This is an optimization exercise on Yosys and OpenROAD, whose aim is small area, not a production implementation. RTL that was checked went through simulation tests only; none was proved equivalent to the original. The series may have gaps, and a smaller design here may also do less where the tests do not look. The RTL of runs 3 and 4 was laid out without a check of its function.

==> config.mk <==
export PLATFORM = sky130hd
export DESIGN_NAME = Tempreture
export DESIGN_NICKNAME = Tempreture
export VERILOG_FILES = /design/flow/design.v
export SDC_FILE = /design/flow/constraint.sdc
export NUM_CORES = 4
export LEC_CHECK = 0
export ABC_AREA = 1
export CAP_MARGIN = 20
export CORE_MARGIN = 2
export CORE_UTILIZATION = 30
export SLEW_MARGIN = 20
==> run.sh <==
#!/bin/bash
# synth_recipe.tcl (not shown) runs the flow's synth.tcl, then flattens the netlist and writes it again
# the make line also repeats each setting of config.mk as NAME=value (left out here)
make -C /OpenROAD-flow-scripts/flow DESIGN_CONFIG=/design/flow/config.mk WORK_HOME=/design/flow/orfs CLKGATE_MAP_FILE= SYNTH_SCRIPT=/design/flow/synth_recipe.tcl finish
==> constraint.sdc <==
create_clock -name core_clock -period 25.0 [get_ports {clk}]
set_input_delay 5.0000 -clock core_clock [delete_from_list [all_inputs] [get_ports {clk}]]
set_output_delay 5.0000 -clock core_clock [all_outputs]
set_load 0.01 [all_outputs]
==> design.v <==
module clk_1us(clk,rst,cnt,half,tick);
input clk,rst;
output reg [3:0]cnt;
output reg half;
output tick;
assign tick = (cnt==4'd11) && !half;
always @(posedge clk or negedge rst)
	if (!rst)
		begin
		cnt<=4'd0;
		half<=1'b0;
		end
	else if (cnt==4'd11)
		begin
		half<=~half;
		cnt<=4'd0;
		end
	else
		cnt<=cnt+4'd1;
endmodule
module clk_1ms(clk,rst,p23,p0,tick,post);
input clk,rst;
input p23;
input p0;
output tick;
output post;
reg [9:0]cnt;
assign tick = p23 && (cnt==10'd0);
assign post = p0 && (cnt==10'd999);
always @(posedge clk or negedge rst)
	if (!rst)
		cnt<=10'd499;
	else if (p23)
		begin
		if (cnt==10'd0)
			cnt<=10'd999;
		else
			cnt<=cnt-10'd1;
		end
endmodule
module ds18b20_test(clk,rst,ce,ds_in,ds_out,ds_oe,data,Flag_CmdSET);
input clk;
input rst;
input ce;
input ds_in;
output reg ds_out;
output reg ds_oe;
output	reg [11:0]data;
output   reg Flag_CmdSET;
parameter state_0  = 0;
parameter state_1  = 1;
parameter state_2  = 2;
parameter state_3  = 3;
parameter state_4  = 4;
parameter state_5  = 5;
parameter state_6  = 6;
parameter state_7  = 7;
parameter state_8  = 8;
parameter state_9  = 9;
parameter state_10  = 10;
parameter state_11  = 11;
reg [11:0] cnt;
reg [12:0] sr;
reg b1, b2, cy;
wire [1:0] s5 = ds_in + b2 + cy;
reg Flag_Rst;
reg [3:0] Rststate;
task Rst_DS18B20;
	begin
	 case(Rststate)
	 state_0 :
			 begin
			  Flag_Rst <= 0;
			  ds_out <= 1; ds_oe <= 1'b1;
			  cnt <= 0;
			  Rststate <= state_1;
			 end
	 state_1 :
			 begin
			  ds_out <= 0; ds_oe <= 1'b1;
			  if(cnt > 600)
				  begin
					cnt <= 0;
					Rststate <= state_2;
					ds_out <= 1; ds_oe <= 1'b1;
				  end
			  else
				  begin
					cnt <= cnt + 1'b1;
					Rststate <= state_1;
				  end
			 end
	 state_2 :
			 begin
				  if(cnt > 60)
					  begin
						cnt <= 0;
						Rststate <= state_3;
					  end
				  else
					  begin
						cnt <= cnt +1'b1;
						Rststate <= state_2;
					  end
			 end
	 state_3 :
			 begin
			  ds_oe <= 1'b0;
			  Rststate <= state_4;
			 end
	 state_4 :
			 begin
				  if(cnt > 6)
					  begin
						cnt <= 0;
						Rststate <= state_5;
					  end
				  else
					  begin
						cnt <= cnt +1'b1;
						Rststate <= state_4;
					  end
			 end
	 state_5 :
			 begin
				  cnt <= 0;
				  if(ds_in == 1'b0)
						Rststate <= state_6;
				  else
						Rststate <= state_9;
			 end
	 state_6 :
		begin
			if(cnt == 240)
				  begin
					cnt <= 0;
					Rststate <= state_7;
				  end
			  else
				  begin
					cnt <= cnt + 1'b1;
					Rststate <= state_6;
				  end
		end
	 state_7 :
			 begin
			  if(ds_in == 1'b1)
					Rststate <= state_8;
			  else
					Rststate <= state_0;
			 end
	 state_8 :
			 begin
			  Flag_Rst <= 1;
			  cnt <= 0;
			  ds_out <= 1'b1; ds_oe <= 1'b1;
			  Rststate <= state_0;
			 end
	state_9 :
			 begin
				if(cnt > 300)
					begin
					 cnt <= 0;
					 Rststate <= state_0;
					end
				else
					begin
					 cnt <= cnt + 1'b1;
					 Rststate <= state_9;
					end
			end
	 default :
			 begin
			  cnt <= 0;
			  Rststate <= state_0;
			 end
	 endcase
	end
endtask
reg[3:0] i;
reg Flag_Write;
reg[2:0] WrState;
task Write_DS18B20;
	input [7:0] dcmd;
	begin
		 case(WrState)
			 state_0 :
				 begin
					Flag_Write <= 0;
					WrState <= state_1;
					ds_out <= 1'b1; ds_oe <= 1'b1;
					i <= 0;
				 end
			 state_1 :
				 begin
					if(!i[3])
						begin
							wBit_DS18B20(dcmd[i[2:0]]);
							if(Flag_wBit)
								i <= i + 1'b1;
							WrState <= state_1;
						end
					else
						begin
						WrState <= state_2;
						i <= 4'd0;
						end
				 end
			 state_2 :
				begin
				ds_out <= 1'b1; ds_oe <= 1'b1;
				WrState <= state_3;
				end
			 state_3 :
				begin
				WrState <= state_4;
				end
			state_4:
				 begin
				  Flag_Write <= 1'b1;
				  WrState <= state_0;
				 end
			 default :
				 begin
					Flag_Write <= 1'b0;
					WrState<=state_0;
				 end
		 endcase
	end
endtask
reg Flag_wBit;
reg[2:0] WriteBitstate;
task wBit_DS18B20;
input wiBit;
	begin
		 case(WriteBitstate)
		 state_0 :
			 begin
			  Flag_wBit <= 1'b0;
			  ds_out <= 1'b0; ds_oe <= 1'b1;
			  cnt <= 0;
			  WriteBitstate <= state_1;
			 end
		 state_1 :
			 begin
			  if(cnt>15)
				begin
				  cnt<=0;
				  WriteBitstate <= state_2;
				end
			  else
				begin
					cnt<=cnt+1'b1;
					WriteBitstate <= state_1;
				end
			 end
		 state_2 :
			 begin
				ds_out <= wiBit; ds_oe <= 1'b1;
				WriteBitstate <= state_3;
			 end
		 state_3 :
				begin
				  if(cnt >= 60)
					  begin
						cnt <= 0;
						WriteBitstate <= state_4;
					  end
				  else
					  begin
						cnt <= cnt + 1'b1;
						WriteBitstate <= state_3;
					  end
				end
		 state_4 :
			 begin
			 ds_out <= 1; ds_oe <= 1'b1;
			 WriteBitstate <= state_5;
			 end
		 state_5 :
			 begin
			  if(cnt >= 3)
				  begin
					cnt <= 0;
					WriteBitstate <= state_6;
				  end
			  else
				  begin
					cnt <= cnt + 1'b1;
					WriteBitstate <= state_5;
				  end
			 end
		 state_6 :
			 begin
			  Flag_wBit <= 1;
			  cnt <= 0;
			  WriteBitstate <= state_0;
			 end
		 default :
			 begin
			  Flag_wBit <= 0;
			  cnt <= 0;
			  WriteBitstate <= state_0;
			 end
		endcase
	end
endtask
reg[2:0] j;
reg Flag_Read;
reg [1:0] Readstate;
task Read_DS18B20;
	begin
		 case(Readstate)
			 state_0 :
				 begin
				  Flag_Read <= 0;
				  Readstate <= state_1;
				  j <= 0;
				 end
			 state_1 :
				 begin
					  rBit_DS18B20;
					  if(Flag_rBit)
						  begin
								if(j != 3'd7)
									begin
									 j <= j + 1'b1;
									 Readstate <= state_1;
									end
								else
									begin
									 Readstate <= state_2;
									 j <= 0;
									end
						  end
					  else Readstate <= state_1;
				 end
			 state_2 :
				 begin
				  Flag_Read <= 1;
				  Readstate <= state_0;
				 end
			 default :
				 begin
				  Flag_Read <= 0;
				  Readstate <= state_0;
				 end
		 endcase
	end
endtask
reg Flag_rBit;
reg[2:0] ReadBitstate;
task rBit_DS18B20;
	begin
		 case(ReadBitstate)
				 state_0 :
					 begin
					  Flag_rBit <= 1'b0;
					  ds_out <= 1'b0; ds_oe <= 1'b1;
					  cnt <= 0;
					  ReadBitstate <= state_1;
					 end
				 state_1 :
					 begin
						if(cnt >= 2)
							begin
							ds_out <= 1'b1; ds_oe <= 1'b1;
							cnt <= 0;
							ReadBitstate <= state_2;
							end
						else
							begin
							cnt <= cnt + 1'b1;
							ReadBitstate <= state_1;
							end
					 end
				state_2 :
					 begin
					 if(cnt >= 4)
							begin
							ds_oe <= 1'b0;
							cnt <= 0;
							ReadBitstate <= state_3;
							end
						else
							begin
							cnt <= cnt + 1'b1;
							ReadBitstate <= state_2;
							end
					 end
				state_3 :
					 begin
						  if(cnt >= 2)
							  begin
								sr <= {s5[0], sr[12:1]};
								b1 <= ds_in;
								b2 <= b1;
								cy <= s5[1];
								if(ds_in)
									data<=data+1'b1;
								cnt <= 0;
								ReadBitstate <= state_4;
							  end
						  else
								  begin
									cnt <= cnt + 1'b1;
									ReadBitstate <= state_3;
								  end
					 end
				state_4 :
					 begin
					  if(cnt >= 60)
						  begin
							cnt <= 0;
							ReadBitstate <= state_5;
						  end
					  else
						  begin
							cnt <= cnt + 1'b1;
							ReadBitstate <= state_4;
						  end
					 end
				state_5 :
					 begin
					  ds_out <= 1'b1; ds_oe <= 1'b1;
					  Flag_rBit <= 1'b1;
					  cnt <= 0;
					  ReadBitstate <= state_0;
					 end
				default :
					 begin
					  Flag_rBit <= 1'b0;
					  cnt <= 0;
					  ReadBitstate <= state_0;
					 end
		 endcase
	end
endtask
reg [3:0] CmdSETstate;
task CmdSETDS18B20;
	begin
		 case(CmdSETstate)
		 state_0 :
			 begin
			  Flag_CmdSET <= 0;
			  Rst_DS18B20;
			  if(Flag_Rst)
				CmdSETstate <= state_1;
			 end
		 state_1 :
			 begin
			  Write_DS18B20(8'hCC);
			  if(Flag_Write) CmdSETstate <= state_2;
			 end
		 state_2 :
			 begin
			  Write_DS18B20(8'h44);
			  if(Flag_Write) CmdSETstate <= state_3;
			 end
		 state_3 :
		 begin
			  if(cnt == 12'd3513)
				  begin
					cnt <= 0;
					CmdSETstate <= state_5;
				  end
			  else
					cnt <= cnt + 1'b1;
			 end
		 state_5 :
			 begin
				Rst_DS18B20;
				if(Flag_Rst)
					CmdSETstate <= state_6;
			 end
		 state_6 :
			 begin
			  Write_DS18B20(8'hcc);
			  if(Flag_Write) CmdSETstate <= state_7;
			 end
		 state_7 :
			 begin
				Write_DS18B20(8'hbe);
			  if(Flag_Write) CmdSETstate <= state_8;
			 end
		 state_8 :
			 begin
			  Read_DS18B20;
			  if(Flag_Read) CmdSETstate <= state_9;
			 end
		 state_9 :
			 begin
			  Read_DS18B20;
			  if(Flag_Read) CmdSETstate <= state_10;
			 end
		 state_10 :
			 begin
			  data<=sr[11:0];
			  b1<=1'b0;
			  b2<=1'b0;
			  cy<=1'b0;
			  CmdSETstate <= state_11;
			 end
		 state_11 :
			 begin
			  Flag_CmdSET <= 1;
			  CmdSETstate <= state_0;
			 end
		 default :
			 begin
			  Flag_CmdSET <= 0;
			  CmdSETstate <= state_0;
			 end
		 endcase
	end
endtask
always@(posedge clk or negedge rst)
begin
	if(!rst)
	begin
		data <= 12'd0;
		Flag_Rst <= 1'b0;
		Rststate <= 4'd0;
		cnt <= 12'd0;
		i <= 4'd0;
		Flag_Write <= 1'b0;
		WrState <= 3'd0;
		Flag_wBit <= 1'b0;
		WriteBitstate <= 3'd0;
		j <= 3'd0;
		sr <= 13'd0;
		b1 <= 1'b0;
		b2 <= 1'b0;
		cy <= 1'b0;
		Flag_Read <= 1'b0;
		Readstate <= 2'd0;
		Flag_rBit <= 1'b0;
		ReadBitstate <= 3'd0;
		CmdSETstate <= 4'd0;
		Flag_CmdSET <= 1'b0;
		ds_out <= 1'b1;
		ds_oe <= 1'b0;
	end
	else if(ce)
	CmdSETDS18B20;
end
endmodule
module key_rc(clk,rst,ce,post,key1,key2,key3,rise1,rise2,rise3);
input		clk;
input		rst;
input		ce;
input		post;
input		key1;
input		key2;
input		key3;
output	rise1;
output	rise2;
output	rise3;
reg	[3:0]key_state;
reg	[4:0]key_count;
reg	[1:0]key_value;
wire none = key1&key2&key3;
wire first6 = post && (key_state==4'd6);
assign rise1 = first6 && (key_value==2'd1);
assign rise2 = first6 && (key_value==2'd2);
assign rise3 = first6 && (key_value==2'd3);
always @(posedge clk or negedge rst)
	if(!rst)
	begin
		key_state<=4'd0;
		key_count<=5'd0;
		key_value<=2'd0;
	end
	else if(ce)
	begin
		case(key_state)
		4'd0: if(!none) key_state<=4'd1;
		4'd1:
			if(key_count > 20)
				begin
				 key_count <= 0;
				 key_state <= 4'd2;
				end
			else
				 key_count <= key_count + 1'b1;
		4'd2: key_state <= none ? 4'd0 : 4'd3;
		4'd3:
			begin
				if		 ((!key1)&key2&key3)
					key_value<=2'd1;
				else if(key1&(!key2)&key3)
					key_value<=2'd2;
				else if(key1&key2&(!key3))
					key_value<=2'd3;
				else
					key_value<=2'd0;
				key_state<=4'd4;
			end
		4'd4: if(none) key_state<=4'd5;
		4'd7:
			if(key_count > 2)
				begin
				 key_count <= 0;
				 key_state <= 4'd8;
				end
			else
				 key_count <= key_count + 1'b1;
		4'd9: key_state<=4'd0;
		default: key_state<=key_state+4'd1;
		endcase
	end
endmodule
module	data_change(clk,rst,rise1,rise2,rise3,dw_h,dw_t,dw_u,show_flag,flash_flag);
input	clk;
input	rst;
input	rise1;
input	rise2;
input	rise3;
output	reg [3:0]dw_h;
output	reg [3:0]dw_t;
output	reg [3:0]dw_u;
output	reg show_flag;
output	reg	[1:0]flash_flag;
always @(posedge clk or negedge rst)
	if(!rst)
	show_flag<=1'b0;
	else if(rise3)
	show_flag<=~show_flag;
always @(posedge clk or negedge rst)
	if(!rst)
		begin
		dw_h<=4'd2;
		dw_t<=4'd0;
		dw_u<=4'd0;
		end
	else if(rise2 && show_flag)
		case(flash_flag)
		2'd0: dw_u <= (dw_u==4'd9) ? 4'd0 : dw_u+4'd1;
		2'd1: dw_t <= (dw_t==4'd9) ? 4'd0 : dw_t+4'd1;
		2'd2: dw_h <= (dw_h==4'd9) ? 4'd0 : dw_h+4'd1;
		default: ;
		endcase
always @(posedge clk or negedge rst)
	if(!rst)
	flash_flag<=2'b0;
	else if(rise1 && show_flag)
	flash_flag <= (flash_flag==2'd2) ? 2'd0 : flash_flag+2'd1;
endmodule
module led_show(clk,rst,ce,ph_cnt,ph_half,flash_flag,show_flag,cs,dw_h,dw_t,dw_u,data_show,data,sta_p1,sta_p2,p_data,i_data,d_data,pid_show);
input		clk;
input		rst;
input		ce;
input		[3:0]ph_cnt;
input		ph_half;
input		show_flag;
input		[1:0]flash_flag;
input		[11:0]data_show;
input		[3:0]dw_h;
input		[3:0]dw_t;
input		[3:0]dw_u;
input    [6:0]p_data;
input    [6:0]i_data;
input    [6:0]d_data;
input    [1:0]pid_show;
output	reg[3:0]cs;
output	reg[7:0]data;
output   reg[7:0]sta_p1;
output   reg[7:0]sta_p2;
function [7:0] seg;
	input [3:0] v;
	case(v)
		4'd0:seg=8'hC0;
		4'd1:seg=8'hF9;
		4'd2:seg=8'hA4;
		4'd3:seg=8'hB0;
		4'd4:seg=8'h99;
		4'd5:seg=8'h92;
		4'd6:seg=8'h82;
		4'd7:seg=8'hF8;
		4'd8:seg=8'h80;
		4'd9:seg=8'h90;
		default:seg=8'h00;
	endcase
endfunction
reg			pid_lock;
reg			[1:0]cs_count;
reg			[8:0]flash_count;
reg			flash_single_flag;
reg         [9:0]pid_count;
reg         [3:0]sta_p1_in;
reg         [3:0]sta_p2_in;
wire pid_mode = (pid_show!=2'b00) || pid_lock;
wire [6:0] pid_sel = (pid_show==2'd1) ? p_data : (pid_show==2'd2) ? i_data : d_data;
wire [11:0] x = pid_mode ? {5'b00000,pid_sel} : data_show;
wire xb = x[4'd11-ph_cnt];
wire first = (ph_cnt==4'd0);
reg [3:0] r1, r2;
reg [2:0] q2;
wire [3:0] r1_in = first ? 4'd0 : r1;
wire [3:0] r2_in = first ? 4'd0 : r2;
wire [2:0] q2_in = first ? 3'd0 : q2;
wire [4:0] t1 = {r1_in,xb};
wire qb1 = (t1 >= 5'd10);
wire [3:0] r1_nx = qb1 ? t1-5'd10 : t1[3:0];
wire [4:0] t2 = {r2_in,qb1};
wire qb2 = (t2 >= 5'd10);
wire [3:0] r2_nx = qb2 ? t2-5'd10 : t2[3:0];
wire [3:0] q2_nx = {q2_in,qb2};
always @(posedge clk)
	begin
	r1 <= r1_nx;
	r2 <= r2_nx;
	q2 <= q2_nx[2:0];
	end
wire [3:0] t_u = r1_nx;
wire [3:0] t_h = q2_nx;
wire [3:0] pid_tens = r2_nx + (q2_nx[0] ? 4'd10 : 4'd0);
wire [3:0] hund = show_flag ? dw_h : t_h;
wire [7:0] seg_h = (hund==4'd0 || hund==4'd10) ? 8'hFF : seg(hund);
always@(posedge clk or negedge rst)
	if(!rst)
	begin
		cs<=4'd0;
		data<=8'd0;
		sta_p1<=8'd0;
		sta_p2<=8'd0;
		pid_lock<=1'b0;
		cs_count<=2'd0;
		flash_count<=9'd0;
		flash_single_flag<=1'b0;
		pid_count<=10'd0;
		sta_p1_in<=4'd0;
		sta_p2_in<=4'd0;
	end
	else if(ce)
	begin
	if(!pid_mode)
		begin
			cs_count <= (cs_count==2'd2) ? 2'd0 : cs_count+2'd1;
			if(show_flag)
				begin
				if(flash_count==9'd500)
					begin
					flash_count<=0;
					flash_single_flag<=~flash_single_flag;
					end
				else
					flash_count<=flash_count+1'b1;
				end
			case(cs_count)
			2'd0:
				begin
				cs <= (show_flag && flash_flag==2'd2 && !flash_single_flag) ? 4'b1111 : 4'b0111;
				data <= seg_h;
				end
			2'd1:
				begin
				cs <= (show_flag && flash_flag==2'd1 && !flash_single_flag) ? 4'b1111 : 4'b1011;
				data <= show_flag ? (seg(dw_t) ^ 8'h80) : (data ^ 8'h80);
				end
			default:
				begin
				cs <= (show_flag && flash_flag==2'd0 && !flash_single_flag) ? 4'b1111 : 4'b1101;
				data <= seg(show_flag ? dw_u : t_u);
				end
			endcase
			sta_p1<=8'hFF;
			sta_p2<=8'hFF;
		end
	else
		begin
		case(pid_show)
		2'd1: begin cs<=4'b0111; data<=8'h8C; end
		2'd2: begin cs<=4'b0111; data<=8'hCF; end
		2'd3: begin cs<=4'b0111; data<=8'hA1; end
		default: ;
		endcase
		if(pid_show!=2'd0)
			begin
			sta_p1_in<=pid_tens;
			sta_p2_in<=t_u;
			end
		sta_p1<=seg(sta_p1_in);
		sta_p2<=seg(sta_p2_in);
		if(pid_count==10'd1000)
			begin
			pid_count<=0;
			pid_lock<=0;
			end
		else
			begin
			pid_count<=pid_count+1'b1;
			pid_lock<=1;
			end
		end
	end
endmodule
module work_unity(clk,rst,ce,ph_cnt,ph_half,data_changing,dw_h,dw_t,dw_u,ds_data,d_para,heater_open,fan_open,work_c,hl4);
input clk;
input rst;
input ce;
input [3:0]ph_cnt;
input ph_half;
input data_changing;
input [3:0]dw_h;
input [3:0]dw_t;
input [3:0]dw_u;
input	[11:0]ds_data;
input [6:0]d_para;
output reg heater_open;
output reg fan_open;
output reg work_c;
output reg [7:0]hl4;
reg [1:0]contCMD;
reg [12:0]nerr;		 
wire [9:0] dw = dw_h*7'd100 + dw_t*4'd10 + dw_u;
wire [12:0] nd = {1'b0,ds_data} - {3'b000,dw};	 
wire nd_pos = !nd[12] && (nd != 13'd0);
wire eq = (nd == 13'd0);
wire hot = !nd[12] && (nd > 13'd1);
wire far = nd[12] ? (nd < 13'h1FF6) : (nd > 13'd10);
wire [11:0] m = d_para * 5'd25;
wire mb = m[4'd11-ph_cnt];
wire start = (ph_cnt==4'd0) && !ph_half;
reg [13:0] acc;
wire [13:0] addend = mb ? {nerr[12],nerr} : 14'd0;
always @(posedge clk)
	acc <= (start ? 14'd0 : {acc[12:0],1'b0}) + addend;
wire [7:0] hl_d = acc[13] ? 8'd0 : (acc > 14'd250) ? 8'd250 : acc[7:0];
always @(posedge clk or negedge rst)
begin
	if(!rst)
	begin
		heater_open<=0;
		fan_open<=0;
		contCMD<=0;
		work_c<=0;
		nerr<=0;
		hl4<=0;
	end
	else if(ce)
	begin
	if(!data_changing)
		case(contCMD)
		2'd0:
			begin
			work_c<=0;
			fan_open<=0;
			if(far) contCMD<=2'd1;
			end
		2'd1:
			begin
			work_c<=1;
			if(eq) contCMD<=2'd2;
			nerr<=nd;
			if(nd_pos)
				hl4<=0;
			else if(!eq)
				hl4<=8'd250;
			else
				hl4<=hl_d;
			fan_open<=hot;
			heater_open<=!hot;
			end
		2'd2:
			if(!eq) contCMD<=2'd1;
		default: ;
		endcase
	else
		begin
		heater_open<=0;
		contCMD<=0;
		work_c<=0;
		nerr<=0;
		hl4<=0;
		end
	end
end
endmodule
module heatercontrol(clk,rst,ce,heater_open,hl4,heater_con);
input clk;
input rst;
input ce;
input heater_open;
input [7:0]hl4;
output reg heater_con;
reg [9:0]point_now;
always @(posedge clk or negedge rst)
begin
   if(!rst)
      begin
         heater_con<=1'b0;
         point_now<=10'd0;
      end
   else if(ce)
   begin
   if(heater_open)
      begin
	       if(point_now[9:2]<hl4)
				begin
		        point_now<=point_now+10'd1;
		        heater_con<=1;
				end
	       else if(point_now<10'd1010)
		        begin
                 heater_con<=0;
				     point_now<=point_now+10'd1;
              end
		    else
	           begin
	              heater_con<=1;
				     point_now<=10'd0;
				  end
      end
	else
			heater_con<=0;
   end
end
endmodule
module pid_parameter(clk,rst,ce,change_p,k_p,k_i,k_d,p_pa,i_pa,d_pa,pid_show);
input clk;
input rst;
input ce;
input change_p;
input k_p;
input k_i;
input k_d;
output reg [6:0]p_pa;
output reg [6:0]i_pa;
output reg [6:0]d_pa;
output reg [1:0]pid_show;
reg	[3:0]key_state;
reg	[4:0]key_count;
reg	[1:0]key_value;
wire none = k_p&k_i&k_d;
always @(posedge clk or negedge rst)
   if(!rst)
   begin
		p_pa<=7'd70;
		i_pa<=7'd10;
		d_pa<=7'd4;
		pid_show<=2'd0;
		key_state<=4'd0;
		key_count<=5'd0;
		key_value<=2'd0;
   end
   else if(ce && (~change_p))
   begin
		case(key_state)
		4'd0: if(!none) key_state<=4'd1;
		4'd1:
			if(key_count > 20)
				begin
				 key_count <= 0;
				 key_state <= 4'd2;
				end
			else
				 key_count <= key_count + 1'b1;
		4'd2: key_state <= none ? 4'd0 : 4'd3;
		4'd3:
			begin
				if		 ((!k_p)&k_i&k_d)
					key_value<=2'd1;
				else if(k_p&(!k_i)&k_d)
					key_value<=2'd2;
				else if(k_p&k_i&(!k_d))
					key_value<=2'd3;
				key_state<=4'd4;
			end
		4'd4: if(none) key_state<=4'd5;
		4'd5:
			begin
				case(key_value)
				2'd1: begin p_pa<=p_pa+1'b1; pid_show<=2'd1; end
				2'd2: begin i_pa<=i_pa+1'b1; pid_show<=2'd2; end
				2'd3: begin d_pa<=d_pa+1'b1; pid_show<=2'd3; end
				default: ;
				endcase
				key_value<=2'd0;
				key_state<=4'd6;
			end
		4'd6: key_state<=4'd7;
		4'd7:
			if(key_count > 20)
				begin
				 key_count <= 0;
				 key_state <= 4'd8;
				end
			else
				 key_count <= key_count + 1'b1;
		4'd8:
			begin
				pid_show<=2'd0;
				key_state<=4'd9;
			end
		default: key_state<=4'd0;
		endcase
	end
endmodule
module Tempreture(clk,rst,ds_in,ds_out,ds_oe,led,cs,key1,key2,key3,key_p,key_i,key_d,static_p1,static_p2,work_status,show_flag_wire,heater_status,fan_status,heater_control,loopfin);
input		key1,key2,key3,key_p,key_i,key_d;
input		rst;
input		clk;
input		ds_in;
output	ds_out;
output	ds_oe;
output	[3:0]cs;
output	[7:0]led;
output   [7:0]static_p1;
output   [7:0]static_p2;
output   work_status;
output   show_flag_wire;
output   heater_status;
output   fan_status;
output  heater_control;
output loopfin;
wire [3:0]us_cnt;
wire us_half;
wire tick_1us;
wire tick_1ms;
wire [11:0]temp_data;
wire [3:0]dw_h, dw_t, dw_u;
wire [1:0]flash_flag_wire;
wire rise1, rise2, rise3;
wire post_1ms;
wire [7:0]hl4;
wire [6:0]P_PARA;
wire [6:0]I_PARA;
wire [6:0]D_PARA;
wire [1:0]pid_show_wire;
wire loopfin_rise = loopfin && us_half && (us_cnt==4'd0);
clk_1us U1(
			.clk(clk),
			.rst(rst),
			.cnt(us_cnt),
			.half(us_half),
			.tick(tick_1us)
			);
clk_1ms U2(
			.clk(clk),
			.rst(rst),
			.p23(us_half && (us_cnt==4'd11)),
			.p0(!us_half && (us_cnt==4'd0)),
			.tick(tick_1ms),
			.post(post_1ms)
			);
ds18b20_test U3(
				.clk(clk),
				.rst(rst),
				.ce(tick_1us),
				.ds_in(ds_in),
				.ds_out(ds_out),
				.ds_oe(ds_oe),
				.data(temp_data),
				.Flag_CmdSET(loopfin)
				);
key_rc	U4(
			.clk(clk),
			.rst(rst),
			.ce(tick_1ms),
			.post(post_1ms),
			.key1(key1),
			.key2(key2),
			.key3(key3),
			.rise1(rise1),
			.rise2(rise2),
			.rise3(rise3)
			);
data_change	U5(
				.clk(clk),
				.rst(rst),
				.rise1(rise1),
				.rise2(rise2),
				.rise3(rise3),
				.dw_h(dw_h),
				.dw_t(dw_t),
				.dw_u(dw_u),
				.show_flag(show_flag_wire),
				.flash_flag(flash_flag_wire)
				);
led_show	U6(
			.clk(clk),
			.rst(rst),
			.ce(tick_1ms),
			.ph_cnt(us_cnt),
			.ph_half(us_half),
			.flash_flag(flash_flag_wire),
			.show_flag(show_flag_wire),
			.cs(cs),
			.dw_h(dw_h),
			.dw_t(dw_t),
			.dw_u(dw_u),
			.data_show(temp_data),
			.data(led),
			.sta_p1(static_p1),
			.sta_p2(static_p2),
			.p_data(P_PARA),
			.i_data(I_PARA),
			.d_data(D_PARA),
			.pid_show(pid_show_wire)
			);
work_unity U7(
			.clk(clk),
			.rst(rst),
			.ce(loopfin_rise),
			.ph_cnt(us_cnt),
			.ph_half(us_half),
			.data_changing(show_flag_wire),
			.dw_h(dw_h),
			.dw_t(dw_t),
			.dw_u(dw_u),
			.ds_data(temp_data),
			.d_para(D_PARA),
			.heater_open(heater_status),
			.fan_open(fan_status),
			.work_c(work_status),
			.hl4(hl4)
			);
heatercontrol U8(
			.clk(clk),
			.rst(rst),
			.ce(tick_1us),
			.heater_open(heater_status),
			.hl4(hl4),
			.heater_con(heater_control)
			);
pid_parameter U9(
			.clk(clk),
			.rst(rst),
			.ce(tick_1ms),
			.change_p(show_flag_wire),
			.k_p(key_p),
			.k_i(key_i),
			.k_d(key_d),
			.p_pa(P_PARA),
			.i_pa(I_PARA),
			.d_pa(D_PARA),
			.pid_show(pid_show_wire)
			);
endmodule
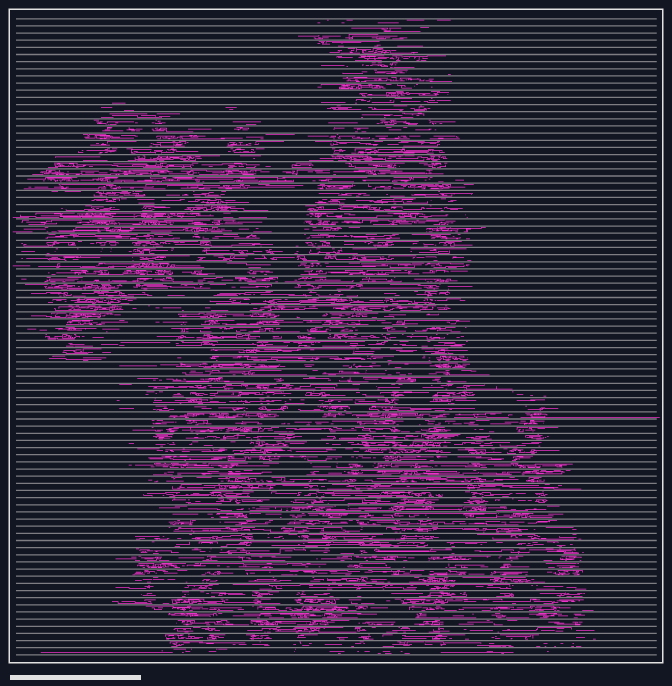
**Above:** run 1 (met1 routing).
The bar under the picture is 50 um long. Supply wires on this layer in gray.
longest straight run: 54.7 um
main direction: horizontal

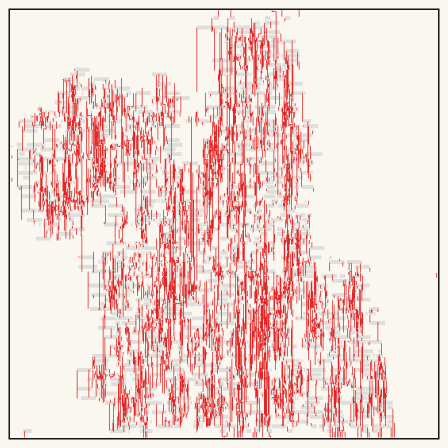
**Above:** run 1 (met2 routing).
Cells faint in the background.
longest straight run: 104 um
share of all routed wire: 46%
overall routed net length: 42300 um
via count: 14955
global routing usage on met2: 0.235

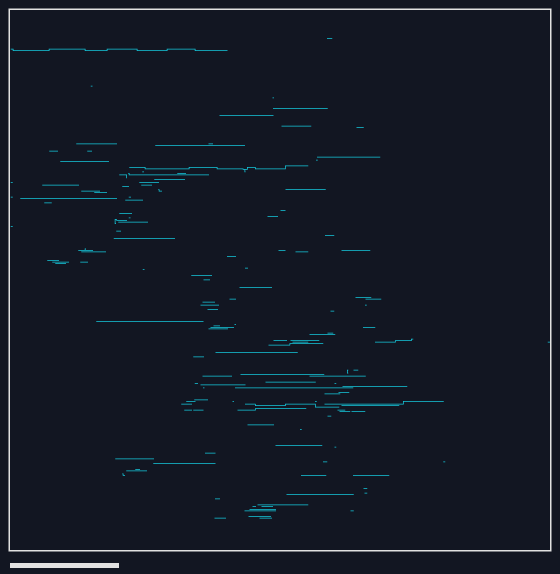
**Above:** run 1 (the metal 3 layer).
The bar under the picture is 50 um long.
wire length on this layer: 1620 um
nets with wire on the layer: 95

==> metrics.md, run 1 <==
| Metric | Value |
|---|---|
| Post-Syn Area per Cell | `7.70 sq um` |
| Highest-utilization routing layer at the global route stage | `met2` |
| Clock buffers created by TritonCTS | `35` |
| TritonCTS clock tree | `done` |
| Cell with the largest stage delay on the worst path | `sky130_fd_sc_hd__clkdlybuf4s50_1` |
| Max clock buf depth | `3` |
| Initial core utilization | `0.303` |
| Crit path max-delay family | `buffers and inverters` |
| Outcome | `timing/DRC/antenna clean` |
| Post-CTS repair timing setup buffer count | `0` |
| Synth Flop Type | `sky130_fd_sc_hd__dfrtp_1` |
| Commonest cells after routing, fill and taps aside | `sky130_fd_sc_hd__inv_1 (397), sky130_fd_sc_hd__nand2_1 (384), sky130_fd_sc_hd__dfrtp_1 (230), sky130_fd_sc_hd__nor2_1 (220), sky130_fd_sc_hd__o21ai_0 (183)` |
| Detailed-routing iteration count for the pre-antenna-repair pass | `7` |
| Number of standard cells after synthesis | `2321` |
| Worst clock skew on the final layout | `24.9 ps` |
| Routed WL per cell | `13.3 um` |
| Core Rows | `89` |
| Area of the multi-input gates | `between 9000 and 10000 sq um` |
| Antenna Violating Nets Remaining | `0` |
| Count of instances resized after the clock tree is built | `0` |
| Std-Cell Core Area | `approximately 59000 sq um` |
| CP Class | `register to primary output` |
| Net total in the final layout | `2540` |
| Setup Slack @ Placement | `18240 ps` |
| Cts-stage hold buffer count | `0` |
| Final number of hold-violating endpoints | `0` |
| Share of flip-flops with an asynchronous set or reset | `0.907` |
| Die footprint | `61600 sq um` |
| Kind of start point of the critical path | `register` |
| Arrival time of the worst setup path | `~1800 ps` |
| Hold WS | `430 ps` |
| Highest achievable clock rate | `0.148 GHz` |
| Pin slew with the least headroom to its limit | `959 ps` |
| Critical Path Max Stage Delay | `~600 ps` |
| Met3 routing resource usage after global routing | `0.0225` |
| Number of failing setup endpoints in the final timing report | `0` |
| Synthesized net count | `2485` |
| DIE WIDTH | `248 um` |
| H-Tree Level Count | `2` |
| Post-synth design cell area | `17900 sq um` |
| Worst-skew pair later-pin latency | `550 ps` |
| Gr usage total | `0.140` |
| Aggregate negative setup slack | `0 ps` |
| # IOs | `45` |
| Proportion of synthesized chip area in sequential cells | `0.372` |
## run 1: metrics by stage
| stage | utilization | cell area [sq um] | cells |
|---|---|---|---|
| floorplan | - | 17900 | 2321 |
| global placement | 0.325 | 19200 | 3112 |
| finish | 0.346 | 20400 | 3176 |
| detailed placement | 0.325 | 19200 | 3112 |
| CTS | 0.346 | 20400 | 3176 |
| global route | 0.346 | 20400 | 3176 |
## run 1: Yosys cell counts, drive strengths merged (11+ instances only)
cell     instances  share of area
buf             16         0.0052
o21ai          191          0.055
nand3          154          0.044
nor3            68          0.024
nor2           236          0.053
o22ai           25         0.0087
xor2            60          0.029
xnor2           17         0.0083
ha             145           0.10
a2bb2oi         15         0.0073
dfrtp          230           0.32
nand4           28          0.010
dfxtp           25          0.028
inv            411          0.086
o211ai          20         0.0084
o31ai           15         0.0063
nand2          395          0.085
or2             11         0.0038
clkbuf          17         0.0036
dfstp           15          0.022
a21oi          121          0.034
## run 1: final timing paths
check,cells after the start,endpoint,from,slack [ps]
min,2,U6.q2[1]$_DFF_P_,U6.q2[0]$_DFF_P_,430
max in group asynchronous,2,U4.key_count[2]$_DFFE_PN0P_,rst,18990
max reg2reg,39,U7.acc[13]$_DFF_P_,U9.d_pa[2]$_DFFE_PN1P_,18980
min reg2reg,2,U6.q2[1]$_DFF_P_,U6.q2[0]$_DFF_P_,430
max,2,show_flag_wire,U5.show_flag$_DFFE_PN0P_,18230
min in group asynchronous,1,U9.key_state[0]$_DFFE_PN0P_,rst,4530
## run 1: area by class of cell
| cell class | instances | area share |
|---|---|---|
| multi-input cells | 1606 | 0.467 |
| flip-flops and latches | 270 | 0.326 |
| inverters | 412 | 0.0758 |
| well taps | 773 | 0.0474 |
| clock buffers | 50 | 0.0471 |
| repair buffers | 51 | 0.0244 |
| clock inverters | 14 | 0.0129 |
## run 1: metal layers
layer / vias to the layer above / wire length, um
met5: - / 0
met4: 0 / 951
met3: 62 / 1620
met2: 249 / 19600
met1: 6906 / 20100
li1: 7738 / -
## run 1: worst register-to-register path: cells and delay by family (launching register included)
kind	cells	cell delay, ps
compound gates	9	1240
buf+inv	5	240
flops	1	580
fa+ha+maj	6	2000
xor+xnor	1	150
simple gates	18	1730
## run 1: cell families after synthesis
| group | Yosys count | synth area share |
|---|---|---|
| buffers and inverters | 445 | 0.0953 |
| multiplexers | 6 | 0.00371 |
| XOR/XNOR | 77 | 0.0377 |
| AO/OA/AOI/OAI | 447 | 0.147 |
| flip-flops | 270 | 0.372 |
| adder cells (fa/ha/maj) | 155 | 0.113 |
| AND/OR/NAND/NOR | 921 | 0.231 |
## run 1: flip-flops by register name, summed over array words and instances (netlist names), 10 cells and up
name and count:
U2.cnt 10, U3.cnt 12, U3.data 12, U3.sr 13, U6.pid_count 10, U7.acc 14, U7.nerr 13, U8.point_now 10
**Run 1: critical path on the layout**

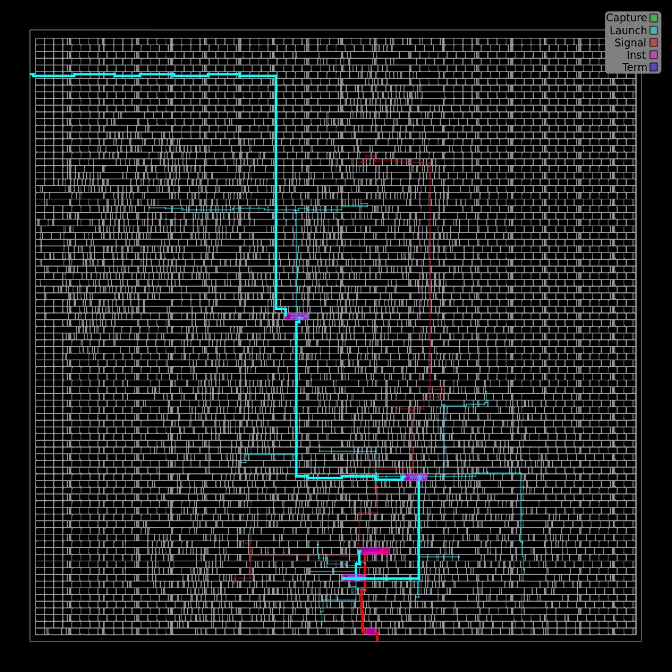

==> run 2: changes to the inputs <==
--- a/config.mk
+++ b/config.mk
@@ -10,3 +10,5 @@
 export CORE_MARGIN = 2
-export CORE_UTILIZATION = 30
+export CORE_UTILIZATION = 60
+export CTS_BUF_LIST = sky130_fd_sc_hd__clkbuf_4 sky130_fd_sc_hd__clkbuf_2
+export PLACE_DENSITY = 0.7
 export SLEW_MARGIN = 20
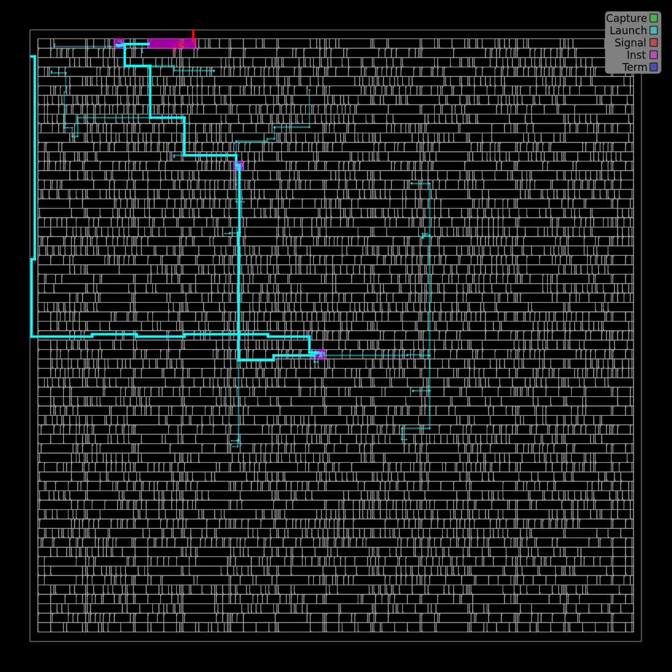
**Above:** run 2 (critical path on the layout).
final instance count without filler cells: 2872
core occupancy in the finished layout: 0.669
aggregate negative setup slack: 0 ps
fin crit period: 6740 ps
worst setup margin: 18260 ps

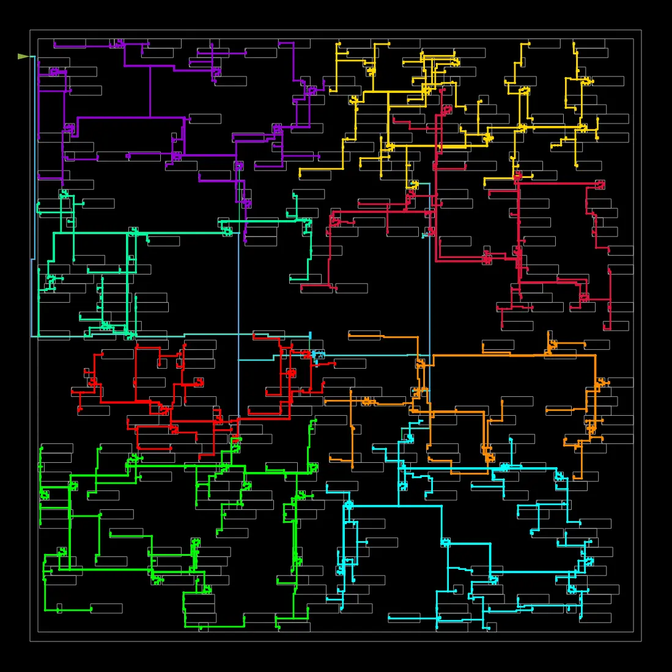
**Above:** run 2 (clock tree after CTS).
FF+latch count: 270
clock buffers created by TritonCTS: 75
sink count of the clock tree: 270
H-Tree Level Count: 3

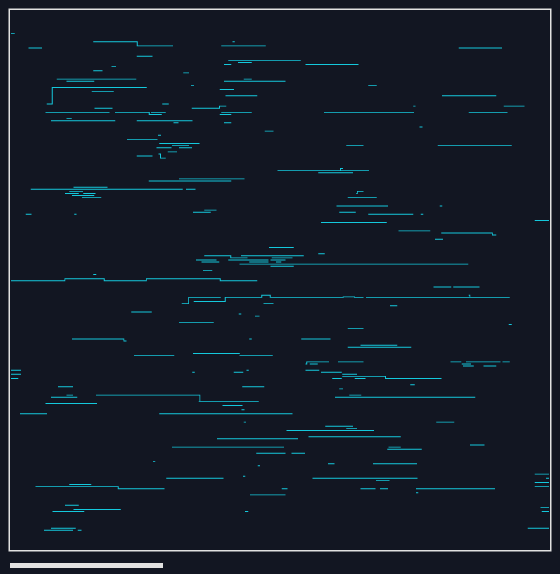
**Above:** run 2 (the metal 3 layer).
The bar under the picture is 50 um long.
main direction: horizontal
nets with wire on the layer: 127
longest straight run: 74.5 um
wire length on this layer: 2040 um
share of all routed wire: 4.9%

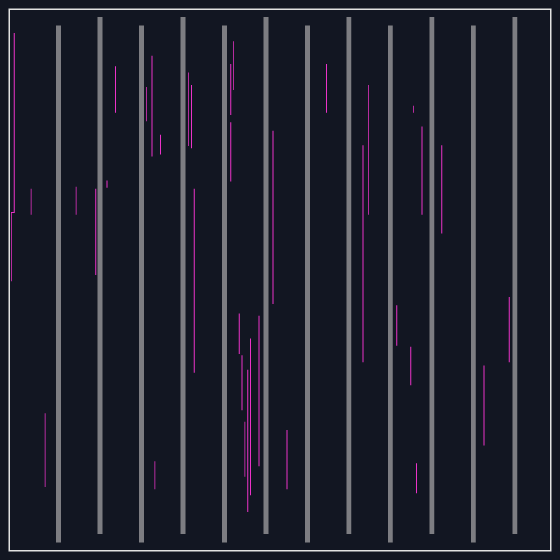
**Above:** run 2 (signal wires on met4).
Supply wires on this layer in gray.
share of all routed wire: 2.2%
main direction: vertical
nets with wire on the layer: 26
wire length on this layer: 920 um

==> metrics.md, run 2 <==
| Metric | Value |
|---|---|
| Outcome | `timing/DRC/antenna clean` |
| Share of flip-flops with an asynchronous set or reset | `0.907` |
| Initial core utilization | `0.607` |
| Commonest cells after routing, fill and taps aside | `sky130_fd_sc_hd__inv_1 (397), sky130_fd_sc_hd__nand2_1 (384), sky130_fd_sc_hd__dfrtp_1 (230), sky130_fd_sc_hd__nor2_1 (220), sky130_fd_sc_hd__o21ai_0 (183)` |
| Cell area after layout | `19700 sq um` |
| Cts-stage hold buffer count | `0` |
| Placed Instances | `2730` |
| Synth Flop Type | `sky130_fd_sc_hd__dfrtp_1` |
| Pin slew with the least headroom to its limit | `988 ps` |
| Gr usage total | `0.273` |
| XOR/XNOR Fraction of Synth Area | `0.0377` |
| Flop2flop setup slack | `about 19000 ps` |
| Capture instance of the worst register-to-register path | `U7.acc[13]$_DFF_P_` |
| Area share of the largest cell type after synthesis | `0.322` |
| Via count | `15622` |
| Setup crit start | `U3.ds_out$_DFFE_PN1P_` |
| Share of the synthesized area in compound gates (AO/OA/AOI/OAI) | `0.147` |
| Critical path capture point | `ds_out` |
| Mux cell area share after synthesis | `0.00371` |
| # IOs | `45` |
| Highest achievable clock rate | `0.148 GHz` |
| Worst r2r path cells | `39` |
| Post-CTS repair timing setup buffer count | `0` |
| Total number of cells along the worst setup path | `1` |
| Most frequent cell after synthesis | `sky130_fd_sc_hd__inv_1` |
| Placed instance area | `18700 sq um` |
| Antenna Violating Nets Remaining | `0` |
| Detailed-routing iteration count for the pre-antenna-repair pass | `5` |
| TritonCTS clock tree | `done` |
| Post-Syn Area per Cell | `between 7 and 8 sq um` |
| R2R Path Start | `U9.d_pa[2]$_DFFE_PN1P_` |
| Proportion of synthesized chip area in sequential cells | `0.372` |
| Biggest area consumer among synthesized cells | `sky130_fd_sc_hd__dfrtp_1` |
| Min-Delay Startpoint | `U6.q2[0]$_DFF_P_` |
| Largest cells by area after synthesis | `sky130_fd_sc_hd__dfrtp_1 (32%), sky130_fd_sc_hd__ha_1 (10%), sky130_fd_sc_hd__inv_1 (8.3%), sky130_fd_sc_hd__nand2_1 (8.1%), sky130_fd_sc_hd__o21ai_0 (5.1%)` |
| DIE WIDTH | `177 um` |
| Number of flip-flops under the largest register name | `14` |
| Worst clock skew on the final layout | `66.6 ps` |
| Final number of hold-violating endpoints | `0` |
| Max clock buf depth | `3` |
| Die footprint | `31200 sq um` |
| Overall routed net length | `41400 um` |
| Most flop-heavy register | `U7.acc` |
| Critical Path Max Stage Delay | `520 ps` |
| Crit path max-delay family | `flip-flops` |
| Commonest cells in the netlist | `sky130_fd_sc_hd__inv_1 (397), sky130_fd_sc_hd__nand2_1 (384), sky130_fd_sc_hd__dfrtp_1 (230)` |
| Arrival time of the worst setup path | `1740 ps` |
| Number of failing setup endpoints in the final timing report | `0` |
| Worst-skew pair later-pin latency | `720 ps` |
| Simple-gate share of the synthesized area | `0.231` |
| Largest registers | `U7.acc: 14 flops, U3.sr: 13 flops, U7.nerr: 13 flops` |
| Core Rows | `63` |
| Routed WL per cell | `14.4 um` |
| Kind of start point of the critical path | `register` |
| Net total in the final layout | `2581` |
==> run 2: layer usage <==
layer	part of all wire	track usage	wire length, um	up-vias
li1	-	-	-	7866
met3	0.049	0.0460	2040	81
met1	0.47	0.374	19400	7326
met2	0.46	0.442	19000	347
met5	0.00031	0	13	-
met4	0.022	0.0892	920	2
==> run 2: through the flow <==
stage	worst slack (ps)	hold slack, ps
6_report	18260	425
5_1_grt	18200	438
4_1_cts	18210	412
2_1_floorplan	19040	405
3_3_place_gp	18340	418
3_5_place_dp	18280	428
==> run 2: tightest hold or removal path, stage by stage (launching register included) <==
cell and delay, ps:
sky130_fd_sc_hd__dfxtp_1 300, sky130_fd_sc_hd__inv_1 60, sky130_fd_sc_hd__nor2_1 40
==> run 2: how the worst min path moves through the flow <==
stage	endpoint	slack [ps]	cells after the start
6_report	U6.q2[1]$_DFF_P_	420	2
4_1_cts	U6.q2[1]$_DFF_P_	410	2
2_1_floorplan	U6.q2[2]$_DFF_P_	410	2
3_5_place_dp	U6.q2[2]$_DFF_P_	430	2
5_1_grt	U6.q2[1]$_DFF_P_	440	2
3_3_place_gp	U6.q2[2]$_DFF_P_	420	2
==> run 2: final cells by class <==
cell class / instances / area (sq um)
Antenna cell: 3 / 7.51
Multi-Input combinational cell: 1606 / 9530
Inverter: 412 / 1550
Clock inverter: 27 / 156
Tap cell: 390 / 488
Sequential cell: 270 / 6650
Timing Repair Buffer: 52 / 505
Clock buffer: 112 / 841
Fill cell: 2627 / 9760
==> run 2: kinds of logic (layout without fill, tap and decap cells) <==
family / Yosys count / after routing
buf+inv: 445 / 603
flops: 270 / 270
mux: 6 / 6
xor+xnor: 77 / 77
compound gates: 447 / 447
fa+ha+maj: 155 / 155
other cells: 0 / 3
simple gates: 921 / 921
**Run 2: met2 routing**

Cells faint in the background.
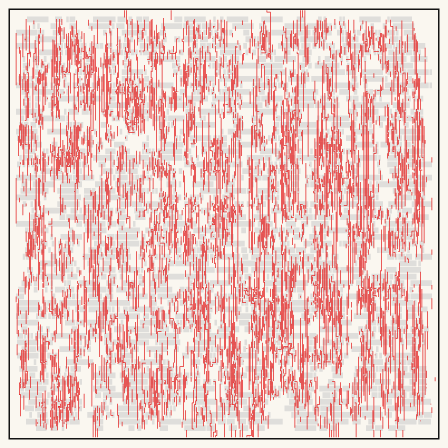

--- run 3 (changed files replaced; the others as in run 2) ---
==> design.v <==
module clk_1us(clk,rst,cnt,half,tick);
input clk,rst;
output reg [3:0]cnt;
output reg half;
output tick;
wire wrap = cnt[3] && cnt[1] && cnt[0];		 
assign tick = wrap && !half;
always @(posedge clk or negedge rst)
	if (!rst)
		begin
		cnt<=4'd0;
		half<=1'b0;
		end
	else
		begin
		half<=half^wrap;
		cnt<=wrap ? 4'd0 : {cnt[3]^(cnt[2]&cnt[1]&cnt[0]), cnt[2]^(cnt[1]&cnt[0]), cnt[1]^cnt[0], ~cnt[0]};
		end
endmodule
module clk_1ms(clk,rst,p23,p0,tick,post);
input clk,rst;
input p23;
input p0;
output tick;
output post;
reg [9:0]cnt;
reg [9:0]dec;
reg b;
integer k;
always @*
	begin
	b = p23;
	for (k=0;k<10;k=k+1)
		begin
		dec[k] = cnt[k]^b;
		b = b & ~cnt[k];
		end
	end
wire zero = (cnt==10'd0);
assign tick = p23 && zero;
assign post = p0 && ((cnt & 10'd999)==10'd999);
always @(posedge clk or negedge rst)
	if (!rst)
		cnt<=10'd499;
	else
		cnt<=tick ? 10'd999 : dec;
endmodule
module ds18b20_test(clk,rst,ce,ds_in,ds_out,ds_oe,data,Flag_CmdSET);
input clk;
input rst;
input ce;
input ds_in;
output reg ds_out;
output reg ds_oe;
output	reg [11:0]data;
output   reg Flag_CmdSET;
parameter state_0  = 0;
parameter state_1  = 1;
parameter state_2  = 2;
parameter state_3  = 3;
parameter state_4  = 4;
parameter state_5  = 5;
parameter state_6  = 6;
parameter state_7  = 7;
parameter state_8  = 8;
parameter state_9  = 9;
parameter state_10  = 10;
parameter state_11  = 11;
reg [11:0] cnt;
reg [12:0] sr;
reg b1, b2, cy;
wire s5_sum = ds_in ^ b2 ^ cy;
wire s5_cy = (ds_in & b2) | (cy & (ds_in ^ b2));
reg cnt_clr, cnt_inc;
reg i_clr, i_inc;
reg data_inc, data_load;
reg sample;
function has;		 
input [11:0] c;
input [11:0] k;
has = ((c & k) == k);
endfunction
reg Flag_Rst;
reg [3:0] Rststate;
task Rst_DS18B20;
	begin
	 case(Rststate)
	 state_0 :
			 begin
			  Flag_Rst <= 0;
			  ds_out <= 1; ds_oe <= 1'b1;
			  cnt_clr = 1;
			  Rststate <= state_1;
			 end
	 state_1 :
			 begin
			  ds_out <= 0; ds_oe <= 1'b1;
			  if(has(cnt,12'd601))
				  begin
					cnt_clr = 1;
					Rststate <= state_2;
					ds_out <= 1; ds_oe <= 1'b1;
				  end
			  else
					cnt_inc = 1;
			 end
	 state_2 :
			 begin
				  if(has(cnt,12'd61))
					  begin
						cnt_clr = 1;
						Rststate <= state_3;
					  end
				  else
						cnt_inc = 1;
			 end
	 state_3 :
			 begin
			  ds_oe <= 1'b0;
			  Rststate <= state_4;
			 end
	 state_4 :
			 begin
				  if(has(cnt,12'd7))
					  begin
						cnt_clr = 1;
						Rststate <= state_5;
					  end
				  else
						cnt_inc = 1;
			 end
	 state_5 :
			 begin
				  cnt_clr = 1;
				  if(ds_in == 1'b0)
						Rststate <= state_6;
				  else
						Rststate <= state_9;
			 end
	 state_6 :
		begin
			if(has(cnt,12'd240))
				  begin
					cnt_clr = 1;
					Rststate <= state_7;
				  end
			  else
					cnt_inc = 1;
		end
	 state_7 :
			 begin
			  if(ds_in == 1'b1)
					Rststate <= state_8;
			  else
					Rststate <= state_0;
			 end
	 state_8 :
			 begin
			  Flag_Rst <= 1;
			  cnt_clr = 1;
			  ds_out <= 1'b1; ds_oe <= 1'b1;
			  Rststate <= state_0;
			 end
	 default :	 
			 begin
				if(has(cnt,12'd301))
					begin
					 cnt_clr = 1;
					 Rststate <= state_0;
					end
				else
					 cnt_inc = 1;
			end
	 endcase
	end
endtask
reg[3:0] i;
reg Flag_Write;
reg[2:0] WrState;
task Write_DS18B20;
	input [7:0] dcmd;
	begin
		 case(WrState)
			 state_0 :
				 begin
					Flag_Write <= 0;
					WrState <= state_1;
					ds_out <= 1'b1; ds_oe <= 1'b1;
					i_clr = 1;
				 end
			 state_1 :
				 begin
					if(!i[3])
						begin
							wBit_DS18B20(dcmd[i[2:0]]);
							if(Flag_wBit)
								i_inc = 1;
						end
					else
						begin
						WrState <= state_2;
						i_clr = 1;
						end
				 end
			 state_2 :
				begin
				ds_out <= 1'b1; ds_oe <= 1'b1;
				WrState <= state_3;
				end
			 state_3 :
				begin
				WrState <= state_4;
				end
			default:	 
				 begin
				  Flag_Write <= 1'b1;
				  WrState <= state_0;
				 end
		 endcase
	end
endtask
reg Flag_wBit;
reg[2:0] WriteBitstate;
task wBit_DS18B20;
input wiBit;
	begin
		 case(WriteBitstate)
		 state_0 :
			 begin
			  Flag_wBit <= 1'b0;
			  ds_out <= 1'b0; ds_oe <= 1'b1;
			  cnt_clr = 1;
			  WriteBitstate <= state_1;
			 end
		 state_1 :
			 begin
			  if(has(cnt,12'd16))
				begin
				  cnt_clr = 1;
				  WriteBitstate <= state_2;
				end
			  else
					cnt_inc = 1;
			 end
		 state_2 :
			 begin
				ds_out <= wiBit; ds_oe <= 1'b1;
				WriteBitstate <= state_3;
			 end
		 state_3 :
				begin
				  if(has(cnt,12'd60))
					  begin
						cnt_clr = 1;
						WriteBitstate <= state_4;
					  end
				  else
						cnt_inc = 1;
				end
		 state_4 :
			 begin
			 ds_out <= 1; ds_oe <= 1'b1;
			 WriteBitstate <= state_5;
			 end
		 state_5 :
			 begin
			  if(has(cnt,12'd3))
				  begin
					cnt_clr = 1;
					WriteBitstate <= state_6;
				  end
			  else
					cnt_inc = 1;
			 end
		 default :	 
			 begin
			  Flag_wBit <= 1;
			  cnt_clr = 1;
			  WriteBitstate <= state_0;
			 end
		endcase
	end
endtask
reg Flag_Read;
reg [1:0] Readstate;
task Read_DS18B20;
	begin
		 case(Readstate)
			 state_0 :
				 begin
				  Flag_Read <= 0;
				  Readstate <= state_1;
				  i_clr = 1;
				 end
			 state_1 :
				 begin
					  rBit_DS18B20;
					  if(Flag_rBit)
						  begin
								if(i[2:0] != 3'd7)
									i_inc = 1;
								else
									begin
									 Readstate <= state_2;
									 i_clr = 1;
									end
						  end
				 end
			 default :	 
				 begin
				  Flag_Read <= 1;
				  Readstate <= state_0;
				 end
		 endcase
	end
endtask
reg Flag_rBit;
reg[2:0] ReadBitstate;
task rBit_DS18B20;
	begin
		 case(ReadBitstate)
				 state_0 :
					 begin
					  Flag_rBit <= 1'b0;
					  ds_out <= 1'b0; ds_oe <= 1'b1;
					  cnt_clr = 1;
					  ReadBitstate <= state_1;
					 end
				 state_1 :
					 begin
						if(has(cnt,12'd2))
							begin
							ds_out <= 1'b1; ds_oe <= 1'b1;
							cnt_clr = 1;
							ReadBitstate <= state_2;
							end
						else
							cnt_inc = 1;
					 end
				state_2 :
					 begin
					 if(has(cnt,12'd4))
							begin
							ds_oe <= 1'b0;
							cnt_clr = 1;
							ReadBitstate <= state_3;
							end
						else
							cnt_inc = 1;
					 end
				state_3 :
					 begin
						  if(has(cnt,12'd2))
							  begin
								sample = 1;
								data_inc = ds_in;
								cnt_clr = 1;
								ReadBitstate <= state_4;
							  end
						  else
								cnt_inc = 1;
					 end
				state_4 :
					 begin
					  if(has(cnt,12'd60))
						  begin
							cnt_clr = 1;
							ReadBitstate <= state_5;
						  end
					  else
							cnt_inc = 1;
					 end
				default :	 
					 begin
					  ds_out <= 1'b1; ds_oe <= 1'b1;
					  Flag_rBit <= 1'b1;
					  cnt_clr = 1;
					  ReadBitstate <= state_0;
					 end
		 endcase
	end
endtask
reg [3:0] CmdSETstate;
task CmdSETDS18B20;
	begin
		 case(CmdSETstate)
		 state_0 :
			 begin
			  Flag_CmdSET <= 0;
			  Rst_DS18B20;
			  if(Flag_Rst)
				CmdSETstate <= state_1;
			 end
		 state_1 :
			 begin
			  Write_DS18B20(8'hCC);
			  if(Flag_Write) CmdSETstate <= state_2;
			 end
		 state_2 :
			 begin
			  Write_DS18B20(8'h44);
			  if(Flag_Write) CmdSETstate <= state_3;
			 end
		 state_3 :
			 begin
			  if(has(cnt,12'd3513))
				  begin
					cnt_clr = 1;
					CmdSETstate <= state_5;
				  end
			  else
					cnt_inc = 1;
			 end
		 state_5 :
			 begin
				Rst_DS18B20;
				if(Flag_Rst)
					CmdSETstate <= state_6;
			 end
		 state_6 :
			 begin
			  Write_DS18B20(8'hcc);
			  if(Flag_Write) CmdSETstate <= state_7;
			 end
		 state_7 :
			 begin
				Write_DS18B20(8'hbe);
			  if(Flag_Write) CmdSETstate <= state_8;
			 end
		 state_8 :
			 begin
			  Read_DS18B20;
			  if(Flag_Read) CmdSETstate <= state_9;
			 end
		 state_9 :
			 begin
			  Read_DS18B20;
			  if(Flag_Read) CmdSETstate <= state_10;
			 end
		 state_10 :
			 begin
			  data_load = 1;
			  CmdSETstate <= state_11;
			 end
		 default :	 
			 begin
			  Flag_CmdSET <= 1;
			  CmdSETstate <= state_0;
			 end
		 endcase
	end
endtask
reg [11:0] cnt_nx;
reg [11:0] data_nx;
reg c;
integer k;
always@(posedge clk or negedge rst)
begin
	if(!rst)
	begin
		data <= 12'd0;
		Flag_Rst <= 1'b0;
		Rststate <= 4'd0;
		cnt <= 12'd0;
		i <= 4'd0;
		Flag_Write <= 1'b0;
		WrState <= 3'd0;
		Flag_wBit <= 1'b0;
		WriteBitstate <= 3'd0;
		Flag_Read <= 1'b0;
		Readstate <= 2'd0;
		Flag_rBit <= 1'b0;
		ReadBitstate <= 3'd0;
		CmdSETstate <= 4'd0;
		Flag_CmdSET <= 1'b0;
		ds_out <= 1'b1;
		ds_oe <= 1'b0;
		b1 <= 1'b0;
		b2 <= 1'b0;
		cy <= 1'b0;
	end
	else
	begin
		cnt_clr = 0; cnt_inc = 0;
		i_clr = 0; i_inc = 0;
		data_inc = 0; data_load = 0;
		sample = 0;
		if(ce)
			CmdSETDS18B20;
		c = cnt_inc;
		for (k=0;k<12;k=k+1)
			begin
			cnt_nx[k] = cnt[k]^c;
			c = c & cnt[k];
			end
		cnt <= cnt_clr ? 12'd0 : cnt_nx;
		if(i_clr)
			i <= 4'd0;
		else if(i_inc)
			i <= {i[3]^(i[2]&i[1]&i[0]), i[2]^(i[1]&i[0]), i[1]^i[0], ~i[0]};
		c = data_inc;
		for (k=0;k<12;k=k+1)
			begin
			data_nx[k] = data[k]^c;
			c = c & data[k];
			end
		data <= data_load ? sr[11:0] : data_nx;
		if(sample)
			begin
			b1 <= ds_in;
			b2 <= b1;
			cy <= s5_cy;
			end
		else if(data_load)
			begin
			b1 <= 1'b0;
			b2 <= 1'b0;
			cy <= 1'b0;
			end
	end
end
always@(posedge clk)
	if(ce && CmdSETstate[3] && !CmdSETstate[1] && Readstate==2'd1 && ReadBitstate==3'd3 && has(cnt,12'd2))
		sr <= {s5_sum, sr[12:1]};
endmodule
module key_rc(clk,rst,ce,post,key1,key2,key3,rise1,rise2,rise3);
input		clk;
input		rst;
input		ce;
input		post;
input		key1;
input		key2;
input		key3;
output	rise1;
output	rise2;
output	rise3;
reg	[5:0]pos;
reg	[1:0]key_value;
wire none = key1&key2&key3;
wire at0  = (pos==6'd0);
wire at23 = (pos==6'd23);
wire at24 = (pos==6'd24);
wire at25 = (pos==6'd25);
wire at27 = (pos==6'd27);
wire at33 = pos[5] & pos[0];		 
wire first6 = post && at27;
assign rise1 = first6 && (key_value==2'd1);
assign rise2 = first6 && (key_value==2'd2);
assign rise3 = first6 && (key_value==2'd3);
wire clr = ce && ((at23 && none) || at33);
wire adv = ce && !(at0 && none) && !(at25 && !none) && !(at23 && none) && !at33;
reg [5:0] pos_inc;
reg c;
integer k;
always @*
	begin
	c = adv;
	for (k=0;k<6;k=k+1)
		begin
		pos_inc[k] = pos[k]^c;
		c = c & pos[k];
		end
	end
always @(posedge clk or negedge rst)
	if(!rst)
	begin
		pos<=6'd0;
		key_value<=2'd0;
	end
	else
	begin
		pos <= clr ? 6'd0 : pos_inc;
		if(ce && at24)
			begin
			if		 ((!key1)&key2&key3)
				key_value<=2'd1;
			else if(key1&(!key2)&key3)
				key_value<=2'd2;
			else if(key1&key2&(!key3))
				key_value<=2'd3;
			else
				key_value<=2'd0;
			end
	end
endmodule
module	data_change(clk,rst,rise1,rise2,rise3,dw_h,dw_t,dw_u,show_flag,flash_flag);
input	clk;
input	rst;
input	rise1;
input	rise2;
input	rise3;
output	reg [3:0]dw_h;
output	reg [3:0]dw_t;
output	reg [3:0]dw_u;
output	reg show_flag;
output	reg	[1:0]flash_flag;
function [3:0] dnext;
input [3:0] d;
dnext = (d[3] & d[0]) ? 4'd0 : {d[3]^(d[2]&d[1]&d[0]), d[2]^(d[1]&d[0]), d[1]^d[0], ~d[0]};
endfunction
always @(posedge clk or negedge rst)
	if(!rst)
	show_flag<=1'b0;
	else if(rise3)
	show_flag<=~show_flag;
always @(posedge clk or negedge rst)
	if(!rst)
		begin
		dw_h<=4'd2;
		dw_t<=4'd0;
		dw_u<=4'd0;
		end
	else if(rise2 && show_flag)
		case(flash_flag)
		2'd0: dw_u <= dnext(dw_u);
		2'd1: dw_t <= dnext(dw_t);
		2'd2: dw_h <= dnext(dw_h);
		default: ;
		endcase
always @(posedge clk or negedge rst)
	if(!rst)
	flash_flag<=2'b0;
	else if(rise1 && show_flag)
	flash_flag <= {flash_flag[0], ~flash_flag[1] & ~flash_flag[0]};
endmodule
module led_show(clk,rst,ce,ph_cnt,flash_flag,show_flag,cs,dw_h,dw_t,dw_u,data_show,data,sta_p1,sta_p2,pid_sel,pid_show);
input		clk;
input		rst;
input		ce;
input		[3:0]ph_cnt;
input		show_flag;
input		[1:0]flash_flag;
input		[11:0]data_show;
input		[3:0]dw_h;
input		[3:0]dw_t;
input		[3:0]dw_u;
input    [6:0]pid_sel;
input    [1:0]pid_show;
output	reg[3:0]cs;
output	[7:0]data;
output   [7:0]sta_p1;
output   [7:0]sta_p2;
function [6:0] seg7;
	input [3:0] v;
	case(v)
		4'd0:seg7=7'h40;
		4'd1:seg7=7'h79;
		4'd2:seg7=7'h24;
		4'd3:seg7=7'h30;
		4'd4:seg7=7'h19;
		4'd5:seg7=7'h12;
		4'd6:seg7=7'h02;
		4'd7:seg7=7'h78;
		4'd9:seg7=7'h10;
		4'd10:seg7=7'h7F;
		4'd11:seg7=7'h0C;
		4'd12:seg7=7'h4F;
		4'd13:seg7=7'h21;
		default:seg7=7'h00;
	endcase
endfunction
function [7:0] seg8;
	input [3:0] v;
	case(v)
		4'd0:seg8=8'hC0;
		4'd1:seg8=8'hF9;
		4'd2:seg8=8'hA4;
		4'd3:seg8=8'hB0;
		4'd4:seg8=8'h99;
		4'd5:seg8=8'h92;
		4'd6:seg8=8'h82;
		4'd7:seg8=8'hF8;
		4'd8:seg8=8'h80;
		4'd9:seg8=8'h90;
		4'd15:seg8=8'hFF;
		default:seg8=8'h00;
	endcase
endfunction
reg			[3:0]led_code;
reg			led_b7;
reg			[3:0]p1_code;
reg			[3:0]p2_code;
reg			[1:0]cs_count;
reg			[8:0]flash_count;
reg			flash_single_flag;
reg         [9:0]pid_count;
reg         [3:0]sta_p1_in;
reg         [3:0]sta_p2_in;
assign data = {led_b7, seg7(led_code)};
assign sta_p1 = seg8(p1_code);
assign sta_p2 = seg8(p2_code);
wire pid_lock = (pid_count!=10'd0);
wire pid_mode = (pid_show!=2'b00) || pid_lock;
wire [11:0] x = pid_mode ? {5'b00000,pid_sel} : data_show;
wire xb = x[4'd11-ph_cnt];
wire first = (ph_cnt==4'd0);
reg [3:0] r1, r2;
reg [2:0] q2;
wire [3:0] r1_in = first ? 4'd0 : r1;
wire [3:0] r2_in = first ? 4'd0 : r2;
wire [2:0] q2_in = first ? 3'd0 : q2;
function [4:0] dstep;		 
input [3:0] r;
input b;
begin
	case(r)
	4'd5: dstep = {1'b1, 3'd0, b};
	4'd6: dstep = {1'b1, 3'd1, b};
	4'd7: dstep = {1'b1, 3'd2, b};
	4'd8: dstep = {1'b1, 3'd3, b};
	4'd9: dstep = {1'b1, 3'd4, b};
	default: dstep = {1'b0, r[2:0], b};
	endcase
end
endfunction
wire [4:0] st1 = dstep(r1_in, xb);
wire qb1 = st1[4];
wire [3:0] r1_nx = st1[3:0];
wire [4:0] st2 = dstep(r2_in, qb1);
wire qb2 = st2[4];
wire [3:0] r2_nx = st2[3:0];
wire [3:0] q2_nx = {q2_in,qb2};
always @(posedge clk)
	begin
	r1 <= r1_nx;
	r2 <= r2_nx;
	q2 <= q2_nx[2:0];
	end
wire [3:0] t_u = r1_nx;
wire [3:0] t_h = q2_nx;
wire [3:0] pid_tens = q2_nx[0] ? {1'b1, r2_nx[1], ~r2_nx[1], r2_nx[0]} : r2_nx;
wire [3:0] hund = show_flag ? dw_h : t_h;
wire hund_blank = (hund==4'd0 || hund==4'd10);
wire hund_digit = !hund[3] || (!hund[2] && !hund[1]);
wire flash_en = ce && !pid_mode && show_flag;
wire flash_wrap = ((flash_count & 9'd500)==9'd500);
wire pid_en = ce && pid_mode;
wire pid_wrap = ((pid_count & 10'd1000)==10'd1000);
reg [8:0] fc_inc;
reg [9:0] pc_inc;
reg c;
integer k;
always @*
	begin
	c = flash_en;
	for (k=0;k<9;k=k+1)
		begin
		fc_inc[k] = flash_count[k]^c;
		c = c & flash_count[k];
		end
	c = pid_en;
	for (k=0;k<10;k=k+1)
		begin
		pc_inc[k] = pid_count[k]^c;
		c = c & pid_count[k];
		end
	end
always@(posedge clk or negedge rst)
	if(!rst)
		begin
		flash_count<=9'd0;
		pid_count<=10'd0;
		end
	else
		begin
		flash_count <= (flash_en && flash_wrap) ? 9'd0 : fc_inc;
		pid_count <= (pid_en && pid_wrap) ? 10'd0 : pc_inc;
		end
always@(posedge clk or negedge rst)
	if(!rst)
	begin
		cs<=4'd0;
		led_code<=4'd8;
		led_b7<=1'b0;
		p1_code<=4'd10;
		p2_code<=4'd10;
		cs_count<=2'd0;
		flash_single_flag<=1'b0;
		sta_p1_in<=4'd0;
		sta_p2_in<=4'd0;
	end
	else if(ce)
	begin
	if(!pid_mode)
		begin
			cs_count <= {cs_count[0], ~cs_count[1] & ~cs_count[0]};
			if(show_flag)
				begin
				if(flash_wrap)
					flash_single_flag<=~flash_single_flag;
				end
			case(cs_count)
			2'd0:
				begin
				cs <= (show_flag && flash_flag==2'd2 && !flash_single_flag) ? 4'b1111 : 4'b0111;
				led_code <= hund_blank ? 4'd10 : hund_digit ? hund : 4'd8;
				led_b7 <= hund_blank || hund_digit;
				end
			2'd1:
				begin
				cs <= (show_flag && flash_flag==2'd1 && !flash_single_flag) ? 4'b1111 : 4'b1011;
				if(show_flag)
					begin
					led_code <= dw_t;
					led_b7 <= 1'b0;
					end
				else
					led_b7 <= ~led_b7;
				end
			default:
				begin
				cs <= (show_flag && flash_flag==2'd0 && !flash_single_flag) ? 4'b1111 : 4'b1101;
				led_code <= show_flag ? dw_u : t_u;
				led_b7 <= 1'b1;
				end
			endcase
			p1_code<=4'd15;
			p2_code<=4'd15;
		end
	else
		begin
		case(pid_show)
		2'd1: begin cs<=4'b0111; led_code<=4'd11; led_b7<=1'b1; end
		2'd2: begin cs<=4'b0111; led_code<=4'd12; led_b7<=1'b1; end
		2'd3: begin cs<=4'b0111; led_code<=4'd13; led_b7<=1'b1; end
		default: ;
		endcase
		if(pid_show!=2'd0)
			begin
			sta_p1_in<=pid_tens;
			sta_p2_in<=t_u;
			end
		p1_code<=sta_p1_in;
		p2_code<=sta_p2_in;
		end
	end
endmodule
module work_unity(clk,rst,ce,ph_cnt,ph_half,data_changing,dw_h,dw_t,dw_u,ds_data,d_para,heater_open,fan_open,work_c,hl4);
input clk;
input rst;
input ce;
input [3:0]ph_cnt;
input ph_half;
input data_changing;
input [3:0]dw_h;
input [3:0]dw_t;
input [3:0]dw_u;
input	[11:0]ds_data;
input [6:0]d_para;
output reg heater_open;
output reg fan_open;
output reg work_c;
output reg [7:0]hl4;
function [13:0] add14;
input [13:0] a;
input [13:0] b;
input ci;
reg c;
integer k;
begin
	c = ci;
	for (k=0;k<14;k=k+1)
		begin
		add14[k] = a[k]^b[k]^c;
		c = (a[k]&b[k]) | (c&(a[k]^b[k]));
		end
end
endfunction
reg [1:0]contCMD;
reg [12:0]nerr;		 
reg [9:0] h100;
always @*
	case(dw_h)
	4'd1: h100 = 10'd100;
	4'd2: h100 = 10'd200;
	4'd3: h100 = 10'd300;
	4'd4: h100 = 10'd400;
	4'd5: h100 = 10'd500;
	4'd6: h100 = 10'd600;
	4'd7: h100 = 10'd700;
	4'd8: h100 = 10'd800;
	4'd9: h100 = 10'd900;
	default: h100 = 10'd0;
	endcase
wire [13:0] tu = add14({7'd0,dw_t,3'b000}, {9'd0,dw_t,1'b0}, 1'b0);		 
wire [13:0] tu2 = add14(tu, {10'd0,dw_u}, 1'b0);					 
wire [13:0] dw = add14({4'd0,h100}, tu2, 1'b0);
wire [13:0] nd14 = add14({2'b00,ds_data}, ~dw, 1'b1);			 
wire [12:0] nd = nd14[12:0];		 
wire eq = (nd == 13'd0);
wire nd_pos = !nd[12] && !eq;
wire hot = !nd[12] && (|nd[11:1]);
wire ge11 = (|nd[11:4]) || (nd[3] && (nd[2] || (nd[1] && nd[0])));
wire ge_m10 = (&nd[11:4]) && (nd[3:0] >= 4'd6);	 
wire far = nd[12] ? !ge_m10 : ge11;
wire [13:0] d3 = add14({6'd0,d_para,1'b0}, {7'd0,d_para}, 1'b0);	 
wire [13:0] m14 = add14({d3[10:0],3'b000}, {7'd0,d_para}, 1'b0);	 
wire [11:0] m = m14[11:0];
wire mb = m[4'd11-ph_cnt];
wire start = (ph_cnt==4'd0) && !ph_half;
reg [13:0] acc;
wire [13:0] addend = mb ? {nerr[12],nerr} : 14'd0;
always @(posedge clk)
	acc <= add14(start ? 14'd0 : {acc[12:0],1'b0}, addend, 1'b0);
wire gt250 = (|acc[12:8]) || ((&acc[7:3]) && (acc[2] || (acc[1] && acc[0])));
wire [7:0] hl_d = acc[13] ? 8'd0 : gt250 ? 8'd250 : acc[7:0];
always @(posedge clk or negedge rst)
begin
	if(!rst)
	begin
		heater_open<=0;
		fan_open<=0;
		contCMD<=0;
		work_c<=0;
		nerr<=0;
		hl4<=0;
	end
	else if(ce)
	begin
	if(!data_changing)
		case(contCMD)
		2'd0:
			begin
			work_c<=0;
			fan_open<=0;
			if(far) contCMD<=2'd1;
			end
		2'd1:
			begin
			work_c<=1;
			if(eq) contCMD<=2'd2;
			nerr<=nd;
			if(nd_pos)
				hl4<=0;
			else if(!eq)
				hl4<=8'd250;
			else
				hl4<=hl_d;
			fan_open<=hot;
			heater_open<=!hot;
			end
		2'd2:
			if(!eq) contCMD<=2'd1;
		default: ;
		endcase
	else
		begin
		heater_open<=0;
		contCMD<=0;
		work_c<=0;
		nerr<=0;
		hl4<=0;
		end
	end
end
endmodule
module heatercontrol(clk,rst,ce,heater_open,hl4,heater_con);
input clk;
input rst;
input ce;
input heater_open;
input [7:0]hl4;
output reg heater_con;
reg [9:0]point_now;
reg lt;
reg [9:0] pn_inc;
reg c;
integer k;
always @*
	begin
	lt = 1'b0;		 
	for (k=0;k<8;k=k+1)
		lt = (~point_now[k+2] & hl4[k]) | (~(point_now[k+2]^hl4[k]) & lt);
	end
wire lt1010 = ((point_now & 10'd1010) != 10'd1010);
wire run = ce && heater_open;
wire step = lt || lt1010;
always @*
	begin
	c = run && step;
	for (k=0;k<10;k=k+1)
		begin
		pn_inc[k] = point_now[k]^c;
		c = c & point_now[k];
		end
	end
always @(posedge clk or negedge rst)
begin
   if(!rst)
      begin
         heater_con<=1'b0;
         point_now<=10'd0;
      end
   else
      begin
      point_now <= (run && !step) ? 10'd0 : pn_inc;
      if(ce)
         heater_con <= heater_open && (lt || !lt1010);
      end
end
endmodule
module pid_parameter(clk,rst,ce,change_p,k_p,k_i,k_d,d_pa,sel,pid_show);
input clk;
input rst;
input ce;
input change_p;
input k_p;
input k_i;
input k_d;
output reg [6:0]d_pa;
output [6:0]sel;
output [1:0]pid_show;
reg [6:0]p_pa;
reg [6:0]i_pa;
reg	[5:0]pos;
reg	[1:0]key_value;
wire none = k_p&k_i&k_d;
wire at0  = (pos==6'd0);
wire at23 = (pos==6'd23);
wire at24 = (pos==6'd24);
wire at25 = (pos==6'd25);
wire at26 = (pos==6'd26);
wire at51 = (pos==6'd51);
wire in6to8 = (pos>=6'd27) && (pos<=6'd50);
assign sel = (key_value==2'd1) ? p_pa : (key_value==2'd2) ? i_pa : d_pa;
assign pid_show = in6to8 ? key_value : 2'd0;
wire en = ce && !change_p;
wire clr = en && ((at23 && none) || at51);
wire adv = en && !(at0 && none) && !(at25 && !none) && !(at23 && none) && !at51;
reg [5:0] pos_inc;
reg [6:0] sel_inc;
reg c;
integer k;
always @*
	begin
	c = adv;
	for (k=0;k<6;k=k+1)
		begin
		pos_inc[k] = pos[k]^c;
		c = c & pos[k];
		end
	c = 1'b1;
	for (k=0;k<7;k=k+1)
		begin
		sel_inc[k] = sel[k]^c;
		c = c & sel[k];
		end
	end
always @(posedge clk or negedge rst)
   if(!rst)
   begin
		p_pa<=7'd70;
		i_pa<=7'd10;
		d_pa<=7'd4;
		pos<=6'd0;
		key_value<=2'd0;
   end
   else
   begin
		pos <= clr ? 6'd0 : pos_inc;
		if(en && at24)
			begin
			if		 ((!k_p)&k_i&k_d)
				key_value<=2'd1;
			else if(k_p&(!k_i)&k_d)
				key_value<=2'd2;
			else if(k_p&k_i&(!k_d))
				key_value<=2'd3;
			else
				key_value<=2'd0;
			end
		if(en && at26)
			case(key_value)
			2'd1: p_pa<=sel_inc;
			2'd2: i_pa<=sel_inc;
			2'd3: d_pa<=sel_inc;
			default: ;
			endcase
	end
endmodule
module Tempreture(clk,rst,ds_in,ds_out,ds_oe,led,cs,key1,key2,key3,key_p,key_i,key_d,static_p1,static_p2,work_status,show_flag_wire,heater_status,fan_status,heater_control,loopfin);
input		key1,key2,key3,key_p,key_i,key_d;
input		rst;
input		clk;
input		ds_in;
output	ds_out;
output	ds_oe;
output	[3:0]cs;
output	[7:0]led;
output   [7:0]static_p1;
output   [7:0]static_p2;
output   work_status;
output   show_flag_wire;
output   heater_status;
output   fan_status;
output  heater_control;
output loopfin;
wire [3:0]us_cnt;
wire us_half;
wire tick_1us;
wire tick_1ms;
wire [11:0]temp_data;
wire [3:0]dw_h, dw_t, dw_u;
wire [1:0]flash_flag_wire;
wire rise1, rise2, rise3;
wire post_1ms;
wire [7:0]hl4;
wire [6:0]PID_SEL;
wire [6:0]D_PARA;
wire [1:0]pid_show_wire;
wire loopfin_rise = loopfin && us_half && (us_cnt==4'd0);
clk_1us U1(
			.clk(clk),
			.rst(rst),
			.cnt(us_cnt),
			.half(us_half),
			.tick(tick_1us)
			);
clk_1ms U2(
			.clk(clk),
			.rst(rst),
			.p23(us_half && (us_cnt==4'd11)),
			.p0(!us_half && (us_cnt==4'd0)),
			.tick(tick_1ms),
			.post(post_1ms)
			);
ds18b20_test U3(
				.clk(clk),
				.rst(rst),
				.ce(tick_1us),
				.ds_in(ds_in),
				.ds_out(ds_out),
				.ds_oe(ds_oe),
				.data(temp_data),
				.Flag_CmdSET(loopfin)
				);
key_rc	U4(
			.clk(clk),
			.rst(rst),
			.ce(tick_1ms),
			.post(post_1ms),
			.key1(key1),
			.key2(key2),
			.key3(key3),
			.rise1(rise1),
			.rise2(rise2),
			.rise3(rise3)
			);
data_change	U5(
				.clk(clk),
				.rst(rst),
				.rise1(rise1),
				.rise2(rise2),
				.rise3(rise3),
				.dw_h(dw_h),
				.dw_t(dw_t),
				.dw_u(dw_u),
				.show_flag(show_flag_wire),
				.flash_flag(flash_flag_wire)
				);
led_show	U6(
			.clk(clk),
			.rst(rst),
			.ce(tick_1ms),
			.ph_cnt(us_cnt),
			.flash_flag(flash_flag_wire),
			.show_flag(show_flag_wire),
			.cs(cs),
			.dw_h(dw_h),
			.dw_t(dw_t),
			.dw_u(dw_u),
			.data_show(temp_data),
			.data(led),
			.sta_p1(static_p1),
			.sta_p2(static_p2),
			.pid_sel(PID_SEL),
			.pid_show(pid_show_wire)
			);
work_unity U7(
			.clk(clk),
			.rst(rst),
			.ce(loopfin_rise),
			.ph_cnt(us_cnt),
			.ph_half(us_half),
			.data_changing(show_flag_wire),
			.dw_h(dw_h),
			.dw_t(dw_t),
			.dw_u(dw_u),
			.ds_data(temp_data),
			.d_para(D_PARA),
			.heater_open(heater_status),
			.fan_open(fan_status),
			.work_c(work_status),
			.hl4(hl4)
			);
heatercontrol U8(
			.clk(clk),
			.rst(rst),
			.ce(tick_1us),
			.heater_open(heater_status),
			.hl4(hl4),
			.heater_con(heater_control)
			);
pid_parameter U9(
			.clk(clk),
			.rst(rst),
			.ce(tick_1ms),
			.change_p(show_flag_wire),
			.k_p(key_p),
			.k_i(key_i),
			.k_d(key_d),
			.d_pa(D_PARA),
			.sel(PID_SEL),
			.pid_show(pid_show_wire)
			);
endmodule
==> config.mk <==
export PLATFORM = sky130hd
export DESIGN_NAME = Tempreture
export DESIGN_NICKNAME = Tempreture
export VERILOG_FILES = /design/flow/design.v
export SDC_FILE = /design/flow/constraint.sdc
export NUM_CORES = 4
export LEC_CHECK = 0
export ABC_AREA = 1
export CAP_MARGIN = 20
export CORE_MARGIN = 2
export CORE_UTILIZATION = 60
export CTS_BUF_LIST = sky130_fd_sc_hd__clkbuf_4
export CTS_CLUSTER_DIAMETER = 50
export CTS_CLUSTER_SIZE = 8
export PLACE_DENSITY = 0.7
export SLEW_MARGIN = 20
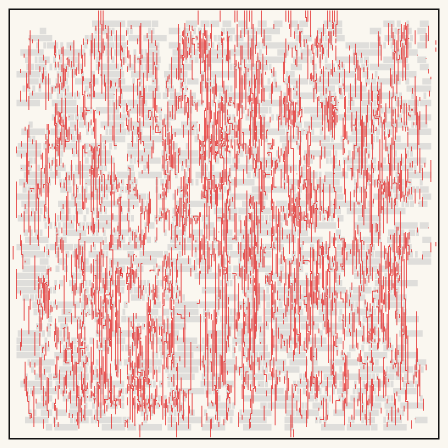
**Above:** run 3 (met2 routing).
Cells faint in the background.
nets with wire on the layer: 1617
longest straight run: 51.3 um
wire length on this layer: 14100 um
share of all routed wire: 46%

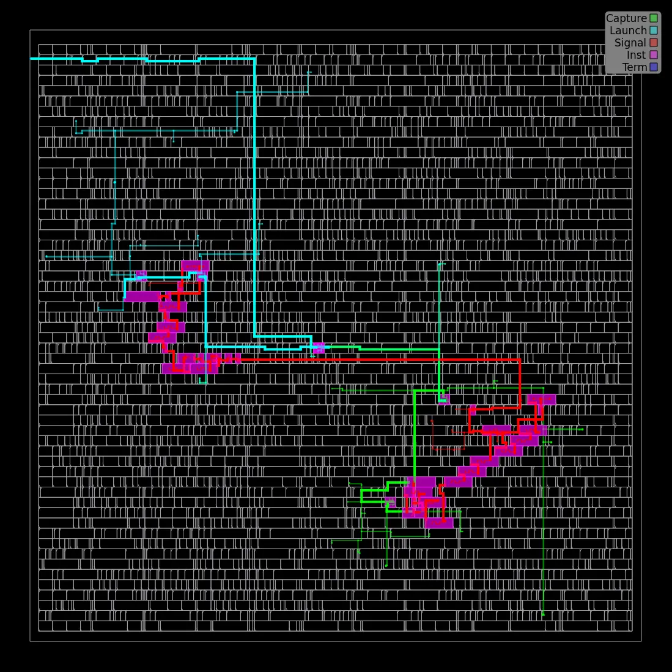
**Above:** run 3 (critical path on the layout).
fin crit period: 8890 ps
final instance count without filler cells: 2220
core occupancy in the finished layout: 0.665
worst setup margin: 16110 ps

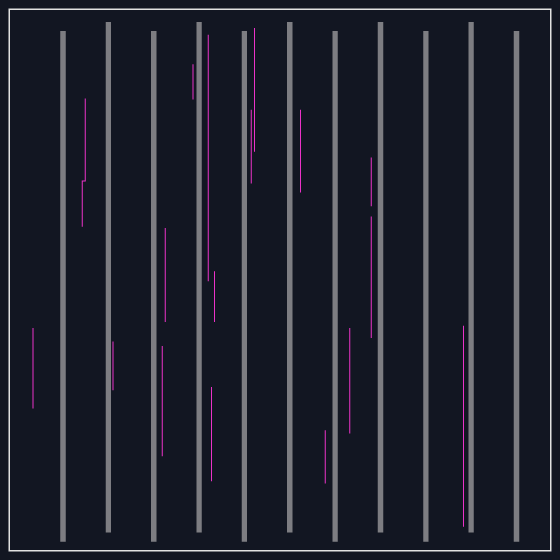
**Above:** run 3 (signal wires on met4).
Supply wires on this layer in gray.
share of all routed wire: 1.6%
wire length on this layer: 504 um
longest straight run: 73.4 um

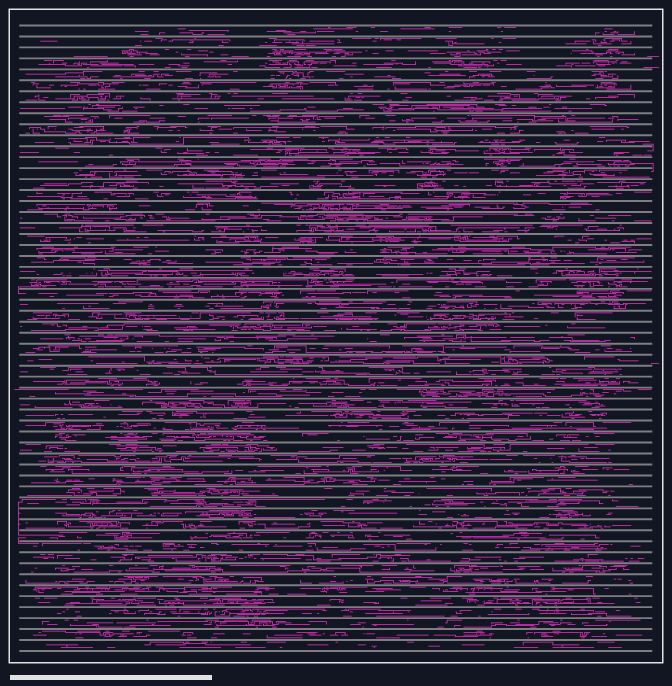
**Above:** run 3 (met1 routing).
The bar under the picture is 50 um long. Supply wires on this layer in gray.
main direction: horizontal
longest straight run: 54.3 um
M1 GR Usage: 0.353
via count: 11701
overall routed net length: 30800 um

==> metrics.md, run 3 <==
| Metric | Value |
|---|---|
| Outcome | `timing/DRC/antenna clean` |
| Worst clock skew on the final layout | `between 40 and 50 ps` |
| Max clock buf depth | `3` |
| Most flop-heavy register | `U7.acc` |
| Commonest cells in the netlist | `sky130_fd_sc_hd__nand2_1 (344), sky130_fd_sc_hd__inv_1 (331), sky130_fd_sc_hd__dfrtp_1 (189)` |
| Critical Path Max Stage Delay | `560 ps` |
| Most common cell after layout, fill and taps aside | `sky130_fd_sc_hd__nand2_1` |
| Clock buffers created by TritonCTS | `39` |
| Post-synth design cell area | `14900 sq um` |
| Core Rows | `57` |
| Number of standard cells after synthesis | `1804` |
| Net total in the final layout | `2050` |
| Synth Flop Type | `sky130_fd_sc_hd__dfrtp_1` |
| Largest cells by area after synthesis | `sky130_fd_sc_hd__dfrtp_1 (32%), sky130_fd_sc_hd__ha_1 (11%), sky130_fd_sc_hd__nand2_1 (8.7%), sky130_fd_sc_hd__inv_1 (8.3%), sky130_fd_sc_hd__fa_1 (5.5%)` |
| Area share of the largest cell type after synthesis | `0.317` |
| Aggregate negative setup slack | `0 ps` |
| Setup Slack @ Placement | `16100 ps` |
| Number of flip-flops under the largest register name | `14` |
| Share of flip-flops with an asynchronous set or reset | `0.846` |
| Number of failing setup endpoints in the final timing report | `0` |
| H-Tree Level Count | `2` |
| Synthesized net count | `1990` |
| Routed WL per cell | `roughly 14 um` |
| Dominant combinational cell family by area after synthesis | `simple AND/OR/NAND/NOR gates` |
| Adder-Cell Fraction of Synth Area | `0.169` |
| Std-Cell Core Area | `24300 sq um` |
| Kind of start point of the critical path | `register` |
| Die footprint | `26100 sq um` |
| XOR/XNOR Fraction of Synth Area | `0.0106` |
| Mux cell area share after synthesis | `0` |
| Post-Syn Area per Cell | `8.26 sq um` |
| Antenna Violating Nets Remaining | `0` |
| Proportion of synthesized chip area in sequential cells | `0.412` |
| Cell with the largest stage delay on the worst path | `sky130_fd_sc_hd__dfstp_2` |
| DIE WIDTH | `162 um` |
| Highest achievable clock rate | `0.112 GHz` |
| Share of the synthesized area in compound gates (AO/OA/AOI/OAI) | `0.109` |
| CP Class | `register to register` |
| # IOs | `45` |
| Detailed-routing iteration count for the pre-antenna-repair pass | `5` |
| Final number of hold-violating endpoints | `0` |
| Largest registers | `U7.acc: 14 flops, U3.sr: 13 flops, U7.nerr: 13 flops` |
| Gr usage total | `0.247` |
| Simple-gate share of the synthesized area | `0.202` |
| Worst-skew pair later-pin latency | `650 ps` |
| Sink count of the clock tree | `around 250` |
| Most frequent cell after synthesis | `sky130_fd_sc_hd__nand2_1` |
| Pin slew with the least headroom to its limit | `about 950 ps` |
| Biggest area consumer among synthesized cells | `sky130_fd_sc_hd__dfrtp_1` |
| Post-CTS repair timing setup buffer count | `0` |
| Commonest cells after routing, fill and taps aside | `sky130_fd_sc_hd__nand2_1 (344), sky130_fd_sc_hd__inv_1 (331), sky130_fd_sc_hd__dfrtp_1 (189), sky130_fd_sc_hd__nor2_1 (168), sky130_fd_sc_hd__o21ai_0 (144)` |
| Port Buf Inserts | `44` |
| Count of instances resized after the clock tree is built | `0` |
run 3: final cells by class:
type	instances	area, sq um
Clock inverter	7	33.8
Clock buffer	64	480
Timing Repair Buffer	49	482
Tap cell	324	405
Inverter	345	1300
Sequential cell	247	6150
Multi-Input combinational cell	1182	7320
Fill cell	2114	8150
Antenna cell	2	5.00
run 3: worst max-delay path: cells and delay by family, from the launching register on:
kind | cells | cell delay [ps]
AO/OA/AOI/OAI | 2 | 220
XOR/XNOR | 2 | 320
adder cells (fa/ha/maj) | 18 | 6570
buffers and inverters | 7 | 700
flip-flops | 1 | 560
AND/OR/NAND/NOR | 3 | 430
run 3: cell families after synthesis:
family,after synthesis
AO/OA/AOI/OAI,292
adder cells (fa/ha/maj),177
flip-flops,247
XOR/XNOR,18
buffers and inverters,375
AND/OR/NAND/NOR,695
run 3: layer usage:
metal | track usage | vias to the layer above | routed length (um)
met3 | 0.0380 | 43 | 1440
met2 | 0.403 | 226 | 14100
met5 | 0 | - | 0
met4 | 0.0540 | 0 | 504
met1 | 0.353 | 5480 | 14800
li1 | - | 5952 | -
run 3: final timing paths:
path,start,to,slack [ps],cells past startpoint
hold reg to reg,U6.q2[0]$_DFF_P_,U6.q2[1]$_DFF_P_,430,2
hold / removal,U6.q2[0]$_DFF_P_,U6.q2[1]$_DFF_P_,430,2
max in group asynchronous,rst,U6.led_code[2]$_DFFE_PN0P_,19210,2
setup reg to reg,U9.d_pa[2]$_DFFE_PN1P_,U7.acc[13]$_DFF_P_,16110,32
setup / recovery,U9.d_pa[2]$_DFFE_PN1P_,U7.acc[13]$_DFF_P_,16110,32
min in group asynchronous,rst,U8.point_now[8]$_DFF_PN0_,4340,1
run 3: per-stage QoR:
stage	std cells	util	area [sq um]	hold WS, ps
5_1_grt	2220	0.665	16200	458
3_3_place_gp	2147	0.643	15600	403
3_5_place_dp	2147	0.643	15600	406
2_1_floorplan	1804	-	14900	400
4_1_cts	2218	0.665	16200	433
6_report	2220	0.665	16200	432
**Run 3: clock tree after CTS**

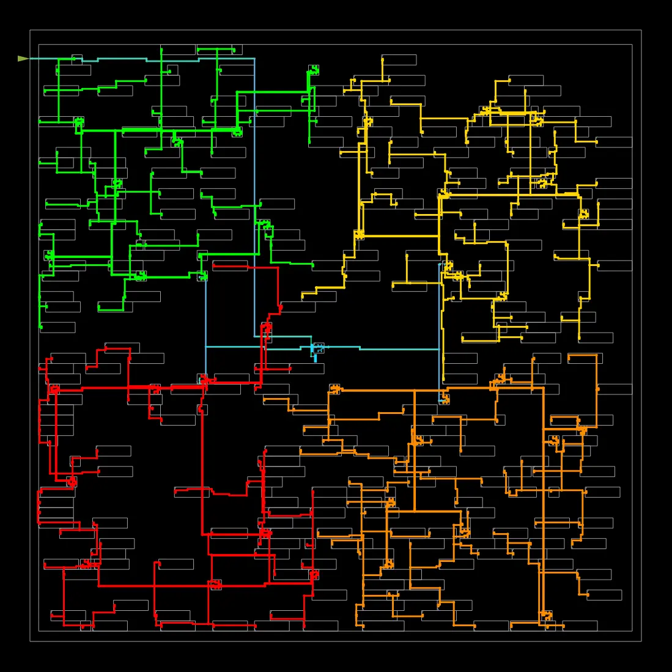

==> run 4: changes to the inputs <==
--- a/config.mk
+++ b/config.mk
@@ -11,5 +11,5 @@
 export CORE_UTILIZATION = 60
-export CTS_BUF_LIST = sky130_fd_sc_hd__clkbuf_4
-export CTS_CLUSTER_DIAMETER = 50
-export CTS_CLUSTER_SIZE = 8
+export CTS_BUF_LIST = sky130_fd_sc_hd__clkbuf_16
+export CTS_CLUSTER_DIAMETER = 80
+export CTS_CLUSTER_SIZE = 20
 export PLACE_DENSITY = 0.7
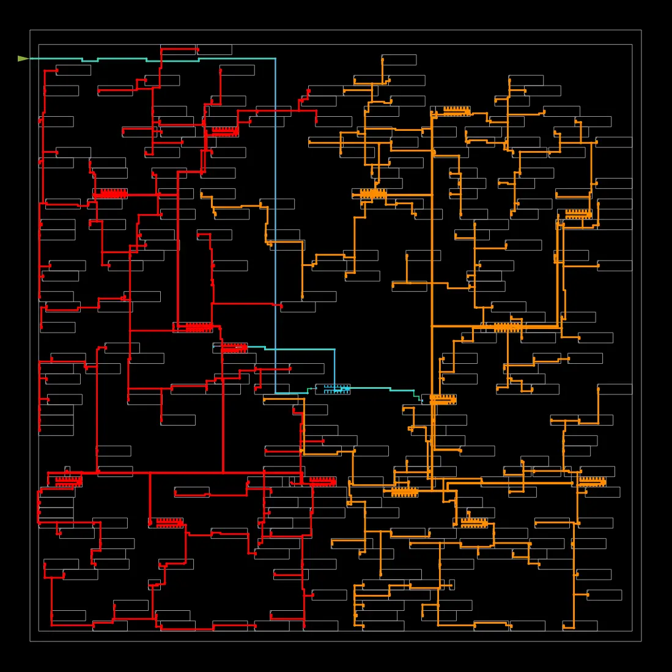
**Above:** run 4 (clock tree after CTS).
H-Tree Level Count: 1
FF+latch count: 247
CTS root buf: sky130_fd_sc_hd__clkbuf_16
sink count of the clock tree: 247

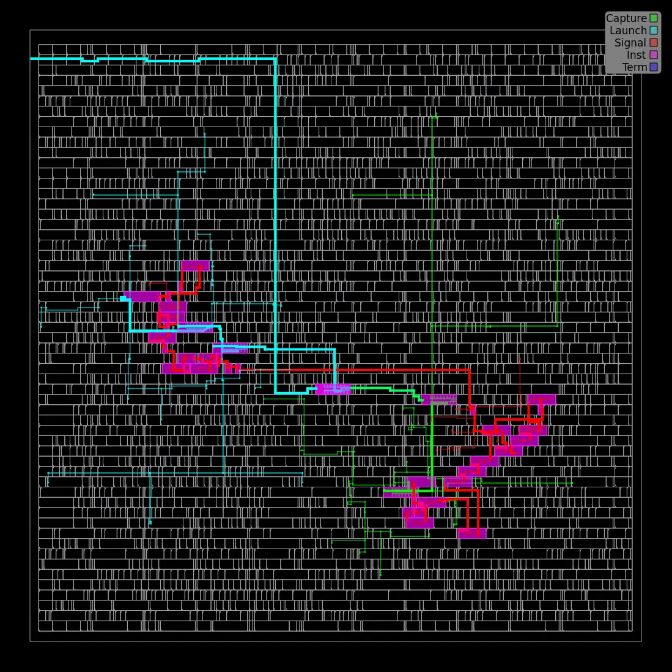
**Above:** run 4 (critical path on the layout).
final instance count without filler cells: 2175
worst setup margin: 16050 ps
fin crit period: 8950 ps
core occupancy in the finished layout: 0.663

==> metrics.md, run 4 <==
| Metric | Value |
|---|---|
| Die footprint | `about 26000 sq um` |
| Post-synth design cell area | `around 15000 sq um` |
| Simple-gate share of the synthesized area | `0.202` |
| Clock buffers created by TritonCTS | `16` |
| Cell with the largest stage delay on the worst path | `sky130_fd_sc_hd__dfstp_2` |
| Pin slew with the least headroom to its limit | `950 ps` |
| CP Class | `register to register` |
| Routed WL per cell | `14.0 um` |
| Final number of hold-violating endpoints | `0` |
| Dominant combinational cell family by area after synthesis | `simple AND/OR/NAND/NOR gates` |
| Number of failing setup endpoints in the final timing report | `0` |
| Core Rows | `57` |
| DIE WIDTH | `approximately 160 um` |
| Number of diodes | `0` |
| XOR/XNOR Fraction of Synth Area | `0.0106` |
| Antenna Violating Nets Remaining | `0` |
| Most flop-heavy register | `U7.acc` |
| Most common cell after layout, fill and taps aside | `sky130_fd_sc_hd__nand2_1` |
| Share of flip-flops with an asynchronous set or reset | `0.846` |
| Number of standard cells after synthesis | `1804` |
| Critical Path Max Stage Delay | `560 ps` |
| Area share of the largest cell type after synthesis | `0.317` |
| Synth Flop Type | `sky130_fd_sc_hd__dfrtp_1` |
| Worst-skew pair later-pin latency | `500 ps` |
| Worst clock skew on the final layout | `19.5 ps` |
| # IOs | `45` |
| Count of instances resized after the clock tree is built | `0` |
| Port Buf Inserts | `44` |
| Number of flip-flops under the largest register name | `14` |
| Most frequent cell after synthesis | `sky130_fd_sc_hd__nand2_1` |
| Proportion of synthesized chip area in sequential cells | `0.412` |
| Share of the synthesized area in compound gates (AO/OA/AOI/OAI) | `0.109` |
| Outcome | `timing/DRC/antenna clean` |
| Detailed-routing iteration count for the pre-antenna-repair pass | `5` |
| Detailed-placement wirelength estimate | `23000 um` |
| Vias in the first global route | `11196` |
| Hold WS | `433 ps` |
| Highest achievable clock rate | `0.112 GHz` |
| Biggest area consumer among synthesized cells | `sky130_fd_sc_hd__dfrtp_1` |
| Initial core utilization | `0.613` |
| Worst r2r path cells | `32` |
| TritonCTS clock tree | `done` |
| Synthesized net count | `1990` |
| Std-Cell Core Area | `24300 sq um` |
| Cts-stage hold buffer count | `0` |
| Largest cells by area after synthesis | `sky130_fd_sc_hd__dfrtp_1 (32%), sky130_fd_sc_hd__ha_1 (11%), sky130_fd_sc_hd__nand2_1 (8.7%), sky130_fd_sc_hd__inv_1 (8.3%), sky130_fd_sc_hd__fa_1 (5.5%)` |
| Commonest cells in the netlist | `sky130_fd_sc_hd__nand2_1 (344), sky130_fd_sc_hd__inv_1 (331), sky130_fd_sc_hd__dfrtp_1 (189)` |
| Aggregate negative setup slack | `0 ps` |
| Largest registers | `U7.acc: 14 flops, U3.sr: 13 flops, U7.nerr: 13 flops` |
| Gr usage total | `0.243` |
| Hold path depth | `2` |
| Mux cell area share after synthesis | `0` |
| Arrival time of the worst setup path | `a little over 9000 ps` |
| Post-Syn Area per Cell | `8.26 sq um` |
| Post-CTS repair timing setup buffer count | `0` |
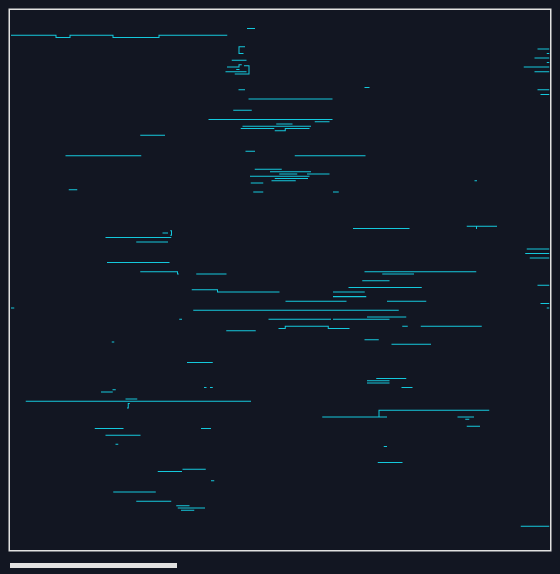
**Above:** run 4 (the metal 3 layer).
The bar under the picture is 50 um long.
wire length on this layer: 1070 um
longest straight run: 67.2 um
main direction: horizontal
share of all routed wire: 3.5%
nets with wire on the layer: 83
via count: 11547
overall routed net length: 30500 um

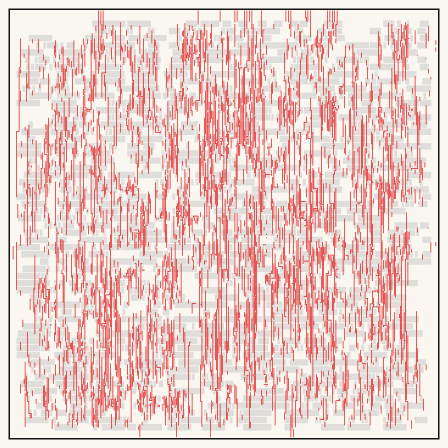
**Above:** run 4 (met2 routing).
Cells faint in the background.
main direction: vertical
wire length on this layer: 14000 um
longest straight run: 52.4 um
nets with wire on the layer: 1590
share of all routed wire: 46%
global routing usage on met2: 0.401

run 4: cell types whose count changed in the layout (fill, tap and decap cells not counted):
cell	delta
sky130_fd_sc_hd__clkbuf_16	+17
sky130_fd_sc_hd__clkbuf_4	-64
sky130_fd_sc_hd__clkinv_1	-2
sky130_fd_sc_hd__clkinv_2	-2
sky130_fd_sc_hd__clkinvlp_4	-1
sky130_fd_sc_hd__diode_2	-2
sky130_fd_sc_hd__inv_1	+8
sky130_fd_sc_hd__inv_6	+1
run 4: final timing paths:
path                                   startpoint                         to  slack [ps]
setup / recovery           U9.d_pa[2]$_DFFE_PN1P_         U7.acc[13]$_DFF_P_       16050
hold / removal                   U6.q2[0]$_DFF_P_           U6.q2[1]$_DFF_P_         430
setup reg to reg           U9.d_pa[2]$_DFFE_PN1P_         U7.acc[13]$_DFF_P_       16050
hold reg to reg                  U6.q2[0]$_DFF_P_           U6.q2[1]$_DFF_P_         430
max in group asynchronous                     rst     U9.p_pa[3]$_DFFE_PN0P_       19100
min in group asynchronous                     rst  U8.point_now[7]$_DFF_PN0_        4490
run 4: area by class of cell:
cell class	instances	area [sq um]
Tap cell	324	405
Timing Repair Buffer	49	482
Multi-Input combinational cell	1182	7320
Clock buffer	17	425
Clock inverter	11	47.5
Inverter	345	1300
Fill cell	2094	8200
Sequential cell	247	6150
run 4: routing by layer:
| metal | GRT usage | up-vias | routed length, um |
|---|---|---|---|
| li1 | - | 5869 | - |
| met1 | 0.354 | 5459 | 14900 |
| met2 | 0.401 | 185 | 14000 |
| met3 | 0.0285 | 34 | 1070 |
| met4 | 0.0430 | 0 | 465 |
| met5 | 0 | - | 0 |
run 4: worst max-delay path: cells and delay by family, from the launching register on:
| family | cells | cell delay [ps] |
|---|---|---|
| AOI/OAI and AO/OA | 2 | 220 |
| xor gates and xnor gates | 2 | 330 |
| adders and majority gates | 18 | 6620 |
| buffers and inverters | 7 | 710 |
| DFF | 1 | 560 |
| and+or+nand+nor | 3 | 410 |
run 4: cells by family (layout without fill, tap and decap cells):
logic type,after synthesis,count (layout)
AO/OA/AOI/OAI,292,292
XOR/XNOR,18,18
adder cells (fa/ha/maj),177,177
buffers and inverters,375,422
flip-flops,247,247
AND/OR/NAND/NOR,695,695
run 4: metrics by stage:
stage / worst slack, ps / std cells / area (sq um)
2_1_floorplan: 16450 / 1804 / 14900
3_3_place_gp: 16230 / 2147 / 15600
3_5_place_dp: 16100 / 2147 / 15600
4_1_cts: 16040 / 2175 / 16100
5_1_grt: 15540 / 2175 / 16100
6_report: 16050 / 2175 / 16100
**Run 4: met1 routing**

The bar under the picture is 50 um long. Supply wires on this layer in gray.
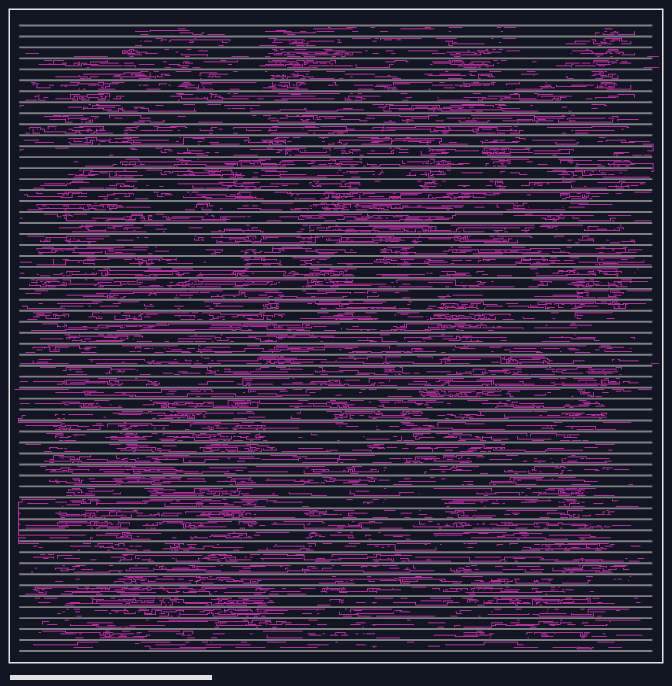

==> run 5: changes to the inputs <==
--- a/design.v
+++ b/design.v
@@ -694,3 +694,18 @@
 wire [11:0] x = pid_mode ? {5'b00000,pid_sel} : data_show;
-wire xb = x[4'd11-ph_cnt];
+reg xb;		 
+always @*
+	case(ph_cnt)
+	4'd0: xb = x[11];
+	4'd1: xb = x[10];
+	4'd2: xb = x[9];
+	4'd3: xb = x[8];
+	4'd4: xb = x[7];
+	4'd5: xb = x[6];
+	4'd6: xb = x[5];
+	4'd7: xb = x[4];
+	4'd8: xb = x[3];
+	4'd9: xb = x[2];
+	4'd10: xb = x[1];
+	default: xb = x[0];
+	endcase
 wire first = (ph_cnt==4'd0);
@@ -898,3 +913,18 @@
 wire [11:0] m = m14[11:0];
-wire mb = m[4'd11-ph_cnt];
+reg mb;		 
+always @*
+	case(ph_cnt)
+	4'd0: mb = m[11];
+	4'd1: mb = m[10];
+	4'd2: mb = m[9];
+	4'd3: mb = m[8];
+	4'd4: mb = m[7];
+	4'd5: mb = m[6];
+	4'd6: mb = m[5];
+	4'd7: mb = m[4];
+	4'd8: mb = m[3];
+	4'd9: mb = m[2];
+	4'd10: mb = m[1];
+	default: mb = m[0];
+	endcase
 wire start = (ph_cnt==4'd0) && !ph_half;
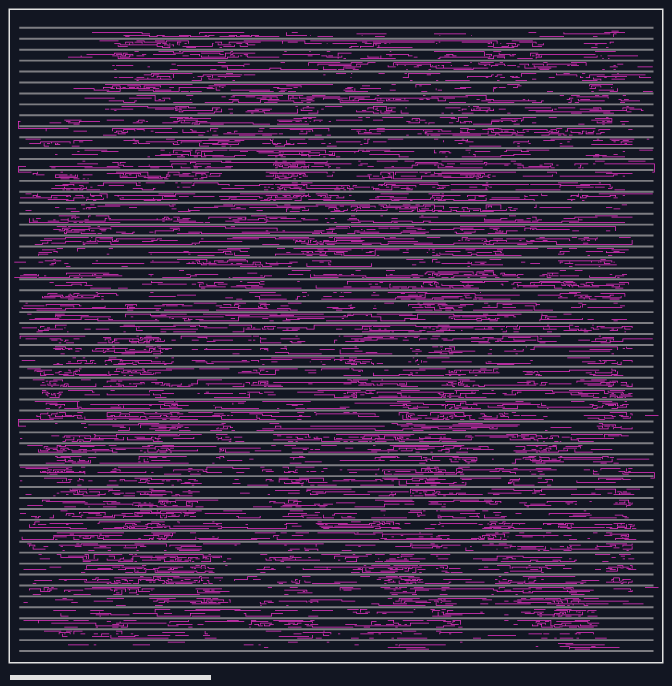
**Above:** run 5 (met1 routing).
The bar under the picture is 50 um long. Supply wires on this layer in gray.
main direction: horizontal
nets with wire on the layer: 1897
wire length on this layer: 14500 um
share of all routed wire: 47%
longest straight run: 60.7 um
M1 GR Usage: 0.335
via count: 11486

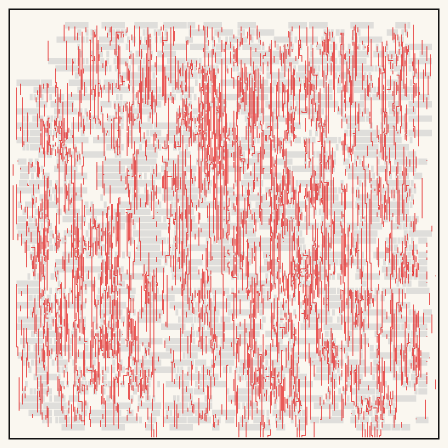
**Above:** run 5 (met2 routing).
Cells faint in the background.
nets with wire on the layer: 1600
wire length on this layer: 14500 um
main direction: vertical
longest straight run: 58.1 um
share of all routed wire: 47%
global routing usage on met2: 0.420
overall routed net length: 30700 um

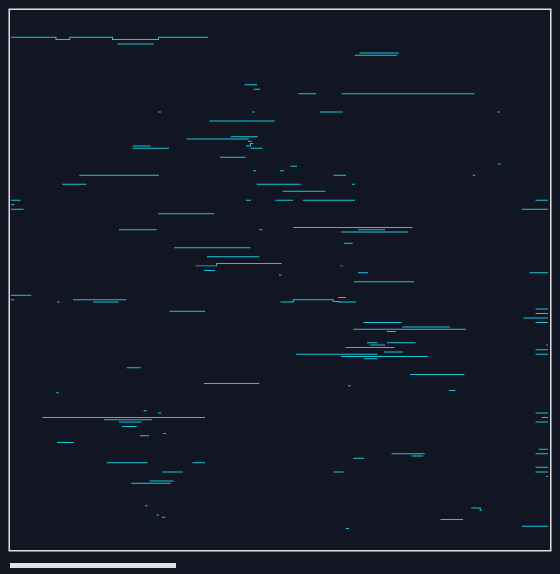
**Above:** run 5 (the metal 3 layer).
The bar under the picture is 50 um long.
longest straight run: 48.5 um
wire length on this layer: 979 um
nets with wire on the layer: 86

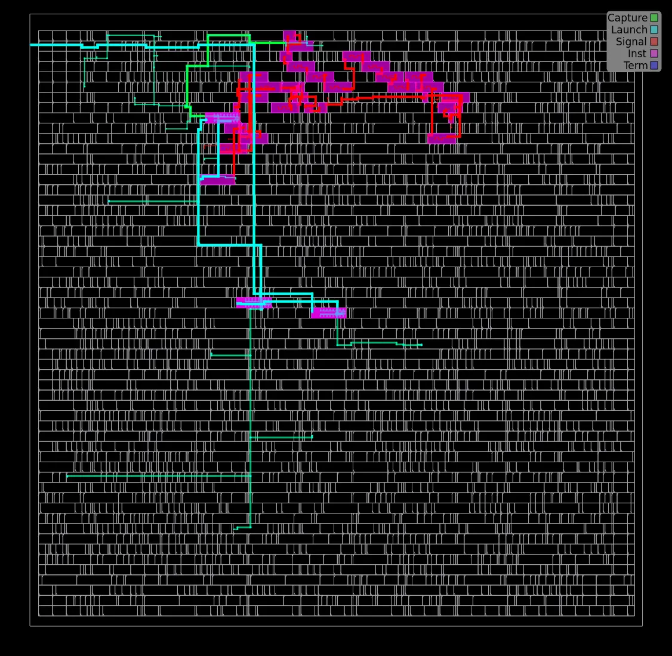
**Above:** run 5 (critical path on the layout).
final instance count without filler cells: 2183
core occupancy in the finished layout: 0.665
fin crit period: 8720 ps

==> metrics.md, run 5 <==
| Metric | Value |
|---|---|
| Antenna Violating Nets Remaining | `0` |
| Synth Flop Type | `sky130_fd_sc_hd__dfrtp_1` |
| TritonCTS clock tree | `done` |
| Number of failing setup endpoints in the final timing report | `0` |
| Share of flip-flops with an asynchronous set or reset | `0.846` |
| Cell with the largest stage delay on the worst path | `sky130_fd_sc_hd__fa_1` |
| Cts-stage hold buffer count | `0` |
| Area of the multi-input gates | `7470 sq um` |
| Aggregate negative setup slack | `0 ps` |
| Hold WS | `~430 ps` |
| Critical Path Max Stage Delay | `roughly 480 ps` |
| Initial core utilization | `0.614` |
| Routed WL per cell | `14.1 um` |
| Area share of the largest cell type after synthesis | `0.315` |
| Worst setup margin | `16280 ps` |
| Std-Cell Core Area | `24500 sq um` |
| Number of diodes | `0` |
| Core Rows | `57` |
| Worst-skew pair later-pin latency | `500 ps` |
| Vias in the first global route | `roughly 11000` |
| Highest achievable clock rate | `about 0.11 GHz` |
| Biggest area consumer among synthesized cells | `sky130_fd_sc_hd__dfrtp_1` |
| Most common cell after layout, fill and taps aside | `sky130_fd_sc_hd__nand2_1` |
| Outcome | `timing/DRC/antenna clean` |
| Post-synth design cell area | `15000 sq um` |
| Gr usage total | `0.244` |
| Placed Instances | `about 2200` |
| Arrival time of the worst setup path | `~9100 ps` |
| Worst clock skew on the final layout | `12.5 ps` |
| Crit path max-delay family | `adder cells` |
| Number of standard cells after synthesis | `approximately 1800` |
| Largest cells by area after synthesis | `sky130_fd_sc_hd__dfrtp_1 (31%), sky130_fd_sc_hd__ha_1 (11%), sky130_fd_sc_hd__nand2_1 (10%), sky130_fd_sc_hd__inv_1 (8.2%), sky130_fd_sc_hd__fa_1 (5.5%)` |
| Final number of hold-violating endpoints | `0` |
| Die footprint | `~26000 sq um` |
| Buffers & Inverters on Critical Path | `4` |
| Sink count of the clock tree | `247` |
| Synthesized net count | `around 2000` |
| Detailed-placement wirelength estimate | `23500 um` |
| Count of instances resized after the clock tree is built | `0` |
| Max clock buf depth | `3` |
| Detailed-routing iteration count for the pre-antenna-repair pass | `5` |
| Kind of start point of the critical path | `register` |
| Post-Syn Area per Cell | `8.31 sq um` |
==> run 5: cell families (layout without fill, tap and decap cells) <==
logic type,count (synthesis),after routing,synth area share
adders and majority gates,177,177,0.168
and+or+nand+nor,741,741,0.216
DFF,247,247,0.409
buffers and inverters,364,416,0.0933
xor gates and xnor gates,18,18,0.0110
AOI/OAI and AO/OA,258,258,0.101
muxes,2,2,0.00142
==> run 5: final cells by class <==
class                      instances  share of cell area
inverter                         339              0.0786
sequential                       247               0.378
timing repair buffer              49              0.0299
multi-input combinational       1196               0.460
tap                              324              0.0249
clock buffer                      17              0.0262
clock inverter                    11             0.00269
==> run 5: routing by layer <==
layer | track usage | routed length (um)
met2 | 0.420 | 14500
met5 | 0 | 0
met1 | 0.335 | 14500
met4 | 0.0611 | 741
met3 | 0.0222 | 979
==> run 5: worst paths after layout <==
kind | from | to | slack (ps) | cells past startpoint
setup / recovery | U9.d_pa[0]$_DFFE_PN0P_ | U7.acc[13]$_DFF_P_ | 16280 | 32
hold / removal | U3.sr[12]$_DFFE_PP_ | U3.sr[11]$_DFFE_PP_ | 430 | 0
setup reg to reg | U9.d_pa[0]$_DFFE_PN0P_ | U7.acc[13]$_DFF_P_ | 16280 | 32
hold reg to reg | U3.sr[12]$_DFFE_PP_ | U3.sr[11]$_DFFE_PP_ | 430 | 0
max in group asynchronous | rst | U3.CmdSETstate[3]$_DFFE_PN0P_ | 18600 | 3
min in group asynchronous | rst | U6.p1_code[2]$_DFFE_PN0P_ | 4460 | 1
==> run 5: metrics by stage <==
step	area (sq um)
5_1_grt	16300
4_1_cts	16300
2_1_floorplan	15000
3_5_place_dp	15800
3_3_place_gp	15800
6_report	16300
==> run 5: worst reg2reg max path: cells and delay by family (launching register included) <==
kind | cells | cell delay (ps)
AO/OA/AOI/OAI | 1 | 40
buffers and inverters | 4 | 270
flip-flops | 1 | 420
XOR/XNOR | 2 | 310
AND/OR/NAND/NOR | 5 | 640
adder cells (fa/ha/maj) | 20 | 6920
**Run 5: signal wires on met4**

Supply wires on this layer in gray.
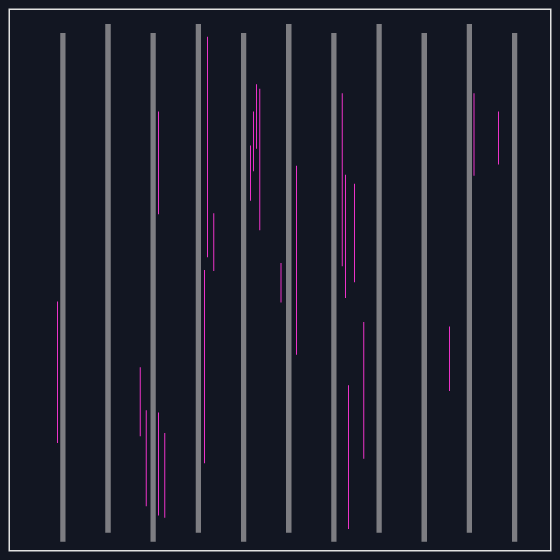

==> run 6: changes to the inputs <==
==> flow/run.sh (new file) <==
#!/bin/bash
# The standard layout (bash standard.sh: ORFS from the standard synthesis to
# finish) with two changes made through ORFS's own variables:
# - port buffers are the smallest buffer (buf_1) instead of the one ORFS picks;
# - clock tree synthesis inserts no dummy loads.
set -euo pipefail
export BUFFER_PORTS_ARGS="-buffer_cell sky130_fd_sc_hd__buf_1"
export CTS_ARGS="-sink_clustering_enable -repair_clock_nets -dont_use_dummy_load -sink_clustering_size 20 -sink_clustering_max_diameter 80 -buf_list sky130_fd_sc_hd__clkbuf_16"
bash standard.sh > standard_flow.log 2>&1
==> standard.sh (new file) <==
#!/bin/bash
# synth_recipe.tcl (not shown) runs the flow's synth.tcl, then flattens the netlist and writes it again
# the make line also repeats each setting of config.mk as NAME=value (left out here)
make -C /OpenROAD-flow-scripts/flow DESIGN_CONFIG=/design/flow/config.mk WORK_HOME=/design/flow/orfs CLKGATE_MAP_FILE= SYNTH_SCRIPT=/design/flow/synth_recipe.tcl "${@:-finish}"
removed: run.sh
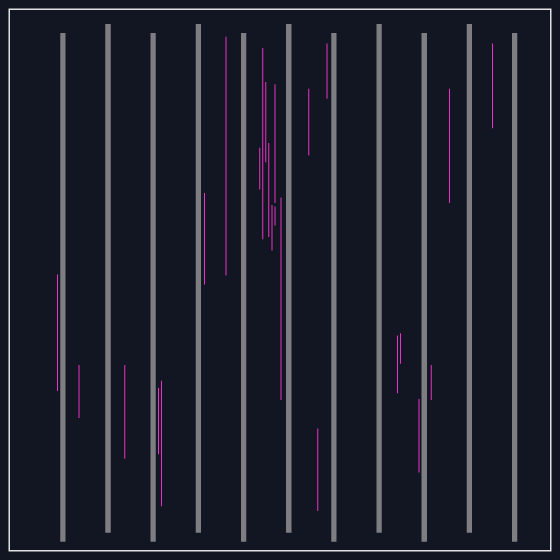
**Above:** run 6 (signal wires on met4).
Supply wires on this layer in gray.
main direction: vertical
wire length on this layer: 647 um
nets with wire on the layer: 20
longest straight run: 71.4 um
share of all routed wire: 2.1%

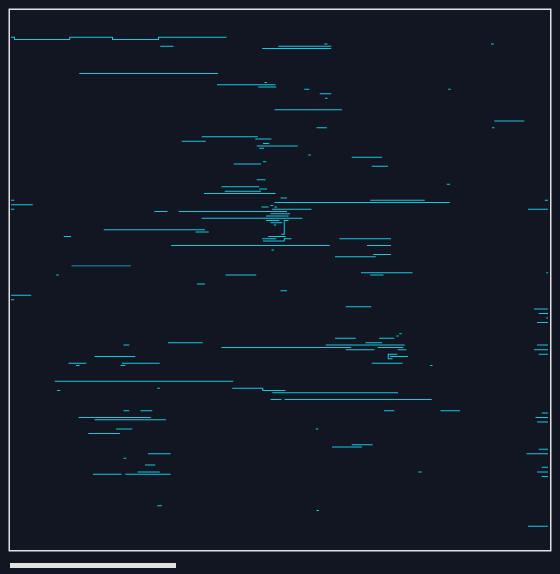
**Above:** run 6 (the metal 3 layer).
The bar under the picture is 50 um long.
wire length on this layer: 1200 um
share of all routed wire: 3.9%
longest straight run: 53.4 um

==> metrics.md, run 6 <==
| Metric | Value |
|---|---|
| Post-Syn Area per Cell | `8.31 sq um` |
| Cell with the largest stage delay on the worst path | `sky130_fd_sc_hd__fa_1` |
| Post-synth design cell area | `between 15000 and 20000 sq um` |
| Detailed-routing iteration count for the pre-antenna-repair pass | `6` |
| Fin crit period | `8790 ps` |
| Largest net degree at the start of global routing | `approximately 150` |
| CP Class | `register to register` |
| Outcome | `timing/DRC/antenna clean` |
| TritonCTS clock tree | `done` |
| Net total in the final layout | `2035` |
| Biggest area consumer among synthesized cells | `sky130_fd_sc_hd__dfrtp_1` |
| Post-route DRC | `0` |
| Number of failing setup endpoints in the final timing report | `0` |
| Largest cells by area after synthesis | `sky130_fd_sc_hd__dfrtp_1 (31%), sky130_fd_sc_hd__ha_1 (11%), sky130_fd_sc_hd__nand2_1 (10%), sky130_fd_sc_hd__inv_1 (8.2%), sky130_fd_sc_hd__fa_1 (5.5%)` |
| Share of flip-flops with an asynchronous set or reset | `0.846` |
| Overall routed net length | `30600 um` |
| Routed WL per cell | `roughly 14 um` |
| DIE WIDTH | `162 um` |
| Commonest cells after routing, fill and taps aside | `sky130_fd_sc_hd__nand2_1 (402), sky130_fd_sc_hd__inv_1 (328), sky130_fd_sc_hd__dfrtp_1 (189), sky130_fd_sc_hd__nor2_1 (149), sky130_fd_sc_hd__ha_1 (136)` |
| H-Tree Level Count | `1` |
| Area share of the largest cell type after synthesis | `0.315` |
| # IOs | `45` |
| Number of standard cells after synthesis | `1807` |
| Kind of start point of the critical path | `register` |
| Most common cell after layout, fill and taps aside | `sky130_fd_sc_hd__nand2_1` |
| Number of inserted filler cells in the final layout | `about 2100` |
| Worst clock skew on the final layout | `33.5 ps` |
| Critical Path Max Stage Delay | `480 ps` |
| Hold path depth | `2` |
| Setup Slack @ Placement | `between 15000 and 20000 ps` |
| Worst setup margin | `16210 ps` |
| Synth Flop Type | `sky130_fd_sc_hd__dfrtp_1` |
| Core Rows | `57` |
| Number of flip-flops under the largest register name | `14` |
| Placed instance area | `about 16000 sq um` |
| Commonest cells in the netlist | `sky130_fd_sc_hd__nand2_1 (402), sky130_fd_sc_hd__inv_1 (328), sky130_fd_sc_hd__dfrtp_1 (189)` |
| Largest registers | `U7.acc: 14 flops, U3.sr: 13 flops, U7.nerr: 13 flops` |
| Max clock buf depth | `3` |
| Number of diodes | `0` |
| Detailed-placement wirelength estimate | `roughly 23000 um` |
| Initial core utilization | `0.614` |
| Most flop-heavy register | `U7.acc` |
| Proportion of synthesized chip area in sequential cells | `0.409` |
| Cell area after layout | `15900 sq um` |
| Arrival time of the worst setup path | `9170 ps` |
| Die footprint | `26300 sq um` |
| Gr usage total | `0.243` |
| Worst-skew pair later-pin latency | `500 ps` |
| Port Buf Inserts | `44` |
| Most frequent cell after synthesis | `sky130_fd_sc_hd__nand2_1` |
| Critical Path End Type | `register` |
| Worst r2r path cells | `30` |
| Highest achievable clock rate | `about 0.11 GHz` |
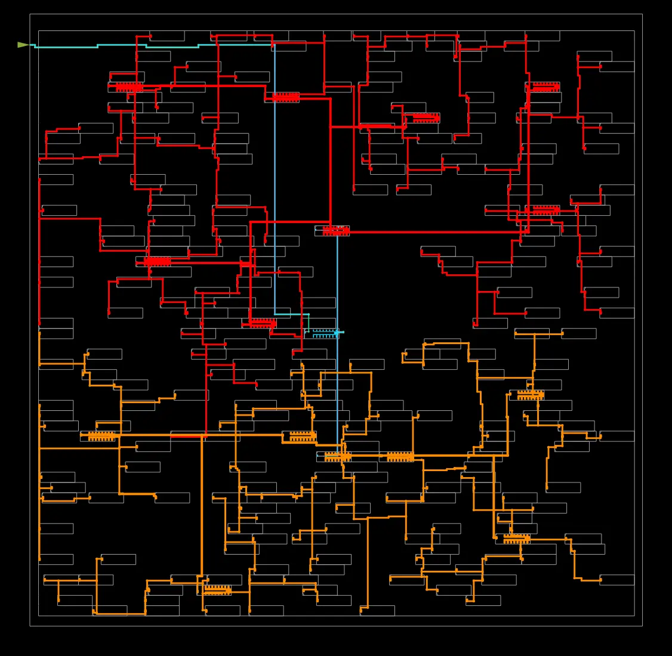
**Above:** run 6 (clock tree after CTS).
clock buffers created by TritonCTS: 16

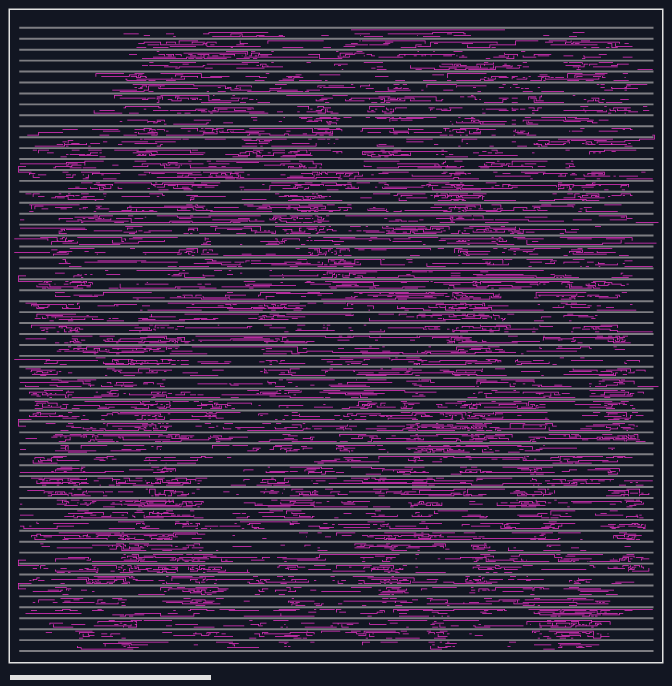
**Above:** run 6 (met1 routing).
The bar under the picture is 50 um long. Supply wires on this layer in gray.
share of all routed wire: 46%
longest straight run: 60.7 um

run 6: metal layers:
layer	GRT usage	wire length [um]
met1	0.332	13900
met2	0.421	14800
met3	0.0248	1200
met4	0.0587	647
met5	0	0
run 6: final timing paths:
kind,start,endpoint,slack (ps)
max reg2reg,U9.d_pa[0]$_DFFE_PN0P_,U7.acc[13]$_DFF_P_,16210
min,U6.q2[1]$_DFF_P_,U6.q2[2]$_DFF_P_,430
min reg2reg,U6.q2[1]$_DFF_P_,U6.q2[2]$_DFF_P_,430
min in group asynchronous,rst,U6.p1_code[2]$_DFFE_PN0P_,4620
max in group asynchronous,rst,U9.d_pa[6]$_DFFE_PN0P_,19090
max,U9.d_pa[0]$_DFFE_PN0P_,U7.acc[13]$_DFF_P_,16210
run 6: cells by family (layout without fill, tap and decap cells):
| logic type | after synthesis | in the layout | share of synthesized area |
|---|---|---|---|
| buffers and inverters | 364 | 404 | 0.0933 |
| AOI/OAI and AO/OA | 258 | 258 | 0.101 |
| xor gates and xnor gates | 18 | 18 | 0.0110 |
| adders and majority gates | 177 | 177 | 0.168 |
| muxes | 2 | 2 | 0.00142 |
| DFF | 247 | 247 | 0.409 |
| and+or+nand+nor | 741 | 741 | 0.216 |
run 6: layout make-up:
class                           instances  area (sq um)  area share
Clock buffer                           16           400      0.0251
Inverter                              339          1280      0.0802
Multi-Input combinational cell       1196          7470       0.469
Sequential cell                       247          6150       0.386
Tap cell                              324           405      0.0255
Timing Repair Buffer                   49           219      0.0138
run 6: worst max-delay path: cells and delay by family, from the launching register on:
kind / cells / cell delay (ps)
compound gates: 1 / 40
xor+xnor: 2 / 300
fa+ha+maj: 20 / 7060
buf+inv: 2 / 150
flops: 1 / 420
simple gates: 5 / 690
run 6: metrics by stage:
stage | instances | util
2_1_floorplan | 1807 | -
3_3_place_gp | 2155 | 0.635
3_5_place_dp | 2155 | 0.635
4_1_cts | 2171 | 0.651
5_1_grt | 2171 | 0.651
6_report | 2171 | 0.651
**Run 6: met2 routing**

Cells faint in the background.
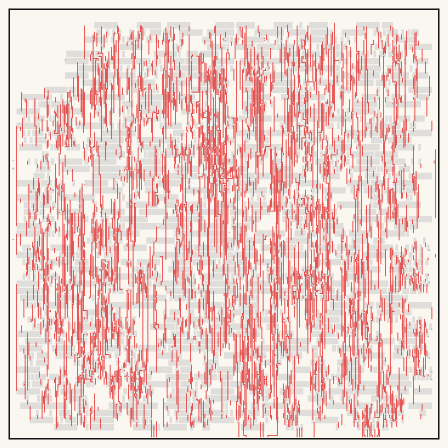

==> run 7: changes to the inputs <==
--- a/design.v
+++ b/design.v
@@ -945,3 +945,2 @@
 		nerr<=0;
-		hl4<=0;
 	end
@@ -962,8 +961,2 @@
 			nerr<=nd;
-			if(nd_pos)
-				hl4<=0;
-			else if(!eq)
-				hl4<=8'd250;
-			else
-				hl4<=hl_d;
 			fan_open<=hot;
@@ -981,3 +974,2 @@
 		nerr<=0;
-		hl4<=0;
 		end
@@ -985,2 +977,5 @@
 end
+always @(posedge clk)
+	if(ce && !data_changing && contCMD==2'd1)
+		hl4 <= nd_pos ? 8'd0 : !eq ? 8'd250 : hl_d;
 endmodule
--- a/flow/run.sh
+++ b/flow/run.sh
@@ -7,3 +7,3 @@
 export BUFFER_PORTS_ARGS="-buffer_cell sky130_fd_sc_hd__buf_1"
-export CTS_ARGS="-sink_clustering_enable -repair_clock_nets -dont_use_dummy_load -sink_clustering_size 20 -sink_clustering_max_diameter 80 -buf_list sky130_fd_sc_hd__clkbuf_16"
+export CTS_ARGS="-sink_clustering_enable -repair_clock_nets -dont_use_dummy_load -sink_clustering_size 8 -sink_clustering_max_diameter 50 -buf_list sky130_fd_sc_hd__clkbuf_4"
 bash standard.sh > standard_flow.log 2>&1
--- a/config.mk
+++ b/config.mk
@@ -11,5 +11,2 @@
 export CORE_UTILIZATION = 60
-export CTS_BUF_LIST = sky130_fd_sc_hd__clkbuf_16
-export CTS_CLUSTER_DIAMETER = 80
-export CTS_CLUSTER_SIZE = 20
 export PLACE_DENSITY = 0.7
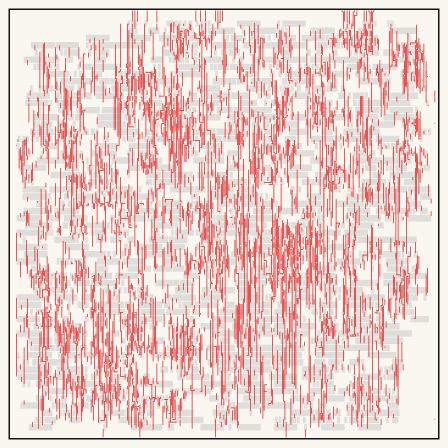
**Above:** run 7 (met2 routing).
Cells faint in the background.
share of all routed wire: 44%
wire length on this layer: 13500 um
nets with wire on the layer: 1587
global routing usage on met2: 0.383
overall routed net length: 30600 um
via count: 11455

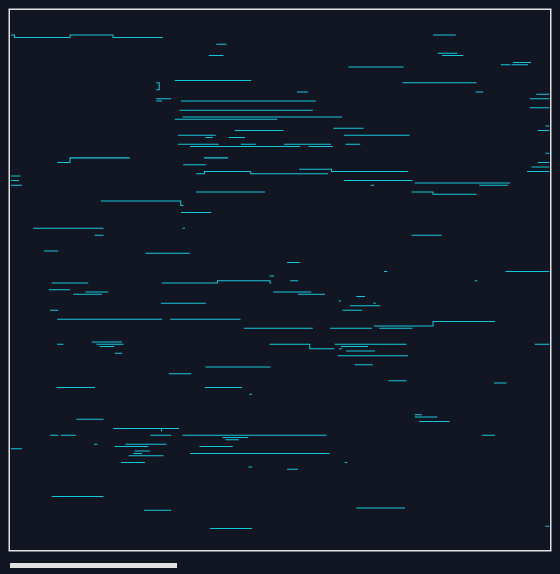
**Above:** run 7 (the metal 3 layer).
The bar under the picture is 50 um long.
nets with wire on the layer: 95
longest straight run: 47.4 um
wire length on this layer: 1480 um
share of all routed wire: 4.9%

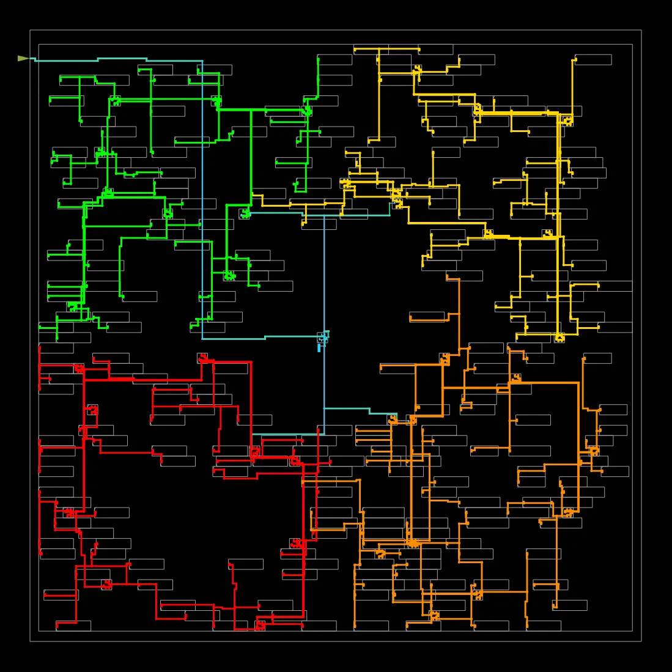
**Above:** run 7 (clock tree after CTS).
clock buffers created by TritonCTS: 38
CTS root buf: sky130_fd_sc_hd__clkbuf_4
H-Tree Level Count: 2

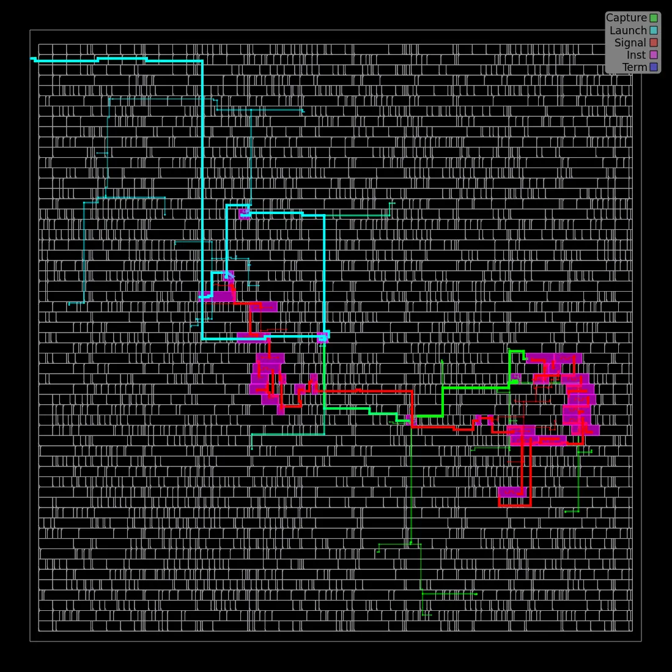
**Above:** run 7 (critical path on the layout).
core occupancy in the finished layout: 0.644
final instance count without filler cells: 2126
fin crit period: 8810 ps
worst setup margin: 16190 ps

==> metrics.md, run 7 <==
| Metric | Value |
|---|---|
| Crit path max-delay family | `adder cells` |
| Net total in the final layout | `1989` |
| Met3 routing resource usage after global routing | `0.0349` |
| Critical Path End Type | `register` |
| Buffers excl. clock | `48` |
| Area of the multi-input gates | `7390 sq um` |
| Number of standard cells after synthesis | `1736` |
| Portion of the layout cell area used by clock cells | `0.0182` |
| # IOs | `45` |
| Antenna Violating Nets Remaining | `0` |
| Biggest area consumer among synthesized cells | `sky130_fd_sc_hd__dfrtp_1` |
| M1 WL | `14900 um` |
| Core Rows | `57` |
| Proportion of synthesized chip area in sequential cells | `0.415` |
| Buffers & Inverters on Critical Path | `4` |
| Outcome | `timing/DRC/antenna clean` |
| Multi-input logic portion of the cell area | `0.471` |
==> run 7: cell types whose count changed after synthesis, sizes merged, moves of 9 or more <==
| cell | change |
|---|---|
| mux2 | +10 |
| nor3 | +10 |
| inv | -21 |
| nand2 | -82 |
| clkbuf | -9 |
| o21ai | +12 |
==> run 7: stage by stage <==
step | std cells | utilization | hold WS [ps] | cell area, sq um | setup WS [ps]
after detailed placement | 2087 | 0.633 | 406 | 15400 | 16250
final | 2126 | 0.644 | 424 | 15700 | 16190
after CTS | 2125 | 0.644 | 425 | 15700 | 16210
after global routing | 2126 | 0.644 | 438 | 15700 | 15760
after global placement | 2087 | 0.633 | 404 | 15400 | 16410
after floorplan | 1736 | - | 400 | 14900 | 16750

[separate check: timing with driven ports]
Ports are ideal in the flow. The routed layouts listed here were re-timed in OpenROAD. Step 1 assumes that a clkbuf_16 drives the clock port and a buf_2 every other input. Step 2 also shifts input and output timing later by t, the mid clock arrival at the registers, as if the neighbouring blocks saw the same clock. Slacks: ideal / step 1 / step 2; pairs: ideal / step 1.
run	t (ns)	slack for setup (ns)	clock arrival spread, ns	pins driven straight from the clock port
run 1	0.589	18.231 / 18.180 / 18.228	0.027 / 0.027	1
run 2	0.732	18.256 / 18.210 / 18.242	0.066 / 0.067	1
run 3	0.668	16.107 / 16.107 / 16.107	0.050 / 0.050	1
run 4	0.540	16.053 / 16.053 / 16.053	0.020 / 0.021	1
run 5	0.538	16.278 / 16.278 / 16.278	0.013 / 0.012	1
run 6	0.536	16.205 / 16.205 / 16.205	0.033 / 0.034	1
run 7	0.669	16.187 / 16.187 / 16.187	0.046 / 0.046	1
After both steps every run listed still meets setup and hold. For run 2, which loses most, drivers alone change the setup slack by -0.046 ns; drivers and shift together by -0.014 ns.
